This design comes from an exercise in tuning for small area and a short achievable clock period on the open sky130 flow, not from production work. In this exercise RTL edits were held to simulation tests only and were not proved equivalent to the original. Some runs may be left out. An edit can pass the tests and still lose a function that they never use.

--- flow/config.mk ---
export PLATFORM = sky130hd
export DESIGN_NAME = ComplexALU
export DESIGN_NICKNAME = ComplexALU
export VERILOG_FILES = /design/flow/design.v
export SDC_FILE = /design/flow/constraint.sdc
export NUM_CORES = 4
export LEC_CHECK = 0
export CAP_MARGIN = 20
export CORE_MARGIN = 2
export CORE_UTILIZATION = 45
export PLACE_DENSITY = 0.6
export SLEW_MARGIN = 20
--- flow/constraint.sdc ---
create_clock -name core_clock -period 190.0 [get_ports {clk}]
set_input_delay 38.0000 -clock core_clock [delete_from_list [all_inputs] [get_ports {clk}]]
set_output_delay 38.0000 -clock core_clock [all_outputs]
set_load 0.01 [all_outputs]
--- flow/design.v ---
`timescale 1ns/1ps
  typedef struct packed {
  	logic [32-(10+1)-4:0]    tag;
  	logic [32-1:0]                  takenPC;
  	logic [2-1:0]              ctrlType;
  	logic                                 valid;
  } btbDataPkt;
typedef struct packed {
	logic                                 hit;
	logic [32-1:0]                  takenPC;
	logic [2-1:0]              ctrlType;
} btbPkt;
typedef struct packed {
	logic [31:0]                          seqNo;
	logic [32-1:0]                  pc;
	logic [64-1:0]         inst;
	logic                                 btbHit;
	logic [2-1:0]              ctrlType;
	logic [32-1:0]                  takenPC;
	logic                                 predDir;
  logic                                 valid;
} fs2Pkt;
typedef struct packed {
	logic [31:0]                          seqNo;
	logic [32-1:0]                  pc;
	logic [64-1:0]         inst;
	logic [2-1:0]              ctrlType;
	logic [32-1:0]                  predNPC;
	logic                                 predDir;
	logic [5-1:0]             ctiID;
	logic                                 valid;
} decPkt;
typedef struct packed {
	logic [6-1:0]             reg_id;
	logic                                 valid;
} log_reg;
typedef struct packed {
	logic [7-1:0]        reg_id;
	logic                                 valid;
} phys_reg;
typedef struct packed {
	logic [31:0]                          seqNo;
	logic [32-1:0]                  pc;
	logic [8-1:0]            opcode;
	logic [2-1:0]          fu;
	logic [6-1:0]             logDest;
	logic                                 logDestValid;
	logic [6-1:0]             logSrc1;
	logic                                 logSrc1Valid;
	logic [6-1:0]             logSrc2;
	logic                                 logSrc2Valid;
	logic [16-1:0]           immed;
	logic                                 immedValid;
	logic                                 isLoad;
	logic                                 isStore;
	logic [2-1:0]           ldstSize;
	logic [2-1:0]              ctrlType;
	logic [5-1:0]             ctiID;
	logic [32-1:0]                  predNPC;
	logic                                 predDir;
	logic                                 valid;
} renPkt;
typedef struct packed {
	logic [31:0]                          seqNo;
	logic [32-1:0]                  pc;
	logic [8-1:0]            opcode;
	logic [2-1:0]          fu;
	logic [6-1:0]             logDest;
	logic [7-1:0]        phyDest;
	logic                                 phyDestValid;
	logic [7-1:0]        phySrc1;
	logic                                 phySrc1Valid;
	logic [7-1:0]        phySrc2;
	logic                                 phySrc2Valid;
	logic [16-1:0]           immed;
	logic                                 immedValid;
	logic                                 isLoad;
	logic                                 isStore;
	logic [2-1:0]           ldstSize;
	logic [2-1:0]              ctrlType;
	logic [5-1:0]             ctiID;
	logic [32-1:0]                  predNPC;
	logic                                 predDir;
} disPkt;
typedef struct packed {
	logic [31:0]                          seqNo;
	logic                                 predLoadVio;
	logic [32-1:0]                  pc;
	logic [8-1:0]            opcode;
	logic [2-1:0]          fu;
	logic [6-1:0]             logDest;
	logic [7-1:0]        phyDest;
	logic                                 phyDestValid;
	logic [7-1:0]        phySrc1;
	logic                                 phySrc1Valid;
	logic [7-1:0]        phySrc2;
	logic                                 phySrc2Valid;
	logic [16-1:0]           immed;
	logic                                 immedValid;
	logic                                 isLoad;
	logic                                 isStore;
	logic [2-1:0]           ldstSize;
	logic                                 isSimple;
	logic [2-1:0]              ctrlType;
	logic [5-1:0]             ctiID;
	logic [32-1:0]                  predNPC;
	logic                                 predDir;
} iqPkt;
typedef struct packed {
	logic [31:0]                          seqNo;
	logic [32-1:0]                  pc;
	logic [6-1:0]             logDest;
	logic [7-1:0]        phyDest;
	logic                                 phyDestValid;
	logic                                 isLoad;
	logic                                 isStore;
} alPkt;
typedef struct packed {
	logic [31:0]                          seqNo;
	logic                                 predLoadVio;
	logic                                 isLoad;
	logic                                 isStore;
} lsqPkt;
typedef struct packed {
	logic [31:0]                          seqNo;
	logic [32-1:0]                  pc;
	logic [8-1:0]            opcode;
	logic [6-1:0]             logDest;
	logic [7-1:0]        phyDest;
	logic [7-1:0]        phySrc1;
	logic [7-1:0]        phySrc2;
	logic [4-1:0]             lsqID;
	logic [7-1:0]      alID;
	logic [16-1:0]           immed;
	logic [2-1:0]           ldstSize;
	logic                                 isSimple;
	logic [2-1:0]              ctrlType;
	logic [5-1:0]             ctiID;
	logic [32-1:0]                  predNPC;
	logic                                 predDir;
	logic                                 valid;
} payloadPkt;
typedef struct packed {
	logic [5-1:0]          id;
	logic                                 valid;
} iqEntryPkt;
typedef struct packed {
	logic [31:0]                          seqNo;
	logic [32-1:0]                  pc;
	logic [8-1:0]            opcode;
	logic [6-1:0]             logDest;
	logic [7-1:0]        phyDest;
	logic [7-1:0]        phySrc1;
	logic [32-1:0]                src1Data;
	logic [7-1:0]        phySrc2;
	logic [32-1:0]                src2Data;
	logic [4-1:0]             lsqID;
	logic [7-1:0]      alID;
	logic [16-1:0]           immed;
	logic                                 isSimple;
	logic [2-1:0]              ctrlType;
	logic [5-1:0]             ctiID;
	logic [32-1:0]                  predNPC;
	logic                                 predDir;
	logic                                 valid;
} fuPkt;
typedef struct packed {
	logic [6-1:0]             logDest;
	logic [7-1:0]        tag;
	logic [31:0]                          data;
	logic                                 valid;
} bypassPkt;
typedef struct packed {
	logic                                 isControl;    
	logic                                 ldSign;       
	logic                                 isPredicted;  
	logic                                 destValid;    
	logic                                 isFission;    
	logic                                 executed;     
	logic                                 exception;    
	logic                                 mispredict;   
} exeFlgs;
typedef struct packed {
	logic [31:0]                          seqNo;
	logic [32-1:0]                  pc;
	exeFlgs                               flags;
	logic [6-1:0]             logDest;
	logic [7-1:0]        phyDest;
	logic [32-1:0]                destData;
	logic [7-1:0]      alID;
	logic [32-1:0]                  nextPC;
	logic [2-1:0]              ctrlType;
	logic                                 ctrlDir;
	logic [5-1:0]             ctiID;
	logic                                 predDir;
	logic                                 valid;
} wbPkt;
typedef struct packed {
	logic [31:0]                          seqNo;
	logic [7-1:0]      alID;
	logic                                 valid;
} ldVioPkt;
typedef struct packed {
	logic [31:0]                          seqNo;
	logic [32-1:0]                  nextPC;
	logic [7-1:0]      alID;
	logic [8-1:0]          flags;
  logic                                 actualDir;
	logic                                 valid;
} ctrlPkt;
typedef struct packed {
	logic [31:0]                          seqNo;
	logic [32-1:0]                  pc;
	logic [8-1:0]          flags;
	logic [2-1:0]           ldstSize;
	logic [7-1:0]        phyDest;
	logic [32-1:0]                address;
	logic [32-1:0]                src2Data;
	logic [4-1:0]             lsqID;
	logic [7-1:0]      alID;
	logic                                 valid;
} memPkt;
typedef struct packed {
	logic [31:0]                          seqNo;
	logic [6-1:0]             logDest;
	logic [7-1:0]        phyDest;
	logic                                 valid;
} commitPkt;
typedef struct packed {
	logic [6-1:0]             logDest;
	logic [7-1:0]        phyDest;
} recoverPkt;
`timescale 1ns/1ps
`timescale 1ns/100ps
module DW03_pipe_reg #(
    parameter depth = 1,
    parameter width = 1
)(
    input              clk,
    input  [width-1:0] A,
    output [width-1:0] B
);
    logic [width-1:0] pipe [0:depth-1];
    always_ff @(posedge clk) begin
        pipe[0] <= A;
        for (int i = 1; i < depth; i = i + 1)
            pipe[i] <= pipe[i-1];
    end
    assign B = pipe[depth-1];
endmodule
module DW_mult_pipe #(
    parameter a_width    = 32,
    parameter b_width    = 32,
    parameter num_stages = 2,
    parameter stall_mode = 0,
    parameter rst_mode   = 2
)(
    input                          clk,
    input                          rst_n,
    input                          en,
    input                          tc,
    input  [a_width-1:0]           a,
    input  [b_width-1:0]           b,
    output [a_width+b_width-1:0]   product
);
    localparam W = a_width + b_width;
    logic [W-1:0] prod_c;
    logic [W-1:0] pipe [0:num_stages-2];
    always_comb begin
        if (tc)
            prod_c = $signed(a) * $signed(b);
        else
            prod_c = a * b;
    end
    always_ff @(posedge clk) begin
        if (!rst_n) begin
            for (int i = 0; i < num_stages-1; i = i + 1)
                pipe[i] <= '0;
        end
        else begin
            pipe[0] <= prod_c;
            for (int i = 1; i < num_stages-1; i = i + 1)
                pipe[i] <= pipe[i-1];
        end
    end
    assign product = pipe[num_stages-2];
endmodule
module DW_div_pipe #(
    parameter a_width    = 32,
    parameter b_width    = 32,
    parameter tc_mode    = 0,
    parameter rem_mode   = 1,
    parameter num_stages = 2,
    parameter stall_mode = 0,
    parameter rst_mode   = 2
)(
    input                  clk,
    input                  rst_n,
    input                  en,
    input  [a_width-1:0]   a,
    input  [b_width-1:0]   b,
    output [a_width-1:0]   quotient,
    output [b_width-1:0]   remainder,
    output                 divide_by_0
);
    logic [a_width-1:0] a_mag;
    logic [b_width-1:0] b_mag;
    logic               a_neg;
    logic               b_neg;
    logic [a_width-1:0] q_mag;
    logic [b_width:0]   r_mag;
    logic [a_width-1:0] q_c;
    logic [b_width-1:0] r_c;
    logic [a_width-1:0] qpipe [0:num_stages-2];
    logic [b_width-1:0] rpipe [0:num_stages-2];
    logic               zpipe [0:num_stages-2];
    always_comb begin
        a_neg = (tc_mode != 0) && a[a_width-1];
        b_neg = (tc_mode != 0) && b[b_width-1];
        a_mag = a_neg ? (~a + 1'b1) : a;
        b_mag = b_neg ? (~b + 1'b1) : b;
        r_mag = '0;
        q_mag = '0;
        for (int i = a_width-1; i >= 0; i = i - 1) begin
            r_mag = {r_mag[b_width-1:0], a_mag[i]};
            if (r_mag >= {1'b0, b_mag}) begin
                r_mag    = r_mag - {1'b0, b_mag};
                q_mag[i] = 1'b1;
            end
        end
        q_c = (a_neg ^ b_neg) ? (~q_mag + 1'b1) : q_mag;
        r_c = a_neg ? (~r_mag[b_width-1:0] + 1'b1) : r_mag[b_width-1:0];
    end
    always_ff @(posedge clk) begin
        if (!rst_n) begin
            for (int i = 0; i < num_stages-1; i = i + 1) begin
                qpipe[i] <= '0;
                rpipe[i] <= '0;
                zpipe[i] <= 1'b0;
            end
        end
        else begin
            qpipe[0] <= q_c;
            rpipe[0] <= r_c;
            zpipe[0] <= (b == '0);
            for (int i = 1; i < num_stages-1; i = i + 1) begin
                qpipe[i] <= qpipe[i-1];
                rpipe[i] <= rpipe[i-1];
                zpipe[i] <= zpipe[i-1];
            end
        end
    end
    assign quotient    = qpipe[num_stages-2];
    assign remainder   = rpipe[num_stages-2];
    assign divide_by_0 = zpipe[num_stages-2];
endmodule
`timescale 1ns/100ps
module Complex_ALU #(
    parameter DEPTH                     = 6
)(
    input                               clk,
    input                               reset,
    output                              toggleFlag_o, 
    input                               recoverFlag_i,
    input  fuPkt                        exePacket_i,
    input  [32-1:0]             data1_i,
    input  [32-1:0]             data2_i,
    input  [16-1:0]        immd_i,
    input  [8-1:0]         opcode_i,
    output wbPkt                        wbPacket_o
);
wire signed [32-1:0]        data1_s;
wire signed [32-1:0]        data2_s;
logic       [32-1:0]        signedProduct_l;
logic       [32-1:0]        signedProduct_h;
logic       [32-1:0]        unsignedProduct_l;
logic       [32-1:0]        unsignedProduct_h;
logic       [32-1:0]        signedQuotient;
logic       [32-1:0]        signedRemainder;
logic       [32-1:0]        unsignedQuotient;
logic       [32-1:0]        unsignedRemainder;
logic       [32-1:0]        divisor;
exeFlgs                             flags;
exeFlgs                             shiftFlagsOut;
logic [3:0]                         resultType;
logic [3:0]                         resultTypeShifted;
logic                               toggleFlag;
localparam SIGNED_PRODUCT_L     = 4'h0;
localparam SIGNED_PRODUCT_H     = 4'h1;
localparam UNSIGNED_PRODUCT_L   = 4'h2;
localparam UNSIGNED_PRODUCT_H   = 4'h3;
localparam SIGNED_QUOTIENT      = 4'h4;
localparam SIGNED_REMAINDER     = 4'h5;
localparam UNSIGNED_QUOTIENT    = 4'h6;
localparam UNSIGNED_REMAINDER   = 4'h7;
localparam TOGGLE               = 4'h8;
fuPkt                            shiftPacketOut;
logic [DEPTH:0]                     recoverFlag_reg;
always_ff @(posedge clk)
begin
    if (reset)
    begin
        recoverFlag_reg     <= 0;
    end
    else if (recoverFlag_i)
    begin
        recoverFlag_reg     <= {(DEPTH+1){1'h1}};
    end
    else
    begin
        recoverFlag_reg     <= recoverFlag_reg << 1;
    end
end
assign data1_s     = data1_i;
assign data2_s     = data2_i;
always_comb
begin
    if (recoverFlag_reg[DEPTH])
    begin
        wbPacket_o          = 0;
    end
    else
    begin
        wbPacket_o          = 0;
        wbPacket_o.logDest  = shiftPacketOut.logDest;
        wbPacket_o.phyDest  = shiftPacketOut.phyDest;
        wbPacket_o.alID     = shiftPacketOut.alID;
        wbPacket_o.flags    = shiftFlagsOut;
        wbPacket_o.valid    = shiftPacketOut.valid;
        case (resultTypeShifted)
            SIGNED_PRODUCT_L:   wbPacket_o.destData = signedProduct_l;
            SIGNED_PRODUCT_H:   wbPacket_o.destData = signedProduct_h;
            UNSIGNED_PRODUCT_L: wbPacket_o.destData = unsignedProduct_l;
            UNSIGNED_PRODUCT_H: wbPacket_o.destData = unsignedProduct_h;
            SIGNED_QUOTIENT:    wbPacket_o.destData = signedQuotient;
            SIGNED_REMAINDER:   wbPacket_o.destData = signedRemainder;
            UNSIGNED_QUOTIENT:  wbPacket_o.destData = unsignedQuotient;
            UNSIGNED_REMAINDER: wbPacket_o.destData = unsignedRemainder;
            TOGGLE            : wbPacket_o.destData = 0;
            default           : wbPacket_o.destData = 0;
        endcase
    end
end
always_comb
begin:ALU_OPERATION
    reg signed [32-1:0]  result1_s;
    reg signed [32-1:0]  result2_s;
    reg        [32-1:0]  result1;
    reg        [32-1:0]  result2;
    flags           = 0;
    resultType      = 4'h0;
    divisor         = 32'h1;
    toggleFlag      = 1'b0;
    case (opcode_i)
        16'hfe:
        begin
            flags.executed          = 1'h1;
            flags.isFission         = 1'h1;
            flags.destValid         = 1'h1;
            resultType              = SIGNED_PRODUCT_L;
        end
        16'hff:
        begin
            flags.executed          = 1'h1;
            flags.destValid         = 1'h1;
            resultType              = SIGNED_PRODUCT_H;
        end
        16'hfc:
        begin
            flags.executed          = 1'h1;
            flags.isFission         = 1'h1;
            flags.destValid         = 1'h1;
            resultType              = UNSIGNED_PRODUCT_L;
        end
        16'hfd:
        begin
            flags.executed          = 1'h1;
            flags.destValid         = 1'h1;
            resultType              = UNSIGNED_PRODUCT_H;
        end
        16'hfa:
        begin
            flags.exception         = (data2_s == 0) ? 1'b1 : 1'b0;
            flags.executed          = 1'h1;
            flags.isFission         = 1'h1;
            flags.destValid         = 1'h1;
            resultType              = SIGNED_QUOTIENT;
            divisor                 = data2_i;
        end
        16'hfb:
        begin
            flags.exception         = (data2_s == 0) ? 1'b1 : 1'b0;
            flags.executed          = 1'h1;
            flags.destValid         = 1'h1;
            resultType              = SIGNED_REMAINDER;
            divisor                 = data2_i;
        end
        16'hf8:
        begin
            flags.exception         = (data2_i == 0) ? 1'b1 : 1'b0;
            flags.executed          = 1'h1;
            flags.isFission         = 1'h1;
            flags.destValid         = 1'h1;
            resultType              = UNSIGNED_QUOTIENT;
            divisor                 = data2_i;
        end
        16'hf9:
        begin
            flags.exception         = (data2_i == 0) ? 1'b1 : 1'b0;
            flags.executed          = 1'h1;
            flags.destValid         = 1'h1;
            resultType              = UNSIGNED_REMAINDER;
            divisor                 = data2_i;
        end
        16'ha0:
        begin
            flags.executed          = 1'h1;
            flags.exception         = 1'h1;
        end
        16'he1:
        begin
            flags.executed          = 1'h1;
            flags.destValid         = 1'h1;
            resultType              = TOGGLE;
            toggleFlag              = 1'b1;
        end
    endcase
end
DW03_pipe_reg #(
    .depth          (DEPTH-1),   
    .width          (32+32+8+6+3*(7)+2*(32)+4+7+16+1+2+5+32+1+1)
)
    packetShifter ( 
    .clk            (clk), 
    .A              (exePacket_i), 
    .B              (shiftPacketOut) 
);
DW03_pipe_reg #(
    .depth          (DEPTH-1),   
    .width          (1)
)
    toggleShifter ( 
    .clk            (clk), 
    .A              (toggleFlag), 
    .B              (toggleFlag_o) 
);
DW03_pipe_reg #(
    .depth          (DEPTH-1),   
    .width          (8)
)
    flagShifter ( 
    .clk            (clk), 
    .A              (flags), 
    .B              (shiftFlagsOut) 
);
DW03_pipe_reg #(
    .depth          (DEPTH-1),   
    .width          (4)
)
    resultTypeShifter ( 
    .clk            (clk), 
    .A              (resultType), 
    .B              (resultTypeShifted) 
);
DW_mult_pipe #(
    .a_width        (32), 
    .b_width        (32), 
    .num_stages     (DEPTH),     
    .stall_mode     (0),         
    .rst_mode       (2)          
)
    signedMultiplier (
    .clk            (clk),
    .rst_n          (~reset),
    .en             (~reset),
    .tc             (1'h1),      
    .a              (data1_i),
    .b              (data2_i),
    .product        ({signedProduct_h, signedProduct_l}) 
);
DW_mult_pipe #(
    .a_width        (32), 
    .b_width        (32), 
    .num_stages     (DEPTH),     
    .stall_mode     (0),         
    .rst_mode       (2)          
)
    unsignedMultiplier (
    .clk            (clk),
    .rst_n          (~reset),
    .en             (~reset),
    .tc             (1'h0),      
    .a              (data1_i),
    .b              (data2_i),
    .product        ({unsignedProduct_h, unsignedProduct_l}) 
);
DW_div_pipe #(
    .a_width        (32),
    .b_width        (32),
    .tc_mode        (1),         
    .rem_mode       (1),         
    .num_stages     (DEPTH),     
    .stall_mode     (0),         
    .rst_mode       (2)          
)
    signedDivider (
    .clk            (clk),
    .rst_n          (~reset),
    .en             (~reset),
    .a              (data1_i),
    .b              (divisor),
    .quotient       (signedQuotient),
    .remainder      (signedRemainder),
    .divide_by_0    () 
);
DW_div_pipe #(
    .a_width        (32),
    .b_width        (32),
    .tc_mode        (0),         
    .rem_mode       (1),         
    .num_stages     (DEPTH),     
    .stall_mode     (0),         
    .rst_mode       (2)          
)
    unsignedDivider (
    .clk            (clk),
    .rst_n          (~reset),
    .en             (~reset),
    .a              (data1_i),
    .b              (divisor),
    .quotient       (unsignedQuotient),
    .remainder      (unsignedRemainder),
    .divide_by_0    () 
);
endmodule
`timescale 1ns/100ps
module ComplexALU (
    input                             clk,
    input                             reset,
    input                             recoverFlag_i,
    input                             valid_i,
    input  [8-1:0]       opcode_i,
    input  [32-1:0]           data1_i,
    input  [32-1:0]           data2_i,
    input  [6-1:0]        logDest_i,
    input  [7-1:0]   phyDest_i,
    input  [7-1:0] alID_i,
    output                            wbValid_o,
    output [7:0]                      wbFlags_o,
    output [32-1:0]           wbData_o,
    output [6-1:0]        wbLogDest_o,
    output [7-1:0]   wbPhyDest_o,
    output [7-1:0] wbAlID_o,
    output                            toggleFlag_o
);
fuPkt exePacket;
wbPkt wbPacket;
always_comb
begin
    exePacket         = '0;
    exePacket.opcode  = opcode_i;
    exePacket.logDest = logDest_i;
    exePacket.phyDest = phyDest_i;
    exePacket.src1Data = data1_i;
    exePacket.src2Data = data2_i;
    exePacket.alID    = alID_i;
    exePacket.valid   = valid_i;
end
Complex_ALU #(
    .DEPTH          (6)
)
    calu (
    .clk            (clk),
    .reset          (reset),
    .toggleFlag_o   (toggleFlag_o),
    .recoverFlag_i  (recoverFlag_i),
    .exePacket_i    (exePacket),
    .data1_i        (data1_i),
    .data2_i        (data2_i),
    .immd_i         ('0),
    .opcode_i       (opcode_i),
    .wbPacket_o     (wbPacket)
);
assign wbValid_o   = wbPacket.valid;
assign wbFlags_o   = wbPacket.flags;
assign wbData_o    = wbPacket.destData;
assign wbLogDest_o = wbPacket.logDest;
assign wbPhyDest_o = wbPacket.phyDest;
assign wbAlID_o    = wbPacket.alID;
endmodule
--- flow/run.sh ---
#!/bin/bash
# synth_recipe.tcl (not shown) runs the flow's synth.tcl, then flattens the netlist and writes it again
# the make line also repeats each setting of config.mk as NAME=value (left out here)
make -C /OpenROAD-flow-scripts/flow DESIGN_CONFIG=/design/flow/config.mk WORK_HOME=/design/flow/orfs CLKGATE_MAP_FILE= SYNTH_SCRIPT=/design/flow/synth_recipe.tcl finish
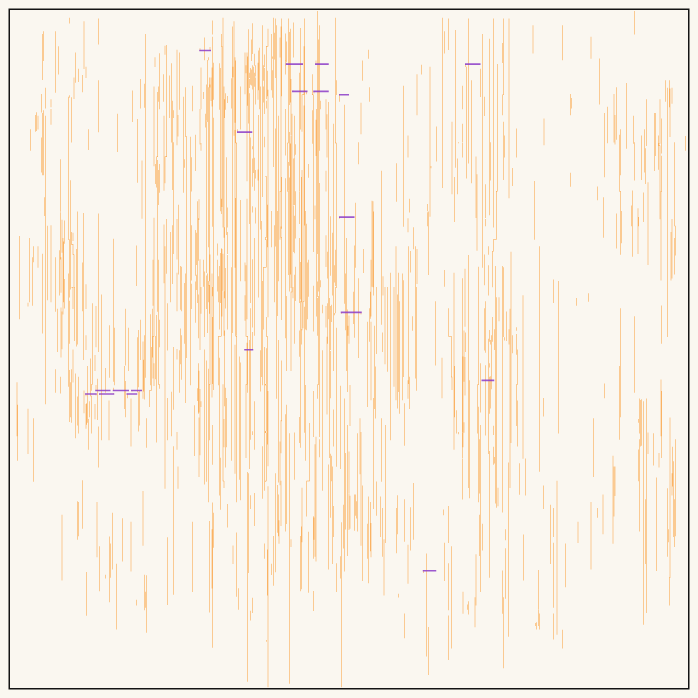
**Above:** run 1 (routed metal, one color a layer).
Scale: 1 px per µm. Only two layers are drawn.
- orange: M4 (wire length 54.2 mm)
- purple: M5 (wire length 236 µm)

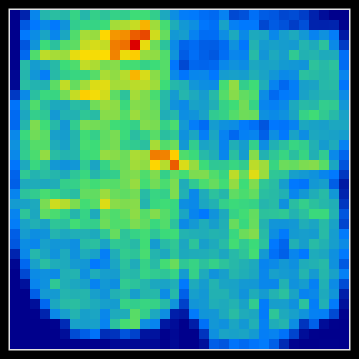
**Above:** run 1 (signal metal coverage by tile).
Scale: 0.5 px per µm. The die is cut into 34 by 34 equal tiles; dark blue is low, red is high, scaled to the fullest tile. Values are wire area over tile area, all layers added.
- emptiest ninth of the die: south-west
- tiles over half the peak: 21%
- mean over tiles: 0.32
- nearly empty tiles: 5.8%
- fullest tile: 0.86

==> results.json, run 1 <==
{
  "path_buf_inv": 53,
  "vias": 207000,
  "cts_tree": "done",
  "post-route-period-util_pct": 95.5,
  "finalSetupViolCount": 0,
  "cp.depth": 1130,
  "nNetsFinal": 35100,
  "reg_top3": "calu.unsignedMultiplier.pipe (320), calu.signedMultiplier.pipe (310)",
  "finClkSkew_ns": 0.0421,
  "cpPeakStageDelay_ns": 0.58,
  "crit_path_end_kind": "register",
  "critPathLaunch": "data1_i[8]",
  "syn2layout_area_growth_pct": 31.6,
  "via_per_inst": 5.56,
  "antenna_found_initial": 76,
  "tns_ns": 0,
  "crit_family": "compound AO/OA/AOI/OAI gates",
  "drtIter0Drc": 18200,
  "htreeDepth": 4,
  "ys_ff_latch": 1427,
  "yosysUniqueCellTypes": 130,
  "grt_max_degree": 190,
  "gp_congestion": 1.04,
  "slew-limit-headroom_pct": 12.9,
  "dieArea_um2": 460000,
  "r2r_start": "calu.signedDivider.qpipe[0][22]$_SDFF_PP0_",
  "cp_common_cell": "o21ai_1",
  "hold_path_class": "reg2reg",
  "status": "timing/DRC/antenna clean",
  "async_flop_share_pct": 0,
  "path_class": "in2reg",
  "min_from": "calu.packetShifter.pipe[0][151]$_DFF_P_",
  "tightest_slew_ns": 1.30,
  "final-max-slew-violation-count": 0,
  "cts_buffers": 137,
  "ios": 158,
  "initial_core_util_pct": 45.2,
  "drv_cap": 0,
  "largest_reg_flops": 320,
  "reg2regPathDepth": 1,
  "ys_warn_count": 20,
  "clock_latency_ns": 0.81,
  "critPathCapture": "calu.signedDivider.qpipe[0][30]$_SDFF_PP0_"
}
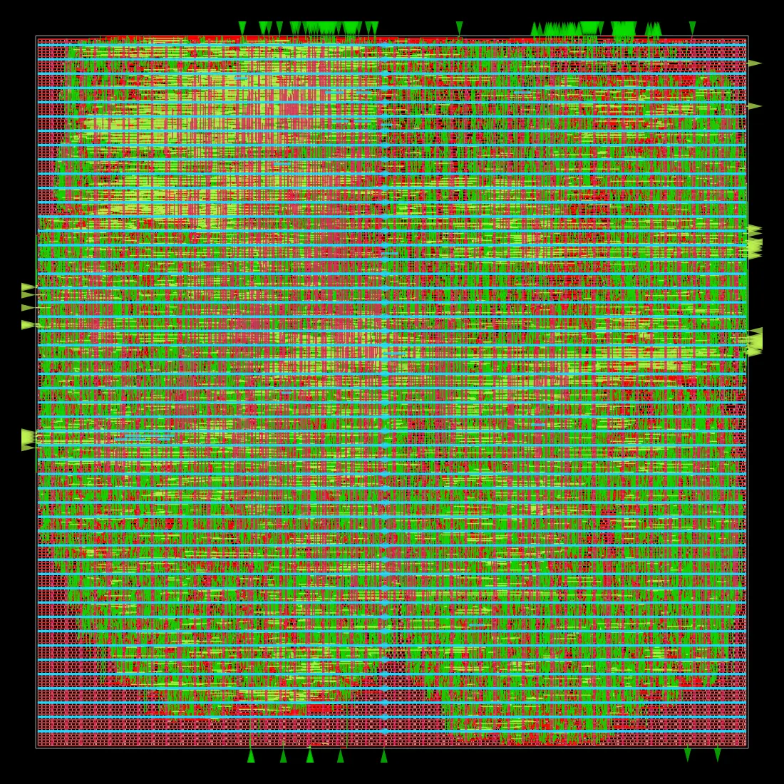
**Above:** run 1 (full-chip view from the flow's report step).
Die Wd: 678 µm
final std cells w/o fill: 37300

run 1: placed cells by master, fill, tap and decap left out, types with 96 or more instances in the layout:
cell type	count
xnor2_1	996
inv_1	2747
nand2_1	2158
clkbuf_16	140
a21boi_0	216
o211ai_1	96
xor2_1	471
o21bai_1	214
a31oi_1	136
buf_4	6697
fa_1	1533
nor3_1	284
a21o_1	651
o21a_1	202
and2_1	310
ha_1	2375
nand2b_1	214
mux2i_1	252
nor2b_1	1248
o21ai_0	937
mux2_2	1277
nor2_1	1981
a21boi_1	141
and3_1	144
a21oi_1	1171
a21boi_2	137
o21ai_1	263
nor4_1	101
or3_1	112
o21ai_2	174
dfxtp_1	1426
nand4_1	405
nand3_1	278
run 1: routing by layer:
layer	track usage, %	vias to the layer above	share of wire [%]	wire (µm)
li1	-	97700	-	-
met3	8.40	1874	9.0	78600
met4	18.8	38	6.2	54200
met5	0	-	0.027	235
met2	57.5	8288	43	378000
met1	47.0	99300	41	359000
run 1: through the flow:
stage	instance area (µm²)	setup WS, ns	instances	hold WS [ns]	utilization (%)
CTS	267000	0.0188	37200	0.305	58.9
global route	269000	-1.04	37300	0.312	59.5
finish	269000	8.47	37300	0.317	59.5
global placement	261000	-16.93	36900	0.310	57.7
detailed placement	261000	-17.99	36900	0.312	57.7
floorplan	205000	0.0110	24900	0.310	-
run 1: area by class of cell:
cell class / instances / area, µm² / area share, %
Tap cell: 5976 / 7480 / 2.78
Clock inverter: 65 / 963 / 0.358
Sequential cell: 1427 / 28600 / 10.6
Antenna cell: 51 / 128 / 0.0474
Timing Repair Buffer: 6896 / 52300 / 19.4
Inverter: 2770 / 10400 / 3.87
Clock buffer: 180 / 3880 / 1.44
Multi-Input combinational cell: 19900 / 165000 / 61.5
run 1: logic make-up (layout without fill, tap and decap cells):
logic type	after synthesis	after routing	share of synthesized area [%]
and+or+nand+nor	7655	7655	18.1
AOI/OAI and AO/OA	5279	5279	16.7
adders and majority gates	3911	3911	29.6
buffers and inverters	3536	9911	6.77
muxes	1579	1579	8.52
xor gates and xnor gates	1479	1479	6.34
DFF	1427	1427	14.0
other	1	55	0.00183
run 1: timing repair:
item / CTS / global route
endpoints found under the hold margin: 0 / 0
setup endpoints to repair: 98 / 99
gates resized for setup: 459 / 761
buffers inserted: 26 / 57
pin swaps: 56 / 208
cloned: 0 / 1
hold buffers: 0 / 0
**Run 1: the clock tree on the layout**

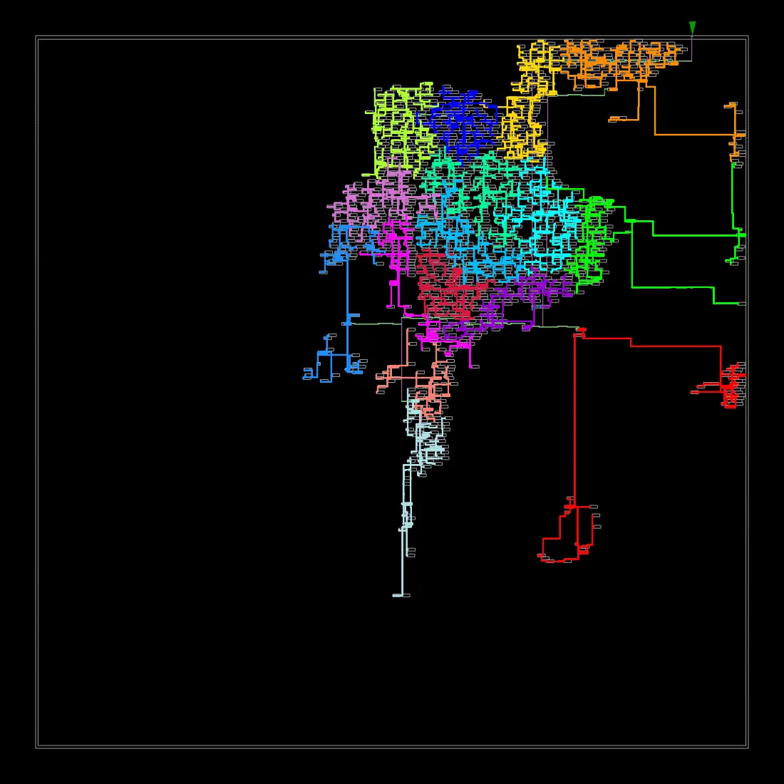

==> run 2: a larger rewrite; changed files in full <==
==> flow/design.v <==
`timescale 1ns/1ps
  typedef struct packed {
  	logic [32-(10+1)-4:0]    tag;
  	logic [32-1:0]                  takenPC;
  	logic [2-1:0]              ctrlType;
  	logic                                 valid;
  } btbDataPkt;
typedef struct packed {
	logic                                 hit;
	logic [32-1:0]                  takenPC;
	logic [2-1:0]              ctrlType;
} btbPkt;
typedef struct packed {
	logic [31:0]                          seqNo;
	logic [32-1:0]                  pc;
	logic [64-1:0]         inst;
	logic                                 btbHit;
	logic [2-1:0]              ctrlType;
	logic [32-1:0]                  takenPC;
	logic                                 predDir;
  logic                                 valid;
} fs2Pkt;
typedef struct packed {
	logic [31:0]                          seqNo;
	logic [32-1:0]                  pc;
	logic [64-1:0]         inst;
	logic [2-1:0]              ctrlType;
	logic [32-1:0]                  predNPC;
	logic                                 predDir;
	logic [5-1:0]             ctiID;
	logic                                 valid;
} decPkt;
typedef struct packed {
	logic [6-1:0]             reg_id;
	logic                                 valid;
} log_reg;
typedef struct packed {
	logic [7-1:0]        reg_id;
	logic                                 valid;
} phys_reg;
typedef struct packed {
	logic [31:0]                          seqNo;
	logic [32-1:0]                  pc;
	logic [8-1:0]            opcode;
	logic [2-1:0]          fu;
	logic [6-1:0]             logDest;
	logic                                 logDestValid;
	logic [6-1:0]             logSrc1;
	logic                                 logSrc1Valid;
	logic [6-1:0]             logSrc2;
	logic                                 logSrc2Valid;
	logic [16-1:0]           immed;
	logic                                 immedValid;
	logic                                 isLoad;
	logic                                 isStore;
	logic [2-1:0]           ldstSize;
	logic [2-1:0]              ctrlType;
	logic [5-1:0]             ctiID;
	logic [32-1:0]                  predNPC;
	logic                                 predDir;
	logic                                 valid;
} renPkt;
typedef struct packed {
	logic [31:0]                          seqNo;
	logic [32-1:0]                  pc;
	logic [8-1:0]            opcode;
	logic [2-1:0]          fu;
	logic [6-1:0]             logDest;
	logic [7-1:0]        phyDest;
	logic                                 phyDestValid;
	logic [7-1:0]        phySrc1;
	logic                                 phySrc1Valid;
	logic [7-1:0]        phySrc2;
	logic                                 phySrc2Valid;
	logic [16-1:0]           immed;
	logic                                 immedValid;
	logic                                 isLoad;
	logic                                 isStore;
	logic [2-1:0]           ldstSize;
	logic [2-1:0]              ctrlType;
	logic [5-1:0]             ctiID;
	logic [32-1:0]                  predNPC;
	logic                                 predDir;
} disPkt;
typedef struct packed {
	logic [31:0]                          seqNo;
	logic                                 predLoadVio;
	logic [32-1:0]                  pc;
	logic [8-1:0]            opcode;
	logic [2-1:0]          fu;
	logic [6-1:0]             logDest;
	logic [7-1:0]        phyDest;
	logic                                 phyDestValid;
	logic [7-1:0]        phySrc1;
	logic                                 phySrc1Valid;
	logic [7-1:0]        phySrc2;
	logic                                 phySrc2Valid;
	logic [16-1:0]           immed;
	logic                                 immedValid;
	logic                                 isLoad;
	logic                                 isStore;
	logic [2-1:0]           ldstSize;
	logic                                 isSimple;
	logic [2-1:0]              ctrlType;
	logic [5-1:0]             ctiID;
	logic [32-1:0]                  predNPC;
	logic                                 predDir;
} iqPkt;
typedef struct packed {
	logic [31:0]                          seqNo;
	logic [32-1:0]                  pc;
	logic [6-1:0]             logDest;
	logic [7-1:0]        phyDest;
	logic                                 phyDestValid;
	logic                                 isLoad;
	logic                                 isStore;
} alPkt;
typedef struct packed {
	logic [31:0]                          seqNo;
	logic                                 predLoadVio;
	logic                                 isLoad;
	logic                                 isStore;
} lsqPkt;
typedef struct packed {
	logic [31:0]                          seqNo;
	logic [32-1:0]                  pc;
	logic [8-1:0]            opcode;
	logic [6-1:0]             logDest;
	logic [7-1:0]        phyDest;
	logic [7-1:0]        phySrc1;
	logic [7-1:0]        phySrc2;
	logic [4-1:0]             lsqID;
	logic [7-1:0]      alID;
	logic [16-1:0]           immed;
	logic [2-1:0]           ldstSize;
	logic                                 isSimple;
	logic [2-1:0]              ctrlType;
	logic [5-1:0]             ctiID;
	logic [32-1:0]                  predNPC;
	logic                                 predDir;
	logic                                 valid;
} payloadPkt;
typedef struct packed {
	logic [5-1:0]          id;
	logic                                 valid;
} iqEntryPkt;
typedef struct packed {
	logic [31:0]                          seqNo;
	logic [32-1:0]                  pc;
	logic [8-1:0]            opcode;
	logic [6-1:0]             logDest;
	logic [7-1:0]        phyDest;
	logic [7-1:0]        phySrc1;
	logic [32-1:0]                src1Data;
	logic [7-1:0]        phySrc2;
	logic [32-1:0]                src2Data;
	logic [4-1:0]             lsqID;
	logic [7-1:0]      alID;
	logic [16-1:0]           immed;
	logic                                 isSimple;
	logic [2-1:0]              ctrlType;
	logic [5-1:0]             ctiID;
	logic [32-1:0]                  predNPC;
	logic                                 predDir;
	logic                                 valid;
} fuPkt;
typedef struct packed {
	logic [6-1:0]             logDest;
	logic [7-1:0]        tag;
	logic [31:0]                          data;
	logic                                 valid;
} bypassPkt;
typedef struct packed {
	logic                                 isControl;    
	logic                                 ldSign;       
	logic                                 isPredicted;  
	logic                                 destValid;    
	logic                                 isFission;    
	logic                                 executed;     
	logic                                 exception;    
	logic                                 mispredict;   
} exeFlgs;
typedef struct packed {
	logic [31:0]                          seqNo;
	logic [32-1:0]                  pc;
	exeFlgs                               flags;
	logic [6-1:0]             logDest;
	logic [7-1:0]        phyDest;
	logic [32-1:0]                destData;
	logic [7-1:0]      alID;
	logic [32-1:0]                  nextPC;
	logic [2-1:0]              ctrlType;
	logic                                 ctrlDir;
	logic [5-1:0]             ctiID;
	logic                                 predDir;
	logic                                 valid;
} wbPkt;
typedef struct packed {
	logic [31:0]                          seqNo;
	logic [7-1:0]      alID;
	logic                                 valid;
} ldVioPkt;
typedef struct packed {
	logic [31:0]                          seqNo;
	logic [32-1:0]                  nextPC;
	logic [7-1:0]      alID;
	logic [8-1:0]          flags;
  logic                                 actualDir;
	logic                                 valid;
} ctrlPkt;
typedef struct packed {
	logic [31:0]                          seqNo;
	logic [32-1:0]                  pc;
	logic [8-1:0]          flags;
	logic [2-1:0]           ldstSize;
	logic [7-1:0]        phyDest;
	logic [32-1:0]                address;
	logic [32-1:0]                src2Data;
	logic [4-1:0]             lsqID;
	logic [7-1:0]      alID;
	logic                                 valid;
} memPkt;
typedef struct packed {
	logic [31:0]                          seqNo;
	logic [6-1:0]             logDest;
	logic [7-1:0]        phyDest;
	logic                                 valid;
} commitPkt;
typedef struct packed {
	logic [6-1:0]             logDest;
	logic [7-1:0]        phyDest;
} recoverPkt;
`timescale 1ns/1ps
`timescale 1ns/100ps
module ComplexALU (
    input             clk,
    input             reset,
    input             recoverFlag_i,
    input             valid_i,
    input      [7:0]  opcode_i,
    input      [31:0] data1_i,
    input      [31:0] data2_i,
    input      [5:0]  logDest_i,
    input      [6:0]  phyDest_i,
    input      [6:0]  alID_i,
    output reg        wbValid_o,
    output     [7:0]  wbFlags_o,
    output reg [31:0] wbData_o,
    output reg [5:0]  wbLogDest_o,
    output reg [6:0]  wbPhyDest_o,
    output reg [6:0]  wbAlID_o,
    output reg        toggleFlag_o
);
reg [31:0] a0, b0;
reg [4:0]  op0;       
reg        v0;
reg [19:0] f0;        
always @(posedge clk) begin
    a0  <= data1_i;
    b0  <= data2_i;
    op0 <= {opcode_i[6], opcode_i[4], opcode_i[2], opcode_i[1], opcode_i[0]};
    v0  <= valid_i;
    f0  <= {alID_i, phyDest_i, logDest_i};
end
wire is_md  = op0[3];               
wire is_sys = ~op0[4];              
wire is_tog = op0[4] & ~op0[3];     
wire is_mul = op0[3] & op0[2];
wire is_sgn = op0[1];
wire is_hi  = op0[0];
wire a_neg = is_sgn & a0[31];
wire b_neg = is_sgn & b0[31];
wire [31:0] amag = a_neg ? (~a0 + 32'd1) : a0;
wire [31:0] bmag = b_neg ? (~b0 + 32'd1) : b0;
wire signed [32:0] ma = {a_neg, a0};
wire signed [32:0] mb = {b_neg, b0};
wire signed [63:0] prod = ma * mb;
wire [31:0] phalf = is_hi ? prod[63:32] : prod[31:0];
wire [5:0] c1_in;
assign c1_in[5] = is_tog;
assign c1_in[4] = is_sys;
assign c1_in[3] = is_mul;
assign c1_in[2] = is_hi;
assign c1_in[1] = ~is_mul & (is_hi ? a_neg : (a_neg ^ b_neg));
assign c1_in[0] = is_sys | (is_md & ~is_mul & (b0 == 32'd0));
wire [0:0] t0 = amag[31];
wire [1:0] d0 = {1'b0, t0} - {1'b0, bmag[0:0]};
wire qb0 = ~d0[1] & ~(|bmag[31:1]);
wire [0:0] r1 = qb0 ? d0[0:0] : t0;
wire [1:0] t1 = {r1, amag[30]};
wire [2:0] d1 = {1'b0, t1} - {1'b0, bmag[1:0]};
wire qb1 = ~d1[2] & ~(|bmag[31:2]);
wire [1:0] r2 = qb1 ? d1[1:0] : t1;
wire [2:0] t2 = {r2, amag[29]};
wire [3:0] d2 = {1'b0, t2} - {1'b0, bmag[2:0]};
wire qb2 = ~d2[3] & ~(|bmag[31:3]);
wire [2:0] r3 = qb2 ? d2[2:0] : t2;
wire [3:0] t3 = {r3, amag[28]};
wire [4:0] d3 = {1'b0, t3} - {1'b0, bmag[3:0]};
wire qb3 = ~d3[4] & ~(|bmag[31:4]);
wire [3:0] r4 = qb3 ? d3[3:0] : t3;
wire [4:0] t4 = {r4, amag[27]};
wire [5:0] d4 = {1'b0, t4} - {1'b0, bmag[4:0]};
wire qb4 = ~d4[5] & ~(|bmag[31:5]);
wire [4:0] r5 = qb4 ? d4[4:0] : t4;
wire [5:0] t5 = {r5, amag[26]};
wire [6:0] d5 = {1'b0, t5} - {1'b0, bmag[5:0]};
wire qb5 = ~d5[6] & ~(|bmag[31:6]);
wire [5:0] r6 = qb5 ? d5[5:0] : t5;
wire [6:0] t6 = {r6, amag[25]};
wire [7:0] d6 = {1'b0, t6} - {1'b0, bmag[6:0]};
wire qb6 = ~d6[7] & ~(|bmag[31:7]);
wire [6:0] r7 = qb6 ? d6[6:0] : t6;
wire [6:0] qn1 = {qb0, qb1, qb2, qb3, qb4, qb5, qb6};
reg [6:0] r_s1;
reg [6:0] q_s1;
reg [24:0] a_s1;
reg [31:0] d_s1;
reg [5:0]  c_s1;
reg        v_s1, t_s1;
reg [19:0] f_s1;
always @(posedge clk) begin
    r_s1 <= r7;
    q_s1 <= qn1;
    a_s1 <= amag[24:0];
    d_s1 <= is_mul ? phalf : bmag;
    t_s1 <= is_tog;
    c_s1 <= c1_in;
    v_s1 <= v0;
    f_s1 <= f0;
end
wire [7:0] t7 = {r_s1, a_s1[24]};
wire [8:0] d7 = {1'b0, t7} - {1'b0, d_s1[7:0]};
wire qb7 = ~d7[8] & ~(|d_s1[31:8]);
wire [7:0] r8 = qb7 ? d7[7:0] : t7;
wire [8:0] t8 = {r8, a_s1[23]};
wire [9:0] d8 = {1'b0, t8} - {1'b0, d_s1[8:0]};
wire qb8 = ~d8[9] & ~(|d_s1[31:9]);
wire [8:0] r9 = qb8 ? d8[8:0] : t8;
wire [9:0] t9 = {r9, a_s1[22]};
wire [10:0] d9 = {1'b0, t9} - {1'b0, d_s1[9:0]};
wire qb9 = ~d9[10] & ~(|d_s1[31:10]);
wire [9:0] r10 = qb9 ? d9[9:0] : t9;
wire [10:0] t10 = {r10, a_s1[21]};
wire [11:0] d10 = {1'b0, t10} - {1'b0, d_s1[10:0]};
wire qb10 = ~d10[11] & ~(|d_s1[31:11]);
wire [10:0] r11 = qb10 ? d10[10:0] : t10;
wire [11:0] t11 = {r11, a_s1[20]};
wire [12:0] d11 = {1'b0, t11} - {1'b0, d_s1[11:0]};
wire qb11 = ~d11[12] & ~(|d_s1[31:12]);
wire [11:0] r12 = qb11 ? d11[11:0] : t11;
wire [12:0] t12 = {r12, a_s1[19]};
wire [13:0] d12 = {1'b0, t12} - {1'b0, d_s1[12:0]};
wire qb12 = ~d12[13] & ~(|d_s1[31:13]);
wire [12:0] r13 = qb12 ? d12[12:0] : t12;
wire [13:0] t13 = {r13, a_s1[18]};
wire [14:0] d13 = {1'b0, t13} - {1'b0, d_s1[13:0]};
wire qb13 = ~d13[14] & ~(|d_s1[31:14]);
wire [13:0] r14 = qb13 ? d13[13:0] : t13;
wire [14:0] t14 = {r14, a_s1[17]};
wire [15:0] d14 = {1'b0, t14} - {1'b0, d_s1[14:0]};
wire qb14 = ~d14[15] & ~(|d_s1[31:15]);
wire [14:0] r15 = qb14 ? d14[14:0] : t14;
wire [14:0] qn2 = {q_s1, qb7, qb8, qb9, qb10, qb11, qb12, qb13, qb14};
reg [14:0] r_s2;
reg [14:0] q_s2;
reg [16:0] a_s2;
reg [31:0] d_s2;
reg [5:0]  c_s2;
reg        v_s2, t_s2;
reg [19:0] f_s2;
always @(posedge clk) begin
    r_s2 <= r15;
    q_s2 <= qn2;
    a_s2 <= a_s1[16:0];
    d_s2 <= d_s1;
    t_s2 <= t_s1;
    c_s2 <= c_s1;
    v_s2 <= v_s1;
    f_s2 <= f_s1;
end
wire [15:0] t15 = {r_s2, a_s2[16]};
wire [16:0] d15 = {1'b0, t15} - {1'b0, d_s2[15:0]};
wire qb15 = ~d15[16] & ~(|d_s2[31:16]);
wire [15:0] r16 = qb15 ? d15[15:0] : t15;
wire [16:0] t16 = {r16, a_s2[15]};
wire [17:0] d16 = {1'b0, t16} - {1'b0, d_s2[16:0]};
wire qb16 = ~d16[17] & ~(|d_s2[31:17]);
wire [16:0] r17 = qb16 ? d16[16:0] : t16;
wire [17:0] t17 = {r17, a_s2[14]};
wire [18:0] d17 = {1'b0, t17} - {1'b0, d_s2[17:0]};
wire qb17 = ~d17[18] & ~(|d_s2[31:18]);
wire [17:0] r18 = qb17 ? d17[17:0] : t17;
wire [18:0] t18 = {r18, a_s2[13]};
wire [19:0] d18 = {1'b0, t18} - {1'b0, d_s2[18:0]};
wire qb18 = ~d18[19] & ~(|d_s2[31:19]);
wire [18:0] r19 = qb18 ? d18[18:0] : t18;
wire [19:0] t19 = {r19, a_s2[12]};
wire [20:0] d19 = {1'b0, t19} - {1'b0, d_s2[19:0]};
wire qb19 = ~d19[20] & ~(|d_s2[31:20]);
wire [19:0] r20 = qb19 ? d19[19:0] : t19;
wire [20:0] t20 = {r20, a_s2[11]};
wire [21:0] d20 = {1'b0, t20} - {1'b0, d_s2[20:0]};
wire qb20 = ~d20[21] & ~(|d_s2[31:21]);
wire [20:0] r21 = qb20 ? d20[20:0] : t20;
wire [21:0] t21 = {r21, a_s2[10]};
wire [22:0] d21 = {1'b0, t21} - {1'b0, d_s2[21:0]};
wire qb21 = ~d21[22] & ~(|d_s2[31:22]);
wire [21:0] r22 = qb21 ? d21[21:0] : t21;
wire [22:0] t22 = {r22, a_s2[9]};
wire [23:0] d22 = {1'b0, t22} - {1'b0, d_s2[22:0]};
wire qb22 = ~d22[23] & ~(|d_s2[31:23]);
wire [22:0] r23 = qb22 ? d22[22:0] : t22;
wire [23:0] t23 = {r23, a_s2[8]};
wire [24:0] d23 = {1'b0, t23} - {1'b0, d_s2[23:0]};
wire qb23 = ~d23[24] & ~(|d_s2[31:24]);
wire [23:0] r24 = qb23 ? d23[23:0] : t23;
wire [23:0] qn3 = {q_s2, qb15, qb16, qb17, qb18, qb19, qb20, qb21, qb22, qb23};
reg [23:0] r_s3;
reg [23:0] q_s3;
reg [7:0] a_s3;
reg [31:0] d_s3;
reg [5:0]  c_s3;
reg        v_s3, t_s3;
reg [19:0] f_s3;
always @(posedge clk) begin
    r_s3 <= r24;
    q_s3 <= qn3;
    a_s3 <= a_s2[7:0];
    d_s3 <= d_s2;
    t_s3 <= t_s2;
    c_s3 <= c_s2;
    v_s3 <= v_s2;
    f_s3 <= f_s2;
end
wire [24:0] t24 = {r_s3, a_s3[7]};
wire [25:0] d24 = {1'b0, t24} - {1'b0, d_s3[24:0]};
wire qb24 = ~d24[25] & ~(|d_s3[31:25]);
wire [24:0] r25 = qb24 ? d24[24:0] : t24;
wire [25:0] t25 = {r25, a_s3[6]};
wire [26:0] d25 = {1'b0, t25} - {1'b0, d_s3[25:0]};
wire qb25 = ~d25[26] & ~(|d_s3[31:26]);
wire [25:0] r26 = qb25 ? d25[25:0] : t25;
wire [26:0] t26 = {r26, a_s3[5]};
wire [27:0] d26 = {1'b0, t26} - {1'b0, d_s3[26:0]};
wire qb26 = ~d26[27] & ~(|d_s3[31:27]);
wire [26:0] r27 = qb26 ? d26[26:0] : t26;
wire [27:0] t27 = {r27, a_s3[4]};
wire [28:0] d27 = {1'b0, t27} - {1'b0, d_s3[27:0]};
wire qb27 = ~d27[28] & ~(|d_s3[31:28]);
wire [27:0] r28 = qb27 ? d27[27:0] : t27;
wire [28:0] t28 = {r28, a_s3[3]};
wire [29:0] d28 = {1'b0, t28} - {1'b0, d_s3[28:0]};
wire qb28 = ~d28[29] & ~(|d_s3[31:29]);
wire [28:0] r29 = qb28 ? d28[28:0] : t28;
wire [29:0] t29 = {r29, a_s3[2]};
wire [30:0] d29 = {1'b0, t29} - {1'b0, d_s3[29:0]};
wire qb29 = ~d29[30] & ~(|d_s3[31:30]);
wire [29:0] r30 = qb29 ? d29[29:0] : t29;
wire [30:0] t30 = {r30, a_s3[1]};
wire [31:0] d30 = {1'b0, t30} - {1'b0, d_s3[30:0]};
wire qb30 = ~d30[31] & ~(|d_s3[31:31]);
wire [30:0] r31 = qb30 ? d30[30:0] : t30;
wire [31:0] t31 = {r31, a_s3[0]};
wire [32:0] d31 = {1'b0, t31} - {1'b0, d_s3[31:0]};
wire qb31 = ~d31[32];
wire [31:0] r32 = qb31 ? d31[31:0] : t31;
wire [31:0] qn4 = {q_s3, qb24, qb25, qb26, qb27, qb28, qb29, qb30, qb31};
wire [31:0] qmag = qn4;
wire [31:0] rmag = r32;
wire [31:0] dres = c_s3[2] ? rmag : qmag;
wire [31:0] dout = c_s3[1] ? (~dres + 32'd1) : dres;
reg [2:0] rec_cnt;    
always @(posedge clk) begin
    if (reset)
        rec_cnt <= 3'd0;
    else if (recoverFlag_i)
        rec_cnt <= 3'd6;
    else if (rec_cnt != 3'd0)
        rec_cnt <= rec_cnt - 3'd1;
end
reg [2:0] fl;    
always @(posedge clk) begin
    wbValid_o    <= v_s3 & ~recoverFlag_i & (rec_cnt == 3'd0);
    toggleFlag_o <= t_s3;
    wbData_o     <= c_s3[5] ? 32'd0 : (c_s3[3] ? d_s3 : dout);
    fl           <= {~c_s3[4], ~c_s3[4] & ~c_s3[5] & ~c_s3[2], c_s3[0]};
    {wbAlID_o, wbPhyDest_o, wbLogDest_o} <= f_s3;
end
assign wbFlags_o = {3'b000, fl[2], fl[1], 1'b1, fl[0], 1'b0};
endmodule
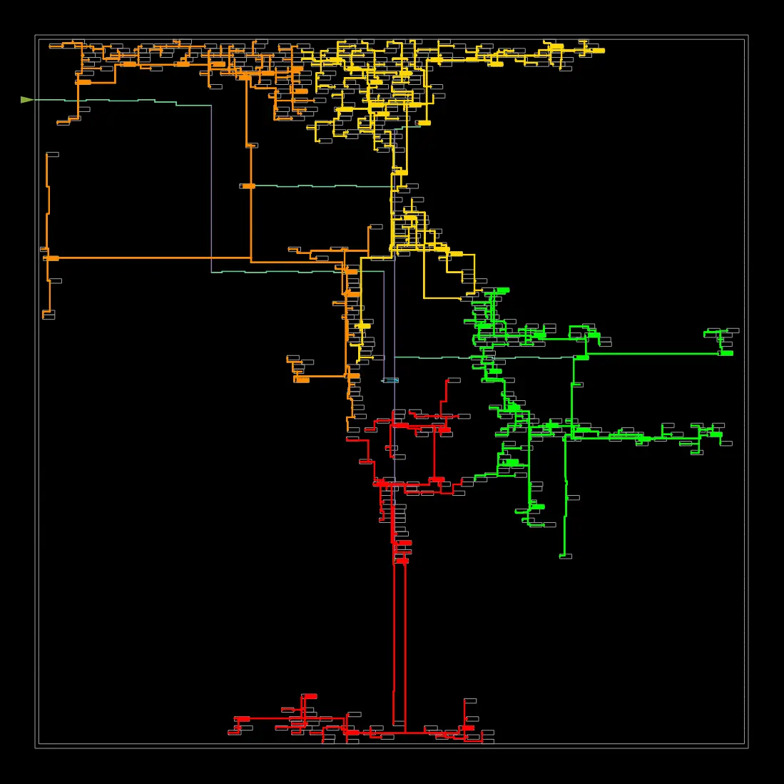
**Above:** run 2 (the clock tree on the layout).
Num CTS Buffers: 57
clock tree root driver cell: clkbuf_16

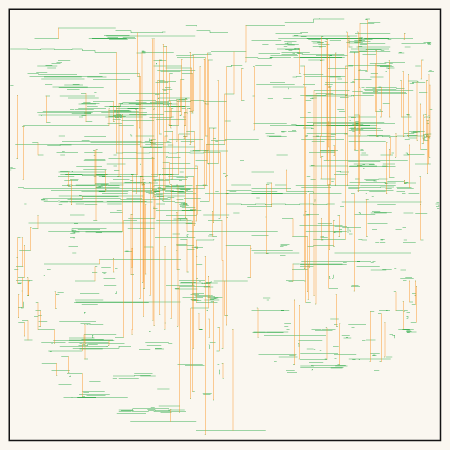
**Above:** run 2 (routed metal, one color a layer).
Scale: 1 px per µm. Only two layers are drawn.
- green: M3 (wire length 16300 µm)
- orange: M4 (wire length 12700 µm)

==> run 2 against run 1 <==
Net effect: still clean on timing, DRC and antenna; non-clock buffer count down 6606; first-iteration DRC count down 74%; via count down 67%; largest cell class unchanged; highest routed layer is now met4.
==> results.json, run 2 <==
{
  "status": "timing/DRC/antenna clean",
  "wl_met3_um": 16300,
  "cts_resized": 0,
  "ys_ff_latch": 469,
  "wl_met1_um": 107000,
  "tightest_slew_ns": 1.18,
  "drtIter0Drc": 4750,
  "hold_path_class": "reg2reg",
  "hold_ws_ns": 0.318,
  "post-route-period-util_pct": 20.8,
  "antenna_found_initial": 6,
  "async_flop_share_pct": 0,
  "gp_congestion": 0.985,
  "grt_max_degree": 48,
  "crit_family": "buffers and inverters",
  "grtUsageMet3_pct": 3.94,
  "yosysUniqueCellTypes": 106,
  "final-max-slew-violation-count": 0,
  "drv_cap": 0,
  "hpwl_um": 210000,
  "dpl_cell_area_um2": 85600,
  "ys_warn_count": 1,
  "post_drt_wl_per_cell_um": 21.7,
  "via_per_inst": 5.66,
  "final_common_cell": "inv_1",
  "cpPeakStageDelay_ns": 0.61,
  "tns_ns": 0,
  "path_buf_inv": 1,
  "route.met2.wl_um": 127000,
  "stdcell_area_um2": 87500,
  "slew-limit-headroom_pct": 20.3,
  "cts_hold_buf": 0,
  "grt.busiest_layer": "met2",
  "nNetsFinal": 11700,
  "syn2layout_area_growth_pct": 7.32,
  "grt_util_met1_pct": 35.9,
  "htreeDepth": 2,
  "final_cell_mix": "inv_1, nand2_1, fa_1",
  "ios": 158,
  "grtUsageTotal_pct": 28.5,
  "cts_tree": "done",
  "min_from": "a_s1[2]$_DFF_P_",
  "reg2regPathDepth": 114,
  "grtUsageMet2_pct": 48.8,
  "path_class": "reg2out",
  "post_cts_buffers": 0,
  "vias": 68600,
  "finalSetupViolCount": 0,
  "finClkSkew_ns": 0.0839,
  "holdPathEnd": "a_s2[2]$_DFF_P_",
  "initial_core_util_pct": 45.2,
  "crit_path_end_kind": "output port"
}
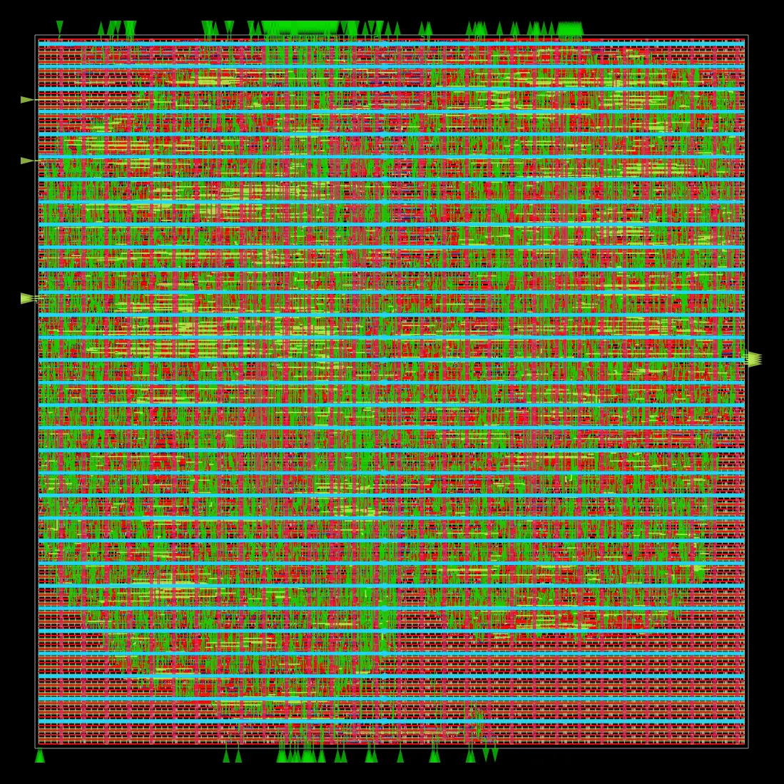
**Above:** run 2 (full-chip view from the flow's report step).
final wirelength: 263000 µm
final core utilization: 48.5%
Die Wd: 430 µm
FP Rows: 156
full die area: 185000 µm²

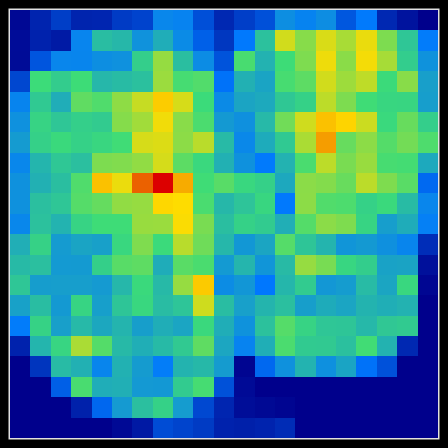
**Above:** run 2 (signal metal coverage by tile).
The die is cut into 21 by 21 equal tiles; dark blue is low, red is high, scaled to the fullest tile. Values are wire area over tile area, all layers added.
- mean over tiles: 0.23
- nearly empty tiles: 10%
- emptiest ninth of the die: south-east

run 2: cell types whose count changed after synthesis, moves of 441 or more:
cell | before | now
xnor2_1 | 1008 | 300
nor2_1 | 2006 | 553
a21oi_1 | 1231 | 511
nand2_1 | 2212 | 1243
a21o_1 | 652 | 210
dfxtp_1 | 1427 | 469
o21ai_0 | 1367 | 353
mux2_2 | 1279 | 145
ha_1 | 2377 | 744
nor2b_1 | 1248 | 89
a21boi_0 | 492 | 51
inv_1 | 2755 | 1468
run 2: cell type report:
class | count | area [µm²] | area share (%)
multi-input cells | 7400 | 65100 | 74.4
repair buffers | 290 | 2550 | 2.91
inverters | 1476 | 5540 | 6.33
diodes | 2 | 5.00 | 0.00572
flip-flops and latches | 469 | 9420 | 10.8
clock buffers | 68 | 1520 | 1.73
well taps | 2370 | 2970 | 3.39
clock inverters | 34 | 402 | 0.459
run 2: logic make-up (layout without fill, tap and decap cells):
family | after synthesis | after routing | synth area share, %
simple gates | 2859 | 2859 | 16.3
compound gates | 1949 | 1949 | 15.7
fa+ha+maj | 1900 | 1900 | 39.8
buf+inv | 1879 | 1868 | 8.72
xor+xnor | 485 | 485 | 5.21
flops | 469 | 469 | 11.5
mux | 202 | 202 | 2.70
other cells | 2 | 7 | 0.00921
run 2: stage by stage:
stage / setup slack [ns] / util, % / std cells
6_report: 150.40 / 48.5 / 12100
5_1_grt: 150.33 / 48.5 / 12100
4_1_cts: 150.32 / 48.5 / 12100
3_5_place_dp: 151.10 / 47.5 / 12000
3_3_place_gp: 151.10 / 47.4 / 12000
2_1_floorplan: 151.65 / - / 9748
run 2: worst max-delay path by stage:
stage / slack (ns) / to / cells after the start / start
6_report: 150.40 / wbData_o[1] / 1 / wbData_o[1]$_SDFF_PP0_
5_1_grt: 150.33 / wbData_o[1] / 1 / wbData_o[1]$_SDFF_PP0_
4_1_cts: 150.32 / wbData_o[1] / 1 / wbData_o[1]$_SDFF_PP0_
3_5_place_dp: 151.10 / wbData_o[0] / 1 / wbData_o[0]$_SDFF_PP0_
3_3_place_gp: 151.10 / wbData_o[0] / 1 / wbData_o[0]$_SDFF_PP0_
2_1_floorplan: 151.65 / rec_cnt[2]$_SDFFE_PP0P_ / 2 / recoverFlag_i
**Run 2: layout detail**

Window x 202 to 227, y 288 to 313 µm. Cells in gray, sequential cells in the stronger gray; small squares are vias.
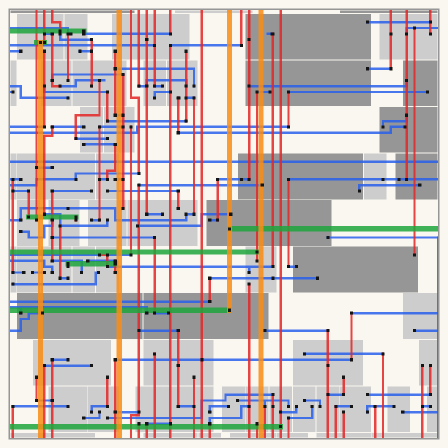

## Run 3: large edit since run 2, in outline
flow/design.v: 491 -> 905 lines; modules unchanged: 0
  ComplexALU: edited, 257 -> 544 lines
  booth_mul: new, 127 lines
==> module booth_mul as of run 3 <==
module booth_mul(input [32:0] ma, input [32:0] mb, output [63:0] p);
wire [34:0] a35 = {ma[32], ma[32], ma};
wire [34:0] b35 = {mb[32], mb[32], mb};
wire bl0 = 1'b0, bm0 = b35[0], bh0 = b35[1];
wire s1_0 = bm0 ^ bl0;
wire s2_0 = (bh0 & ~bm0 & ~bl0) | (~bh0 & bm0 & bl0);
wire ng0 = bh0;
wire [34:0] mg0 = ({35{s1_0}} & a35) | ({35{s2_0}} & {a35[33:0],1'b0});
wire [34:0] pp0 = mg0 ^ {35{ng0}};
wire [63:0] R0 = {28'd0, {~pp0[34], pp0}};
wire bl1 = b35[1], bm1 = b35[2], bh1 = b35[3];
wire s1_1 = bm1 ^ bl1;
wire s2_1 = (bh1 & ~bm1 & ~bl1) | (~bh1 & bm1 & bl1);
wire ng1 = bh1;
wire [34:0] mg1 = ({35{s1_1}} & a35) | ({35{s2_1}} & {a35[33:0],1'b0});
wire [34:0] pp1 = mg1 ^ {35{ng1}};
wire [63:0] R1 = {26'd0, {~pp1[34], pp1}, 1'b0, ng0};
wire bl2 = b35[3], bm2 = b35[4], bh2 = b35[5];
wire s1_2 = bm2 ^ bl2;
wire s2_2 = (bh2 & ~bm2 & ~bl2) | (~bh2 & bm2 & bl2);
wire ng2 = bh2;
wire [34:0] mg2 = ({35{s1_2}} & a35) | ({35{s2_2}} & {a35[33:0],1'b0});
wire [34:0] pp2 = mg2 ^ {35{ng2}};
wire [63:0] R2 = {24'd0, {~pp2[34], pp2}, 1'b0, ng1, 2'd0};
wire bl3 = b35[5], bm3 = b35[6], bh3 = b35[7];
wire s1_3 = bm3 ^ bl3;
wire s2_3 = (bh3 & ~bm3 & ~bl3) | (~bh3 & bm3 & bl3);
wire ng3 = bh3;
wire [34:0] mg3 = ({35{s1_3}} & a35) | ({35{s2_3}} & {a35[33:0],1'b0});
wire [34:0] pp3 = mg3 ^ {35{ng3}};
wire [63:0] R3 = {22'd0, {~pp3[34], pp3}, 1'b0, ng2, 4'd0};
wire bl4 = b35[7], bm4 = b35[8], bh4 = b35[9];
wire s1_4 = bm4 ^ bl4;
wire s2_4 = (bh4 & ~bm4 & ~bl4) | (~bh4 & bm4 & bl4);
wire ng4 = bh4;
wire [34:0] mg4 = ({35{s1_4}} & a35) | ({35{s2_4}} & {a35[33:0],1'b0});
wire [34:0] pp4 = mg4 ^ {35{ng4}};
wire [63:0] R4 = {20'd0, {~pp4[34], pp4}, 1'b0, ng3, 6'd0};
wire bl5 = b35[9], bm5 = b35[10], bh5 = b35[11];
wire s1_5 = bm5 ^ bl5;
wire s2_5 = (bh5 & ~bm5 & ~bl5) | (~bh5 & bm5 & bl5);
wire ng5 = bh5;
wire [34:0] mg5 = ({35{s1_5}} & a35) | ({35{s2_5}} & {a35[33:0],1'b0});
wire [34:0] pp5 = mg5 ^ {35{ng5}};
wire [63:0] R5 = {18'd0, {~pp5[34], pp5}, 1'b0, ng4, 8'd0};
wire bl6 = b35[11], bm6 = b35[12], bh6 = b35[13];
wire s1_6 = bm6 ^ bl6;
wire s2_6 = (bh6 & ~bm6 & ~bl6) | (~bh6 & bm6 & bl6);
wire ng6 = bh6;
wire [34:0] mg6 = ({35{s1_6}} & a35) | ({35{s2_6}} & {a35[33:0],1'b0});
wire [34:0] pp6 = mg6 ^ {35{ng6}};
wire [63:0] R6 = {16'd0, {~pp6[34], pp6}, 1'b0, ng5, 10'd0};
wire bl7 = b35[13], bm7 = b35[14], bh7 = b35[15];
wire s1_7 = bm7 ^ bl7;
wire s2_7 = (bh7 & ~bm7 & ~bl7) | (~bh7 & bm7 & bl7);
wire ng7 = bh7;
wire [34:0] mg7 = ({35{s1_7}} & a35) | ({35{s2_7}} & {a35[33:0],1'b0});
wire [34:0] pp7 = mg7 ^ {35{ng7}};
wire [63:0] R7 = {14'd0, {~pp7[34], pp7}, 1'b0, ng6, 12'd0};
wire bl8 = b35[15], bm8 = b35[16], bh8 = b35[17];
wire s1_8 = bm8 ^ bl8;
wire s2_8 = (bh8 & ~bm8 & ~bl8) | (~bh8 & bm8 & bl8);
wire ng8 = bh8;
wire [34:0] mg8 = ({35{s1_8}} & a35) | ({35{s2_8}} & {a35[33:0],1'b0});
wire [34:0] pp8 = mg8 ^ {35{ng8}};
wire [63:0] R8 = {12'd0, {~pp8[34], pp8}, 1'b0, ng7, 14'd0};
wire bl9 = b35[17], bm9 = b35[18], bh9 = b35[19];
wire s1_9 = bm9 ^ bl9;
wire s2_9 = (bh9 & ~bm9 & ~bl9) | (~bh9 & bm9 & bl9);
wire ng9 = bh9;
wire [34:0] mg9 = ({35{s1_9}} & a35) | ({35{s2_9}} & {a35[33:0],1'b0});
wire [34:0] pp9 = mg9 ^ {35{ng9}};
wire [63:0] R9 = {10'd0, {~pp9[34], pp9}, 1'b0, ng8, 16'd0};
wire bl10 = b35[19], bm10 = b35[20], bh10 = b35[21];
wire s1_10 = bm10 ^ bl10;
wire s2_10 = (bh10 & ~bm10 & ~bl10) | (~bh10 & bm10 & bl10);
wire ng10 = bh10;
wire [34:0] mg10 = ({35{s1_10}} & a35) | ({35{s2_10}} & {a35[33:0],1'b0});
wire [34:0] pp10 = mg10 ^ {35{ng10}};
wire [63:0] R10 = {8'd0, {~pp10[34], pp10}, 1'b0, ng9, 18'd0};
wire bl11 = b35[21], bm11 = b35[22], bh11 = b35[23];
wire s1_11 = bm11 ^ bl11;
wire s2_11 = (bh11 & ~bm11 & ~bl11) | (~bh11 & bm11 & bl11);
wire ng11 = bh11;
wire [34:0] mg11 = ({35{s1_11}} & a35) | ({35{s2_11}} & {a35[33:0],1'b0});
wire [34:0] pp11 = mg11 ^ {35{ng11}};
wire [63:0] R11 = {6'd0, {~pp11[34], pp11}, 1'b0, ng10, 20'd0};
wire bl12 = b35[23], bm12 = b35[24], bh12 = b35[25];
wire s1_12 = bm12 ^ bl12;
wire s2_12 = (bh12 & ~bm12 & ~bl12) | (~bh12 & bm12 & bl12);
wire ng12 = bh12;
wire [34:0] mg12 = ({35{s1_12}} & a35) | ({35{s2_12}} & {a35[33:0],1'b0});
wire [34:0] pp12 = mg12 ^ {35{ng12}};
wire [63:0] R12 = {4'd0, {~pp12[34], pp12}, 1'b0, ng11, 22'd0};
wire bl13 = b35[25], bm13 = b35[26], bh13 = b35[27];
wire s1_13 = bm13 ^ bl13;
wire s2_13 = (bh13 & ~bm13 & ~bl13) | (~bh13 & bm13 & bl13);
wire ng13 = bh13;
wire [34:0] mg13 = ({35{s1_13}} & a35) | ({35{s2_13}} & {a35[33:0],1'b0});
wire [34:0] pp13 = mg13 ^ {35{ng13}};
wire [63:0] R13 = {2'd0, {~pp13[34], pp13}, 1'b0, ng12, 24'd0};
wire bl14 = b35[27], bm14 = b35[28], bh14 = b35[29];
wire s1_14 = bm14 ^ bl14;
wire s2_14 = (bh14 & ~bm14 & ~bl14) | (~bh14 & bm14 & bl14);
wire ng14 = bh14;
wire [34:0] mg14 = ({35{s1_14}} & a35) | ({35{s2_14}} & {a35[33:0],1'b0});
wire [34:0] pp14 = mg14 ^ {35{ng14}};
wire [35:0] pp_r14 = {~pp14[34], pp14};
wire [63:0] R14 = {pp_r14[35:0], 1'b0, ng13, 26'd0};
wire bl15 = b35[29], bm15 = b35[30], bh15 = b35[31];
wire s1_15 = bm15 ^ bl15;
wire s2_15 = (bh15 & ~bm15 & ~bl15) | (~bh15 & bm15 & bl15);
wire ng15 = bh15;
wire [34:0] mg15 = ({35{s1_15}} & a35) | ({35{s2_15}} & {a35[33:0],1'b0});
wire [34:0] pp15 = mg15 ^ {35{ng15}};
wire [35:0] pp_r15 = {~pp15[34], pp15};
wire [63:0] R15 = {pp_r15[33:0], 1'b0, ng14, 28'd0};
wire bl16 = b35[31], bm16 = b35[32], bh16 = b35[33];
wire s1_16 = bm16 ^ bl16;
wire s2_16 = (bh16 & ~bm16 & ~bl16) | (~bh16 & bm16 & bl16);
wire ng16 = bh16;
wire [34:0] mg16 = ({35{s1_16}} & a35) | ({35{s2_16}} & {a35[33:0],1'b0});
wire [34:0] pp16 = mg16 ^ {35{ng16}};
wire [35:0] pp_r16 = {~pp16[34], pp16};
wire [63:0] R16 = {pp_r16[31:0], 1'b0, ng15, 30'd0};
assign p = R0 + R1 + R2 + R3 + R4 + R5 + R6 + R7 + R8 + R9 + R10 + R11 + R12 + R13 + R14 + R15 + R16 + 64'h5555555800000000 + {31'd0, ng16, 32'd0};
endmodule
--- a/flow/config.mk
+++ b/flow/config.mk
@@ -6,4 +6,5 @@
 export NUM_CORES = 4
 export LEC_CHECK = 0
+export ABC_AREA = 1
 export CAP_MARGIN = 20
 export CORE_MARGIN = 2
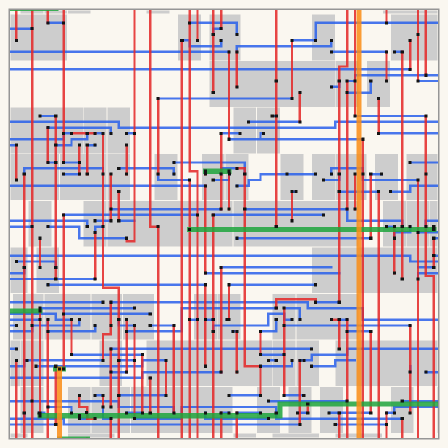
**Above:** run 3 (layout detail).
Window x 188 to 213, y 269 to 294 µm. Cells in gray, sequential cells in the stronger gray; small squares are vias.
- blue: M1
- orange: M4
- green: M3
- red: M2
- most frequent: nand2_1 (21), inv_1 (9), fa_1 (6)
- sequential cells in the window: 0
- cells with their middle in the window: 52

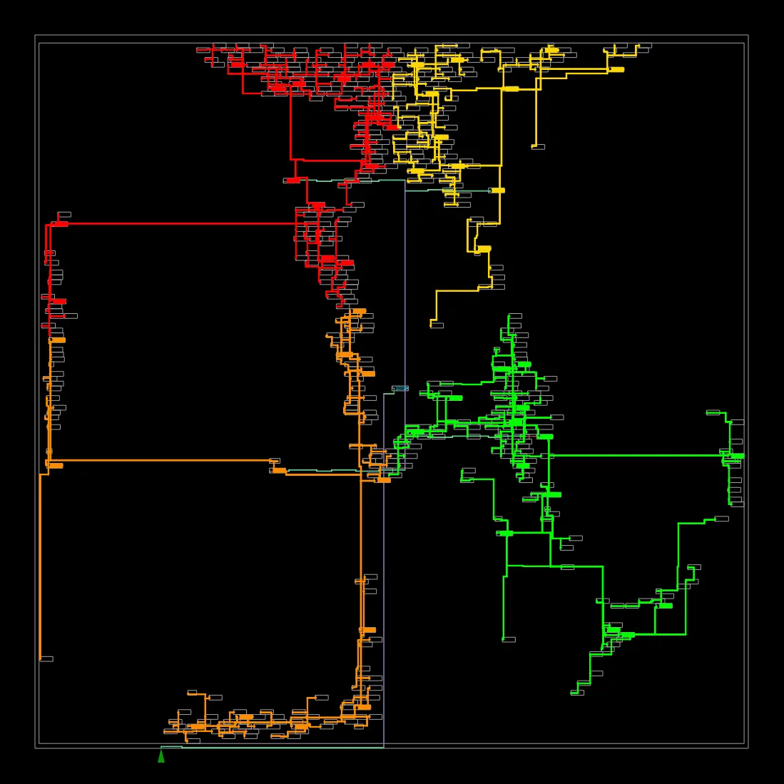
**Above:** run 3 (the clock tree on the layout).
CTS Sinks: 476
sequential cell count: 476
H-tree levels: 2
Num CTS Buffers: 53

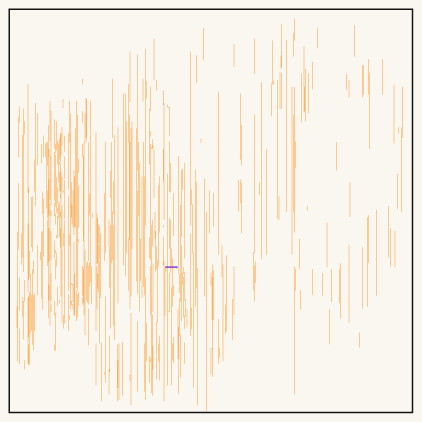
**Above:** run 3 (routed metal, one color a layer).
Scale: 1 px per µm. Only two layers are drawn.
Avg WL per Cell: 22.6 µm
total track usage: 32.9%
final wirelength: 270000 µm
via count: 68500

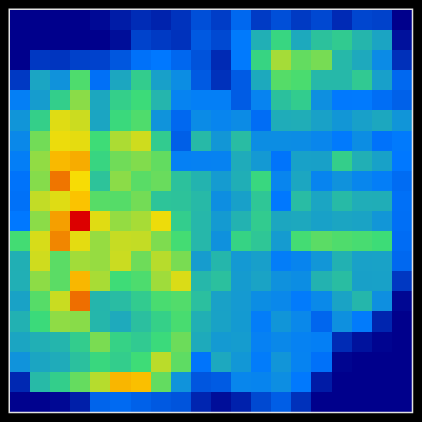
**Above:** run 3 (signal metal coverage by tile).
Scale: 1 px per µm. The die is cut into 20 by 20 equal tiles; dark blue is low, red is high, scaled to the fullest tile. Values are wire area over tile area, all layers added.
- mean over tiles: 0.29
- nearly empty tiles: 8.0%
- fullest tile: 0.81
- tiles over half the peak: 22%
- densest ninth of the die: west

==> run 3 against run 2 <==
Net effect: still clean on timing, DRC and antenna; area after synthesis decreased by 13%; die area down 13%; non-clock buffer count is 24 lower; maximum frequency up 0.19%; core utilization grew 0.19 points; sequential share of layout area increased by 1.7 points; design area down 13%; register-to-register slack better by 1.6 ns; critical path type unchanged; critical endpoint is now wbData_o[10]; largest cell class unchanged; highest routed layer is now met5.
==> results.json, run 3 <==
{
  "cts_hold_buf": 0,
  "dieArea_um2": 161000,
  "antenna_found_initial": 7,
  "cts_tree": "done",
  "die_w_um": 402,
  "crit_path_end_kind": "output port",
  "via_per_inst": 5.74,
  "slew-limit-headroom_pct": 22.2,
  "status": "timing/DRC/antenna clean",
  "multi_input_area_um2": 55200,
  "dpl.cell_count": 11800,
  "tightest_slew_ns": 1.16,
  "cts_resized": 0,
  "grt_max_degree": 61,
  "path_buf_inv": 1,
  "finalSetupViolCount": 0,
  "root_buffer": "clkbuf_16",
  "drtIter0Drc": 5811,
  "layoutNonFillerInstCount": 11900,
  "crit_family": "buffers and inverters",
  "gp_congestion": 0.984,
  "ys_warn_count": 1,
  "yosysUniqueCellTypes": 78,
  "final_util_pct": 48.7,
  "drv_cap": 0,
  "layout.area.seq_um2": 9550,
  "cpPeakStageDelay_ns": 0.58,
  "hold_path_class": "reg2reg",
  "final_cell_mix": "nand2_1, inv_1, xor2_1",
  "yosysTopAreaCell": "fa_1",
  "post_cts_buffers": 0,
  "initial_core_util_pct": 45.4,
  "final_common_cell": "nand2_1",
  "rows": 145
}
run 3: cell count changes in the layout (fill, tap and decap cells not counted), sizes merged, moves of 118 or more:
cell / before / now
o22ai: 20 / 516
xnor2: 300 / 174
nand2b: 118 / 0
inv: 1484 / 1240
o21ai: 382 / 528
nand2: 1246 / 2039
and2: 295 / 73
nand3: 120 / 517
a21o: 210 / 36
fa: 1156 / 554
mux2: 145 / 1
a21oi: 520 / 653
xor2: 185 / 818
run 3: metrics by stage:
step	hold WS (ns)	area, µm²	setup WS [ns]
floorplan	0.310	71200	151.66
global placement	0.309	74500	151.08
detailed placement	0.312	74500	151.07
CTS	0.310	76300	150.42
global route	0.314	76300	150.42
finish	0.311	76300	150.47
run 3: cells by family after synthesis:
group | count (synthesis) | synth area share (%)
muxes | 6 | 0.0862
DFF | 476 | 13.4
buffers and inverters | 1644 | 9.00
xor gates and xnor gates | 992 | 12.2
and+or+nand+nor | 3511 | 21.2
AOI/OAI and AO/OA | 1998 | 16.2
adders and majority gates | 1254 | 27.9
other | 2 | 0.0106
run 3: area by class of cell:
| cell class | instances | share of cell area [%] |
|---|---|---|
| Tap cell | 2058 | 3.38 |
| Clock inverter | 25 | 0.312 |
| Multi-Input combinational cell | 7766 | 72.4 |
| Antenna cell | 8 | 0.0262 |
| Inverter | 1264 | 6.23 |
| Sequential cell | 476 | 12.5 |
| Clock buffer | 72 | 2.02 |
| Timing Repair Buffer | 266 | 3.11 |
run 3: layer usage:
metal / global-route usage [%] / share of wire [%]
met3: 5.60 / 7.9
met1: 39.0 / 39
met2: 55.0 / 46
met5: 0 / 0.0041
met4: 21.0 / 7.6
run 3: path summary, 6_finish.rpt:
path | from | cells after the start | slack [ns] | to
setup / recovery | wbData_o[10]$_SDFF_PP0_ | 1 | 150.47 | wbData_o[10]
hold / removal | f_s2[9]$_DFF_P_ | 0 | 0.31 | f_s3[9]$_DFF_P_
setup reg to reg | d_s1[1]$_DFF_P_ | 135 | 158.43 | r_s2[15]$_DFF_P_
hold reg to reg | f_s2[9]$_DFF_P_ | 0 | 0.31 | f_s3[9]$_DFF_P_
**Run 3: full-chip view from the flow's report step**

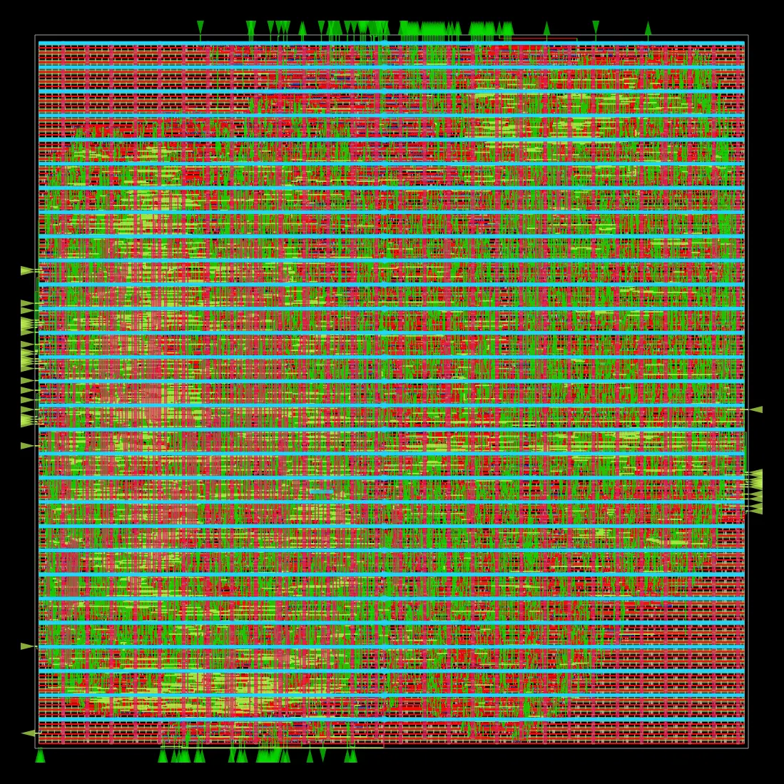

==> run 4: too many edits to list; what changed since run 3 <==
flow/design.v: 905 -> 3033 lines; modules unchanged: 0
  ComplexALU: edited, 544 -> 1592 lines
  booth_mul: edited, 127 -> 1207 lines
--- a/flow/config.mk
+++ b/flow/config.mk
@@ -9,5 +9,5 @@
 export CAP_MARGIN = 20
 export CORE_MARGIN = 2
-export CORE_UTILIZATION = 45
-export PLACE_DENSITY = 0.6
+export CORE_UTILIZATION = 60
+export PLACE_DENSITY = 0.7
 export SLEW_MARGIN = 20
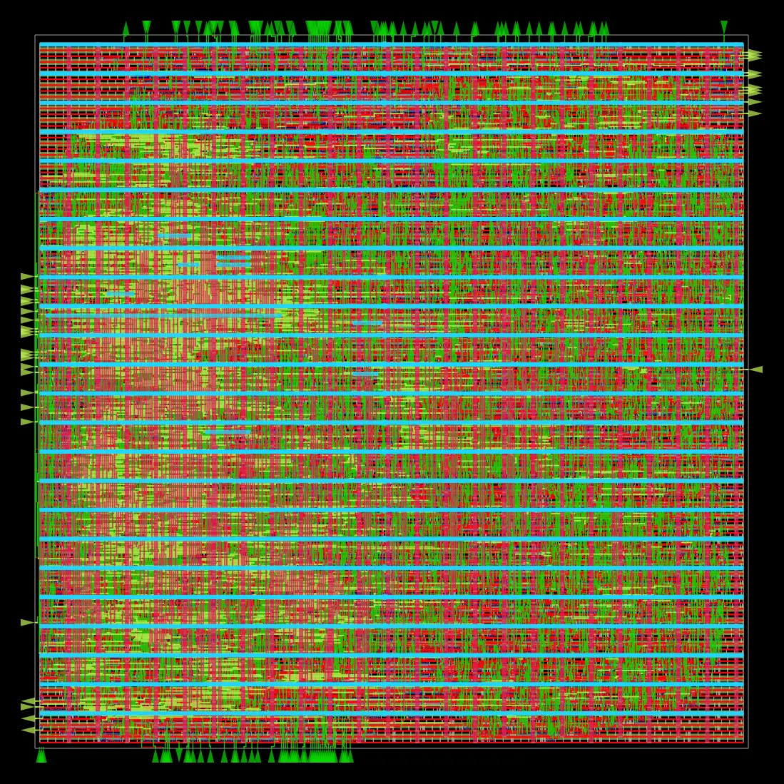
**Above:** run 4 (full-chip view from the flow's report step).
full die area: 111000 µm²
FP Rows: 120
# IOs: 158
final core utilization: 64.9%

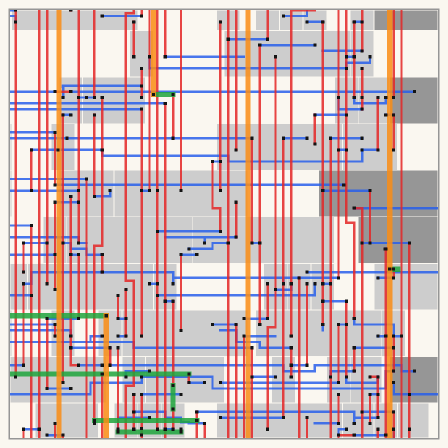
**Above:** run 4 (layout detail).
Window x 154 to 179, y 221 to 246 µm. Cells in gray, sequential cells in the stronger gray; small squares are vias.

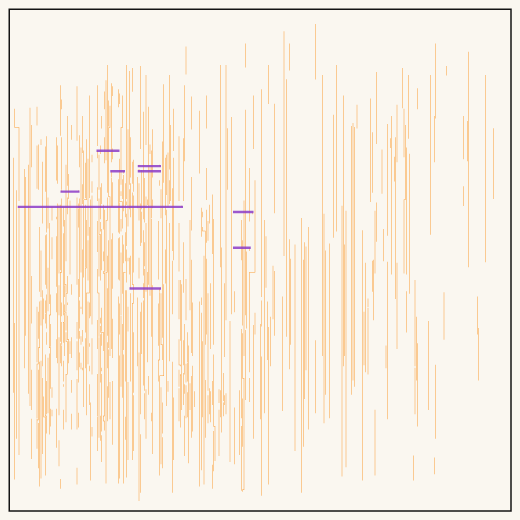
**Above:** run 4 (routed metal, one color a layer).
Scale: 1.5 px per µm. Only two layers are drawn.
via count: 55600
final wirelength: 221000 µm
Avg WL per Cell: 24.1 µm
total track usage: 40.2%

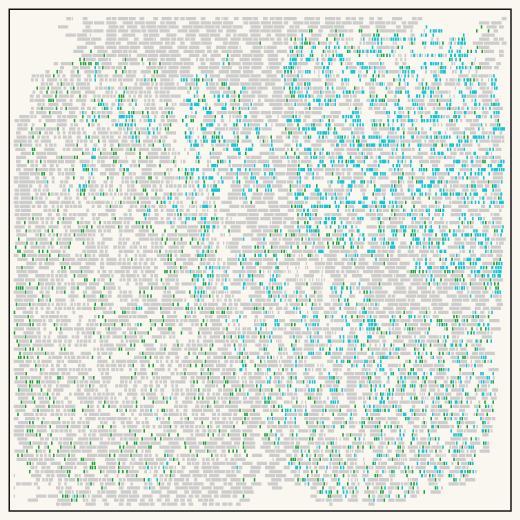
**Above:** run 4 (selected gate families).
Scale: 1.5 px per µm.
- cyan: nand cells (cells 1646)
- green: inv cells (cells 1295; where all over the die)

==> run 4 against run 3 <==
Net effect: synthesized cell count is 21% lower; global-route usage is 7.3 points higher; largest cell class unchanged; critical path type unchanged; core utilization is 16 points higher; sequential share of layout area is 1.2 points higher; register-to-register slack worse by 2.8 ns; first-iteration DRC count is 7.3% lower; critical endpoint is now wbPhyDest_o[1]; maximum frequency hardly changed; highest routed layer unchanged.
==> results.json, run 4 <==
{
  "root_buffer": "clkbuf_16",
  "async_flop_share_pct": 0,
  "crit_path_end_kind": "output port",
  "grt.busiest_layer": "met2",
  "cts_tree": "done",
  "cts_sinks": 476,
  "status": "timing/DRC/antenna clean",
  "tightest_slew_ns": 1.27,
  "grt_max_degree": 61,
  "ys_ff_latch": 476,
  "syn2layout_area_growth_pct": 6.83,
  "via_per_inst": 6.05,
  "cts_hold_buf": 0,
  "post_cts_buffers": 0,
  "wl_met3_um": 24100,
  "cts_buffers": 48,
  "ys_top_cells_by_count": "inv_1, nand2_1, fa_1",
  "slew-limit-headroom_pct": 15.2,
  "htreeDepth": 2,
  "r2r_start": "d_s1[0]$_DFF_P_",
  "grtUsageMet3_pct": 11.9,
  "yosysUniqueCellTypes": 73,
  "drv_cap": 0,
  "worstReg2RegEnd": "r_s2[15]$_DFF_P_",
  "critPathCapture": "wbPhyDest_o[1]",
  "initial_core_util_pct": 60.7,
  "gp_congestion": 1.05,
  "antenna_found_initial": 13,
  "route.met2.wl_um": 97600,
  "grtUsageMet2_pct": 63.4,
  "cpPeakStageDelay_ns": 0.55,
  "final_common_cell": "inv_1",
  "crit_family": "buffers and inverters",
  "cp.depth": 1,
  "stdcell_area_um2": 69600,
  "reg2regPathDepth": 140,
  "clk_pin_slew_worst_paths_ns": 0.06,
  "ff2ff_setup_slack_ns": 155.67,
  "grt_util_met1_pct": 45.1,
  "synth-seq-area-share_pct": 14.6,
  "path_buf_inv": 1,
  "yosysTopAreaCell": "fa_1",
  "top_layer": "met5",
  "cts_resized": 0,
  "final_cell_mix": "inv_1, nand2_1, fa_1",
  "rsz0062_at_grt": "false",
  "die_w_um": 334,
  "finalSetupViolCount": 0,
  "wl_met1_um": 76200,
  "hold_path_class": "reg2reg",
  "ys_warn_count": 1,
  "grt-ovfl-total": 0,
  "critPathLaunch": "wbPhyDest_o[1]$_DFF_P_",
  "dpl_cell_area_um2": 67900,
  "drtIter0Drc": 5389
}
==> run 4: changes by cell type in the layout (fill, tap and decap cells not counted), moves of 45 or more <==
cell and change:
a21oi_1 -413, and2_1 -45, fa_1 +377, ha_1 -164, nand2_1 -827, nand3_1 -229
nand3_2 +54, nor2_1 -218, nor3_1 -46, o21ai_0 -156, xnor2_1 -102, xor2_1 -178
==> run 4: kinds of logic (layout without fill, tap and decap cells) <==
kind of cell / count (synthesis) / count (layout) / synth area share [%]
AND/OR/NAND/NOR: 2159 / 2159 / 15.0
flip-flops: 476 / 476 / 14.6
AO/OA/AOI/OAI: 1270 / 1270 / 11.7
multiplexers: 8 / 8 / 0.148
buffers and inverters: 1680 / 1678 / 10.0
XOR/XNOR: 715 / 715 / 9.64
other: 2 / 9 / 0.0115
adder cells (fa/ha/maj): 1467 / 1467 / 38.9
==> run 4: how the worst min path moves through the flow <==
stage                               start                to  cells past startpoint
after floorplan           a_s1[0]$_DFF_P_   a_s2[0]$_DFF_P_                      0
after global routing      c_s3[0]$_DFF_P_     fl[0]$_DFF_P_                      0
after global placement     f0[19]$_DFF_P_  f_s1[19]$_DFF_P_                      0
final                       f0[4]$_DFF_P_   f_s1[4]$_DFF_P_                      0
after CTS                 c_s3[0]$_DFF_P_     fl[0]$_DFF_P_                      0
after detailed placement  f_s1[5]$_DFF_P_   f_s2[5]$_DFF_P_                      0
==> run 4: layout make-up <==
cell class | count | area, µm²
antenna | 4 | 10.0
clock buffer | 67 | 1380
clock inverter | 22 | 337
fill | 9222 | 37700
inverter | 1295 | 4860
multi-input combinational | 5624 | 49200
sequential | 476 | 9530
tap | 1403 | 1760
timing repair buffer | 294 | 2590
==> run 4: through the flow <==
stage / worst slack (ns) / instances / hold WS [ns] / utilization [%]
floorplan: 151.66 / 7780 / 0.310 / -
global placement: 151.09 / 9091 / 0.310 / 63.2
detailed placement: 151.07 / 9091 / 0.312 / 63.2
CTS: 150.45 / 9180 / 0.317 / 64.8
global route: 150.44 / 9182 / 0.327 / 64.8
finish: 150.49 / 9185 / 0.320 / 64.9
**Run 4: signal metal coverage by tile**

Scale: 1 px per µm. The die is cut into 33 by 33 equal tiles; dark blue is low, red is high, scaled to the fullest tile. Values are wire area over tile area, all layers added.
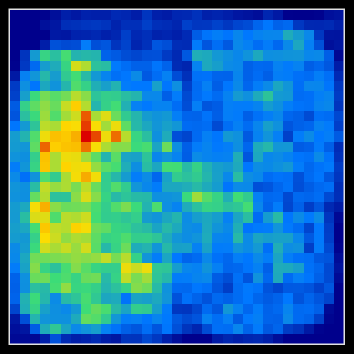

==> run 4 -> run 5 <==
--- a/flow/config.mk
+++ b/flow/config.mk
@@ -9,5 +9,5 @@
 export CAP_MARGIN = 20
 export CORE_MARGIN = 2
-export CORE_UTILIZATION = 60
-export PLACE_DENSITY = 0.7
+export CORE_UTILIZATION = 45
+export PLACE_DENSITY = 0.6
 export SLEW_MARGIN = 20
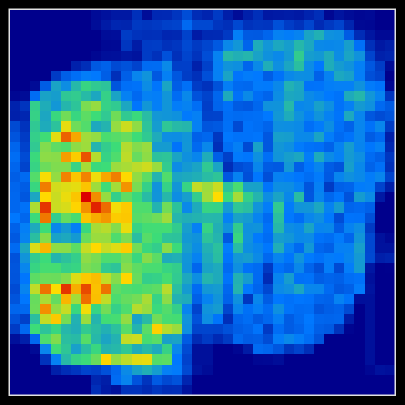
**Above:** run 5 (signal metal coverage by tile).
Scale: 1 px per µm. The die is cut into 38 by 38 equal tiles; dark blue is low, red is high, scaled to the fullest tile. Values are wire area over tile area, all layers added.
Avg WL per Cell: 22.8 µm
via count: 54200
total track usage: 30.2%
final wirelength: 221000 µm

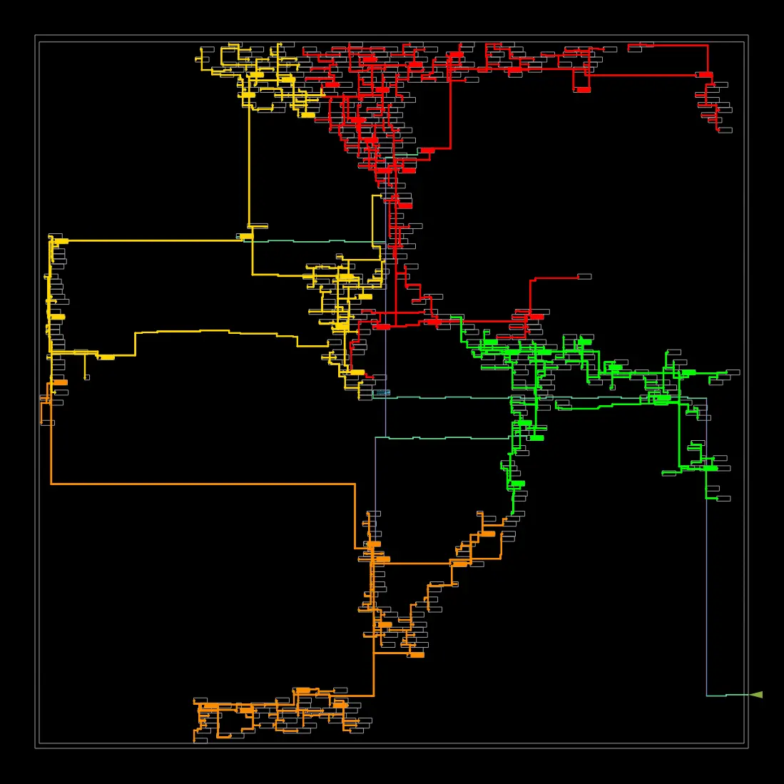
**Above:** run 5 (the clock tree on the layout).
Num CTS Buffers: 52

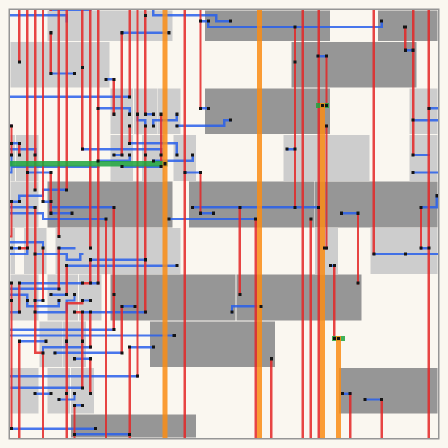
**Above:** run 5 (layout detail).
Window x 180 to 205, y 257 to 282 µm. Cells in gray, sequential cells in the stronger gray; small squares are vias.

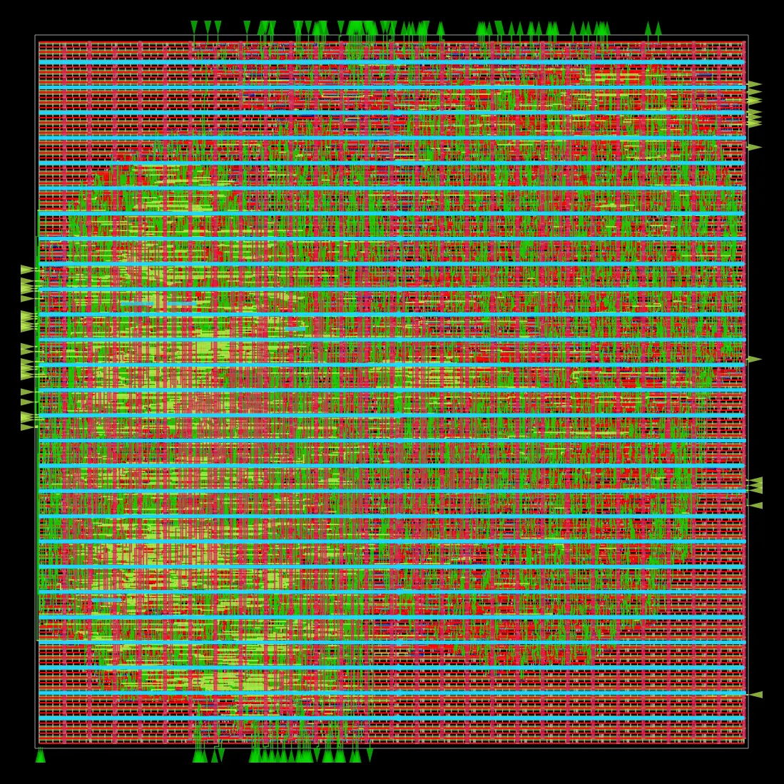
**Above:** run 5 (full-chip view from the flow's report step).
Die Wd: 385 µm
FP Rows: 139

==> run 5 against run 4 <==
Net effect: design area grew 1.1%; critical path depth is the same; non-clock buffer count grew 16; area after synthesis is the same; wire length is essentially flat; still clean on timing, DRC and antenna; register-to-register slack gained 0.09 ns; worst setup slack lost 0.0010 ns; clock skew grew 0.050 ns.
==> results.json, run 5 <==
{
  "dpl.cell_count": 9606,
  "layoutNonFillerInstCount": 9706,
  "nFillCells": 13900,
  "async_flop_share_pct": 0,
  "grt.busiest_layer": "met2",
  "dp_slack_ns": 151.04,
  "synth_top_family_by_area": "adder cells",
  "grtUsageMet2_pct": 49.6,
  "grt-ovfl-total": 0,
  "drv_cap": 0,
  "crit_path_end_kind": "output port",
  "cpPeakStageDelay_ns": 0.54,
  "htreeDepth": 2,
  "tightest_slew_ns": 1.15,
  "ios": 158,
  "status": "timing/DRC/antenna clean",
  "yosysTopAreaCell": "fa_1",
  "worst_slack_ns": 150.49,
  "yosys.area_share.simple_pct": 15.0,
  "gp_congestion": 0.979,
  "muxShareOfSynthArea_pct": 0.148,
  "root_buffer": "clkbuf_16",
  "synth-xor-area-share_pct": 9.64,
  "hold_path_class": "reg2reg",
  "dpl_cell_area_um2": 68600,
  "ys_ff_latch": 476,
  "path_buf_inv": 1,
  "initial_core_util_pct": 45.4,
  "synth_compound_gate_area_share_pct": 11.7,
  "syn2layout_area_growth_pct": 8.05,
  "yosysUniqueCellTypes": 73,
  "cts_sinks": 476,
  "dieArea_um2": 148000,
  "cts_resized": 0,
  "synth-seq-area-share_pct": 14.6,
  "grt_util_met1_pct": 36.0,
  "synthAdderAreaFrac_pct": 38.9,
  "grtUsageMet3_pct": 6.76,
  "rsz0062_at_grt": "false",
  "finalSetupViolCount": 0,
  "post_cts_buffers": 0
}
-- run 5: layout make-up --
class,count,area [µm²],share of cell area [%]
diodes,5,12.5,0.0178
clock buffers,64,1410,2.00
clock inverters,29,363,0.515
inverters,1295,4860,6.91
multi-input cells,5624,49200,69.8
flip-flops and latches,476,9530,13.5
well taps,1903,2380,3.38
repair buffers,310,2710,3.85
-- run 5: final timing paths --
path,from,to,slack (ns),cells past startpoint
setup / recovery,fl[2]$_DFF_P_,wbFlags_o[4],150.49,1
hold / removal,q_s2[1]$_DFF_P_,q_s3[8]$_DFF_P_,0.30,0
setup reg to reg,d_s1[0]$_DFF_P_,r_s2[15]$_DFF_P_,155.76,140
hold reg to reg,q_s2[1]$_DFF_P_,q_s3[8]$_DFF_P_,0.30,0
-- run 5: metal layers --
metal  vias to the layer above  share of wire, %
li1                      24700                 -
met1                     26300                38
met2                      2442                46
met3                       718               8.8
met4                         8               7.7
met5                         -             0.024
-- run 5: metrics by stage --
step / utilization, % / hold WS, ns
after detailed placement: 47.8 / 0.312
after floorplan: - / 0.310
after CTS: 49.0 / 0.291
after global routing: 49.0 / 0.294
final: 49.0 / 0.298
after global placement: 47.8 / 0.309
-- run 5: logic make-up after synthesis --
kind of cell               count (synthesis)
adders and majority gates               1467
and+or+nand+nor                         2159
xor gates and xnor gates                 715
buffers and inverters                   1680
muxes                                      8
DFF                                      476
other                                      2
AOI/OAI and AO/OA                       1270

## separate check: timing with driven ports
No port has a modelled driver above. Below, the same layouts with a new extraction and two added sets of constraints.
Step 1 (the two cells are an assumption about what drives the block):
set clk [get_ports {clk}]
set_driving_cell -lib_cell sky130_fd_sc_hd__clkbuf_16 $clk
set_driving_cell -lib_cell sky130_fd_sc_hd__buf_2 [delete_from_list [all_inputs] $clk]
Step 2 also shifts input and output timing later by t, the mid clock arrival at the registers, as if the neighbouring blocks saw the same clock.
a / b / c = ideal / step 1 / step 2; a / b = the first two.
| run | shift t [ns] | setup WS [ns] | hold slack, ns | worst setup path at the end | cell pins on the clock port's net |
|---|---|---|---|---|---|
| run 1 | 0.867 | 8.473 / 8.519 / 7.653 | 0.317 / 0.317 / 0.317 | input to register | 1 |
| run 2 | 0.750 | 150.396 / 150.306 / 151.056 | 0.318 / 0.318 / 0.318 | register to output | 1 |
| run 3 | 0.724 | 150.473 / 150.399 / 151.069 | 0.311 / 0.311 / 0.311 | input to register | 1 |
| run 4 | 0.720 | 150.490 / 150.413 / 151.051 | 0.320 / 0.320 / 0.320 | input to register | 1 |
| run 5 | 0.728 | 150.489 / 150.408 / 151.028 | 0.298 / 0.298 / 0.298 | input to register | 1 |
After both steps setup and hold are still met in every run listed. For run 1, which loses most, drivers alone change the setup slack by +0.046 ns; drivers and shift together by -0.820 ns.
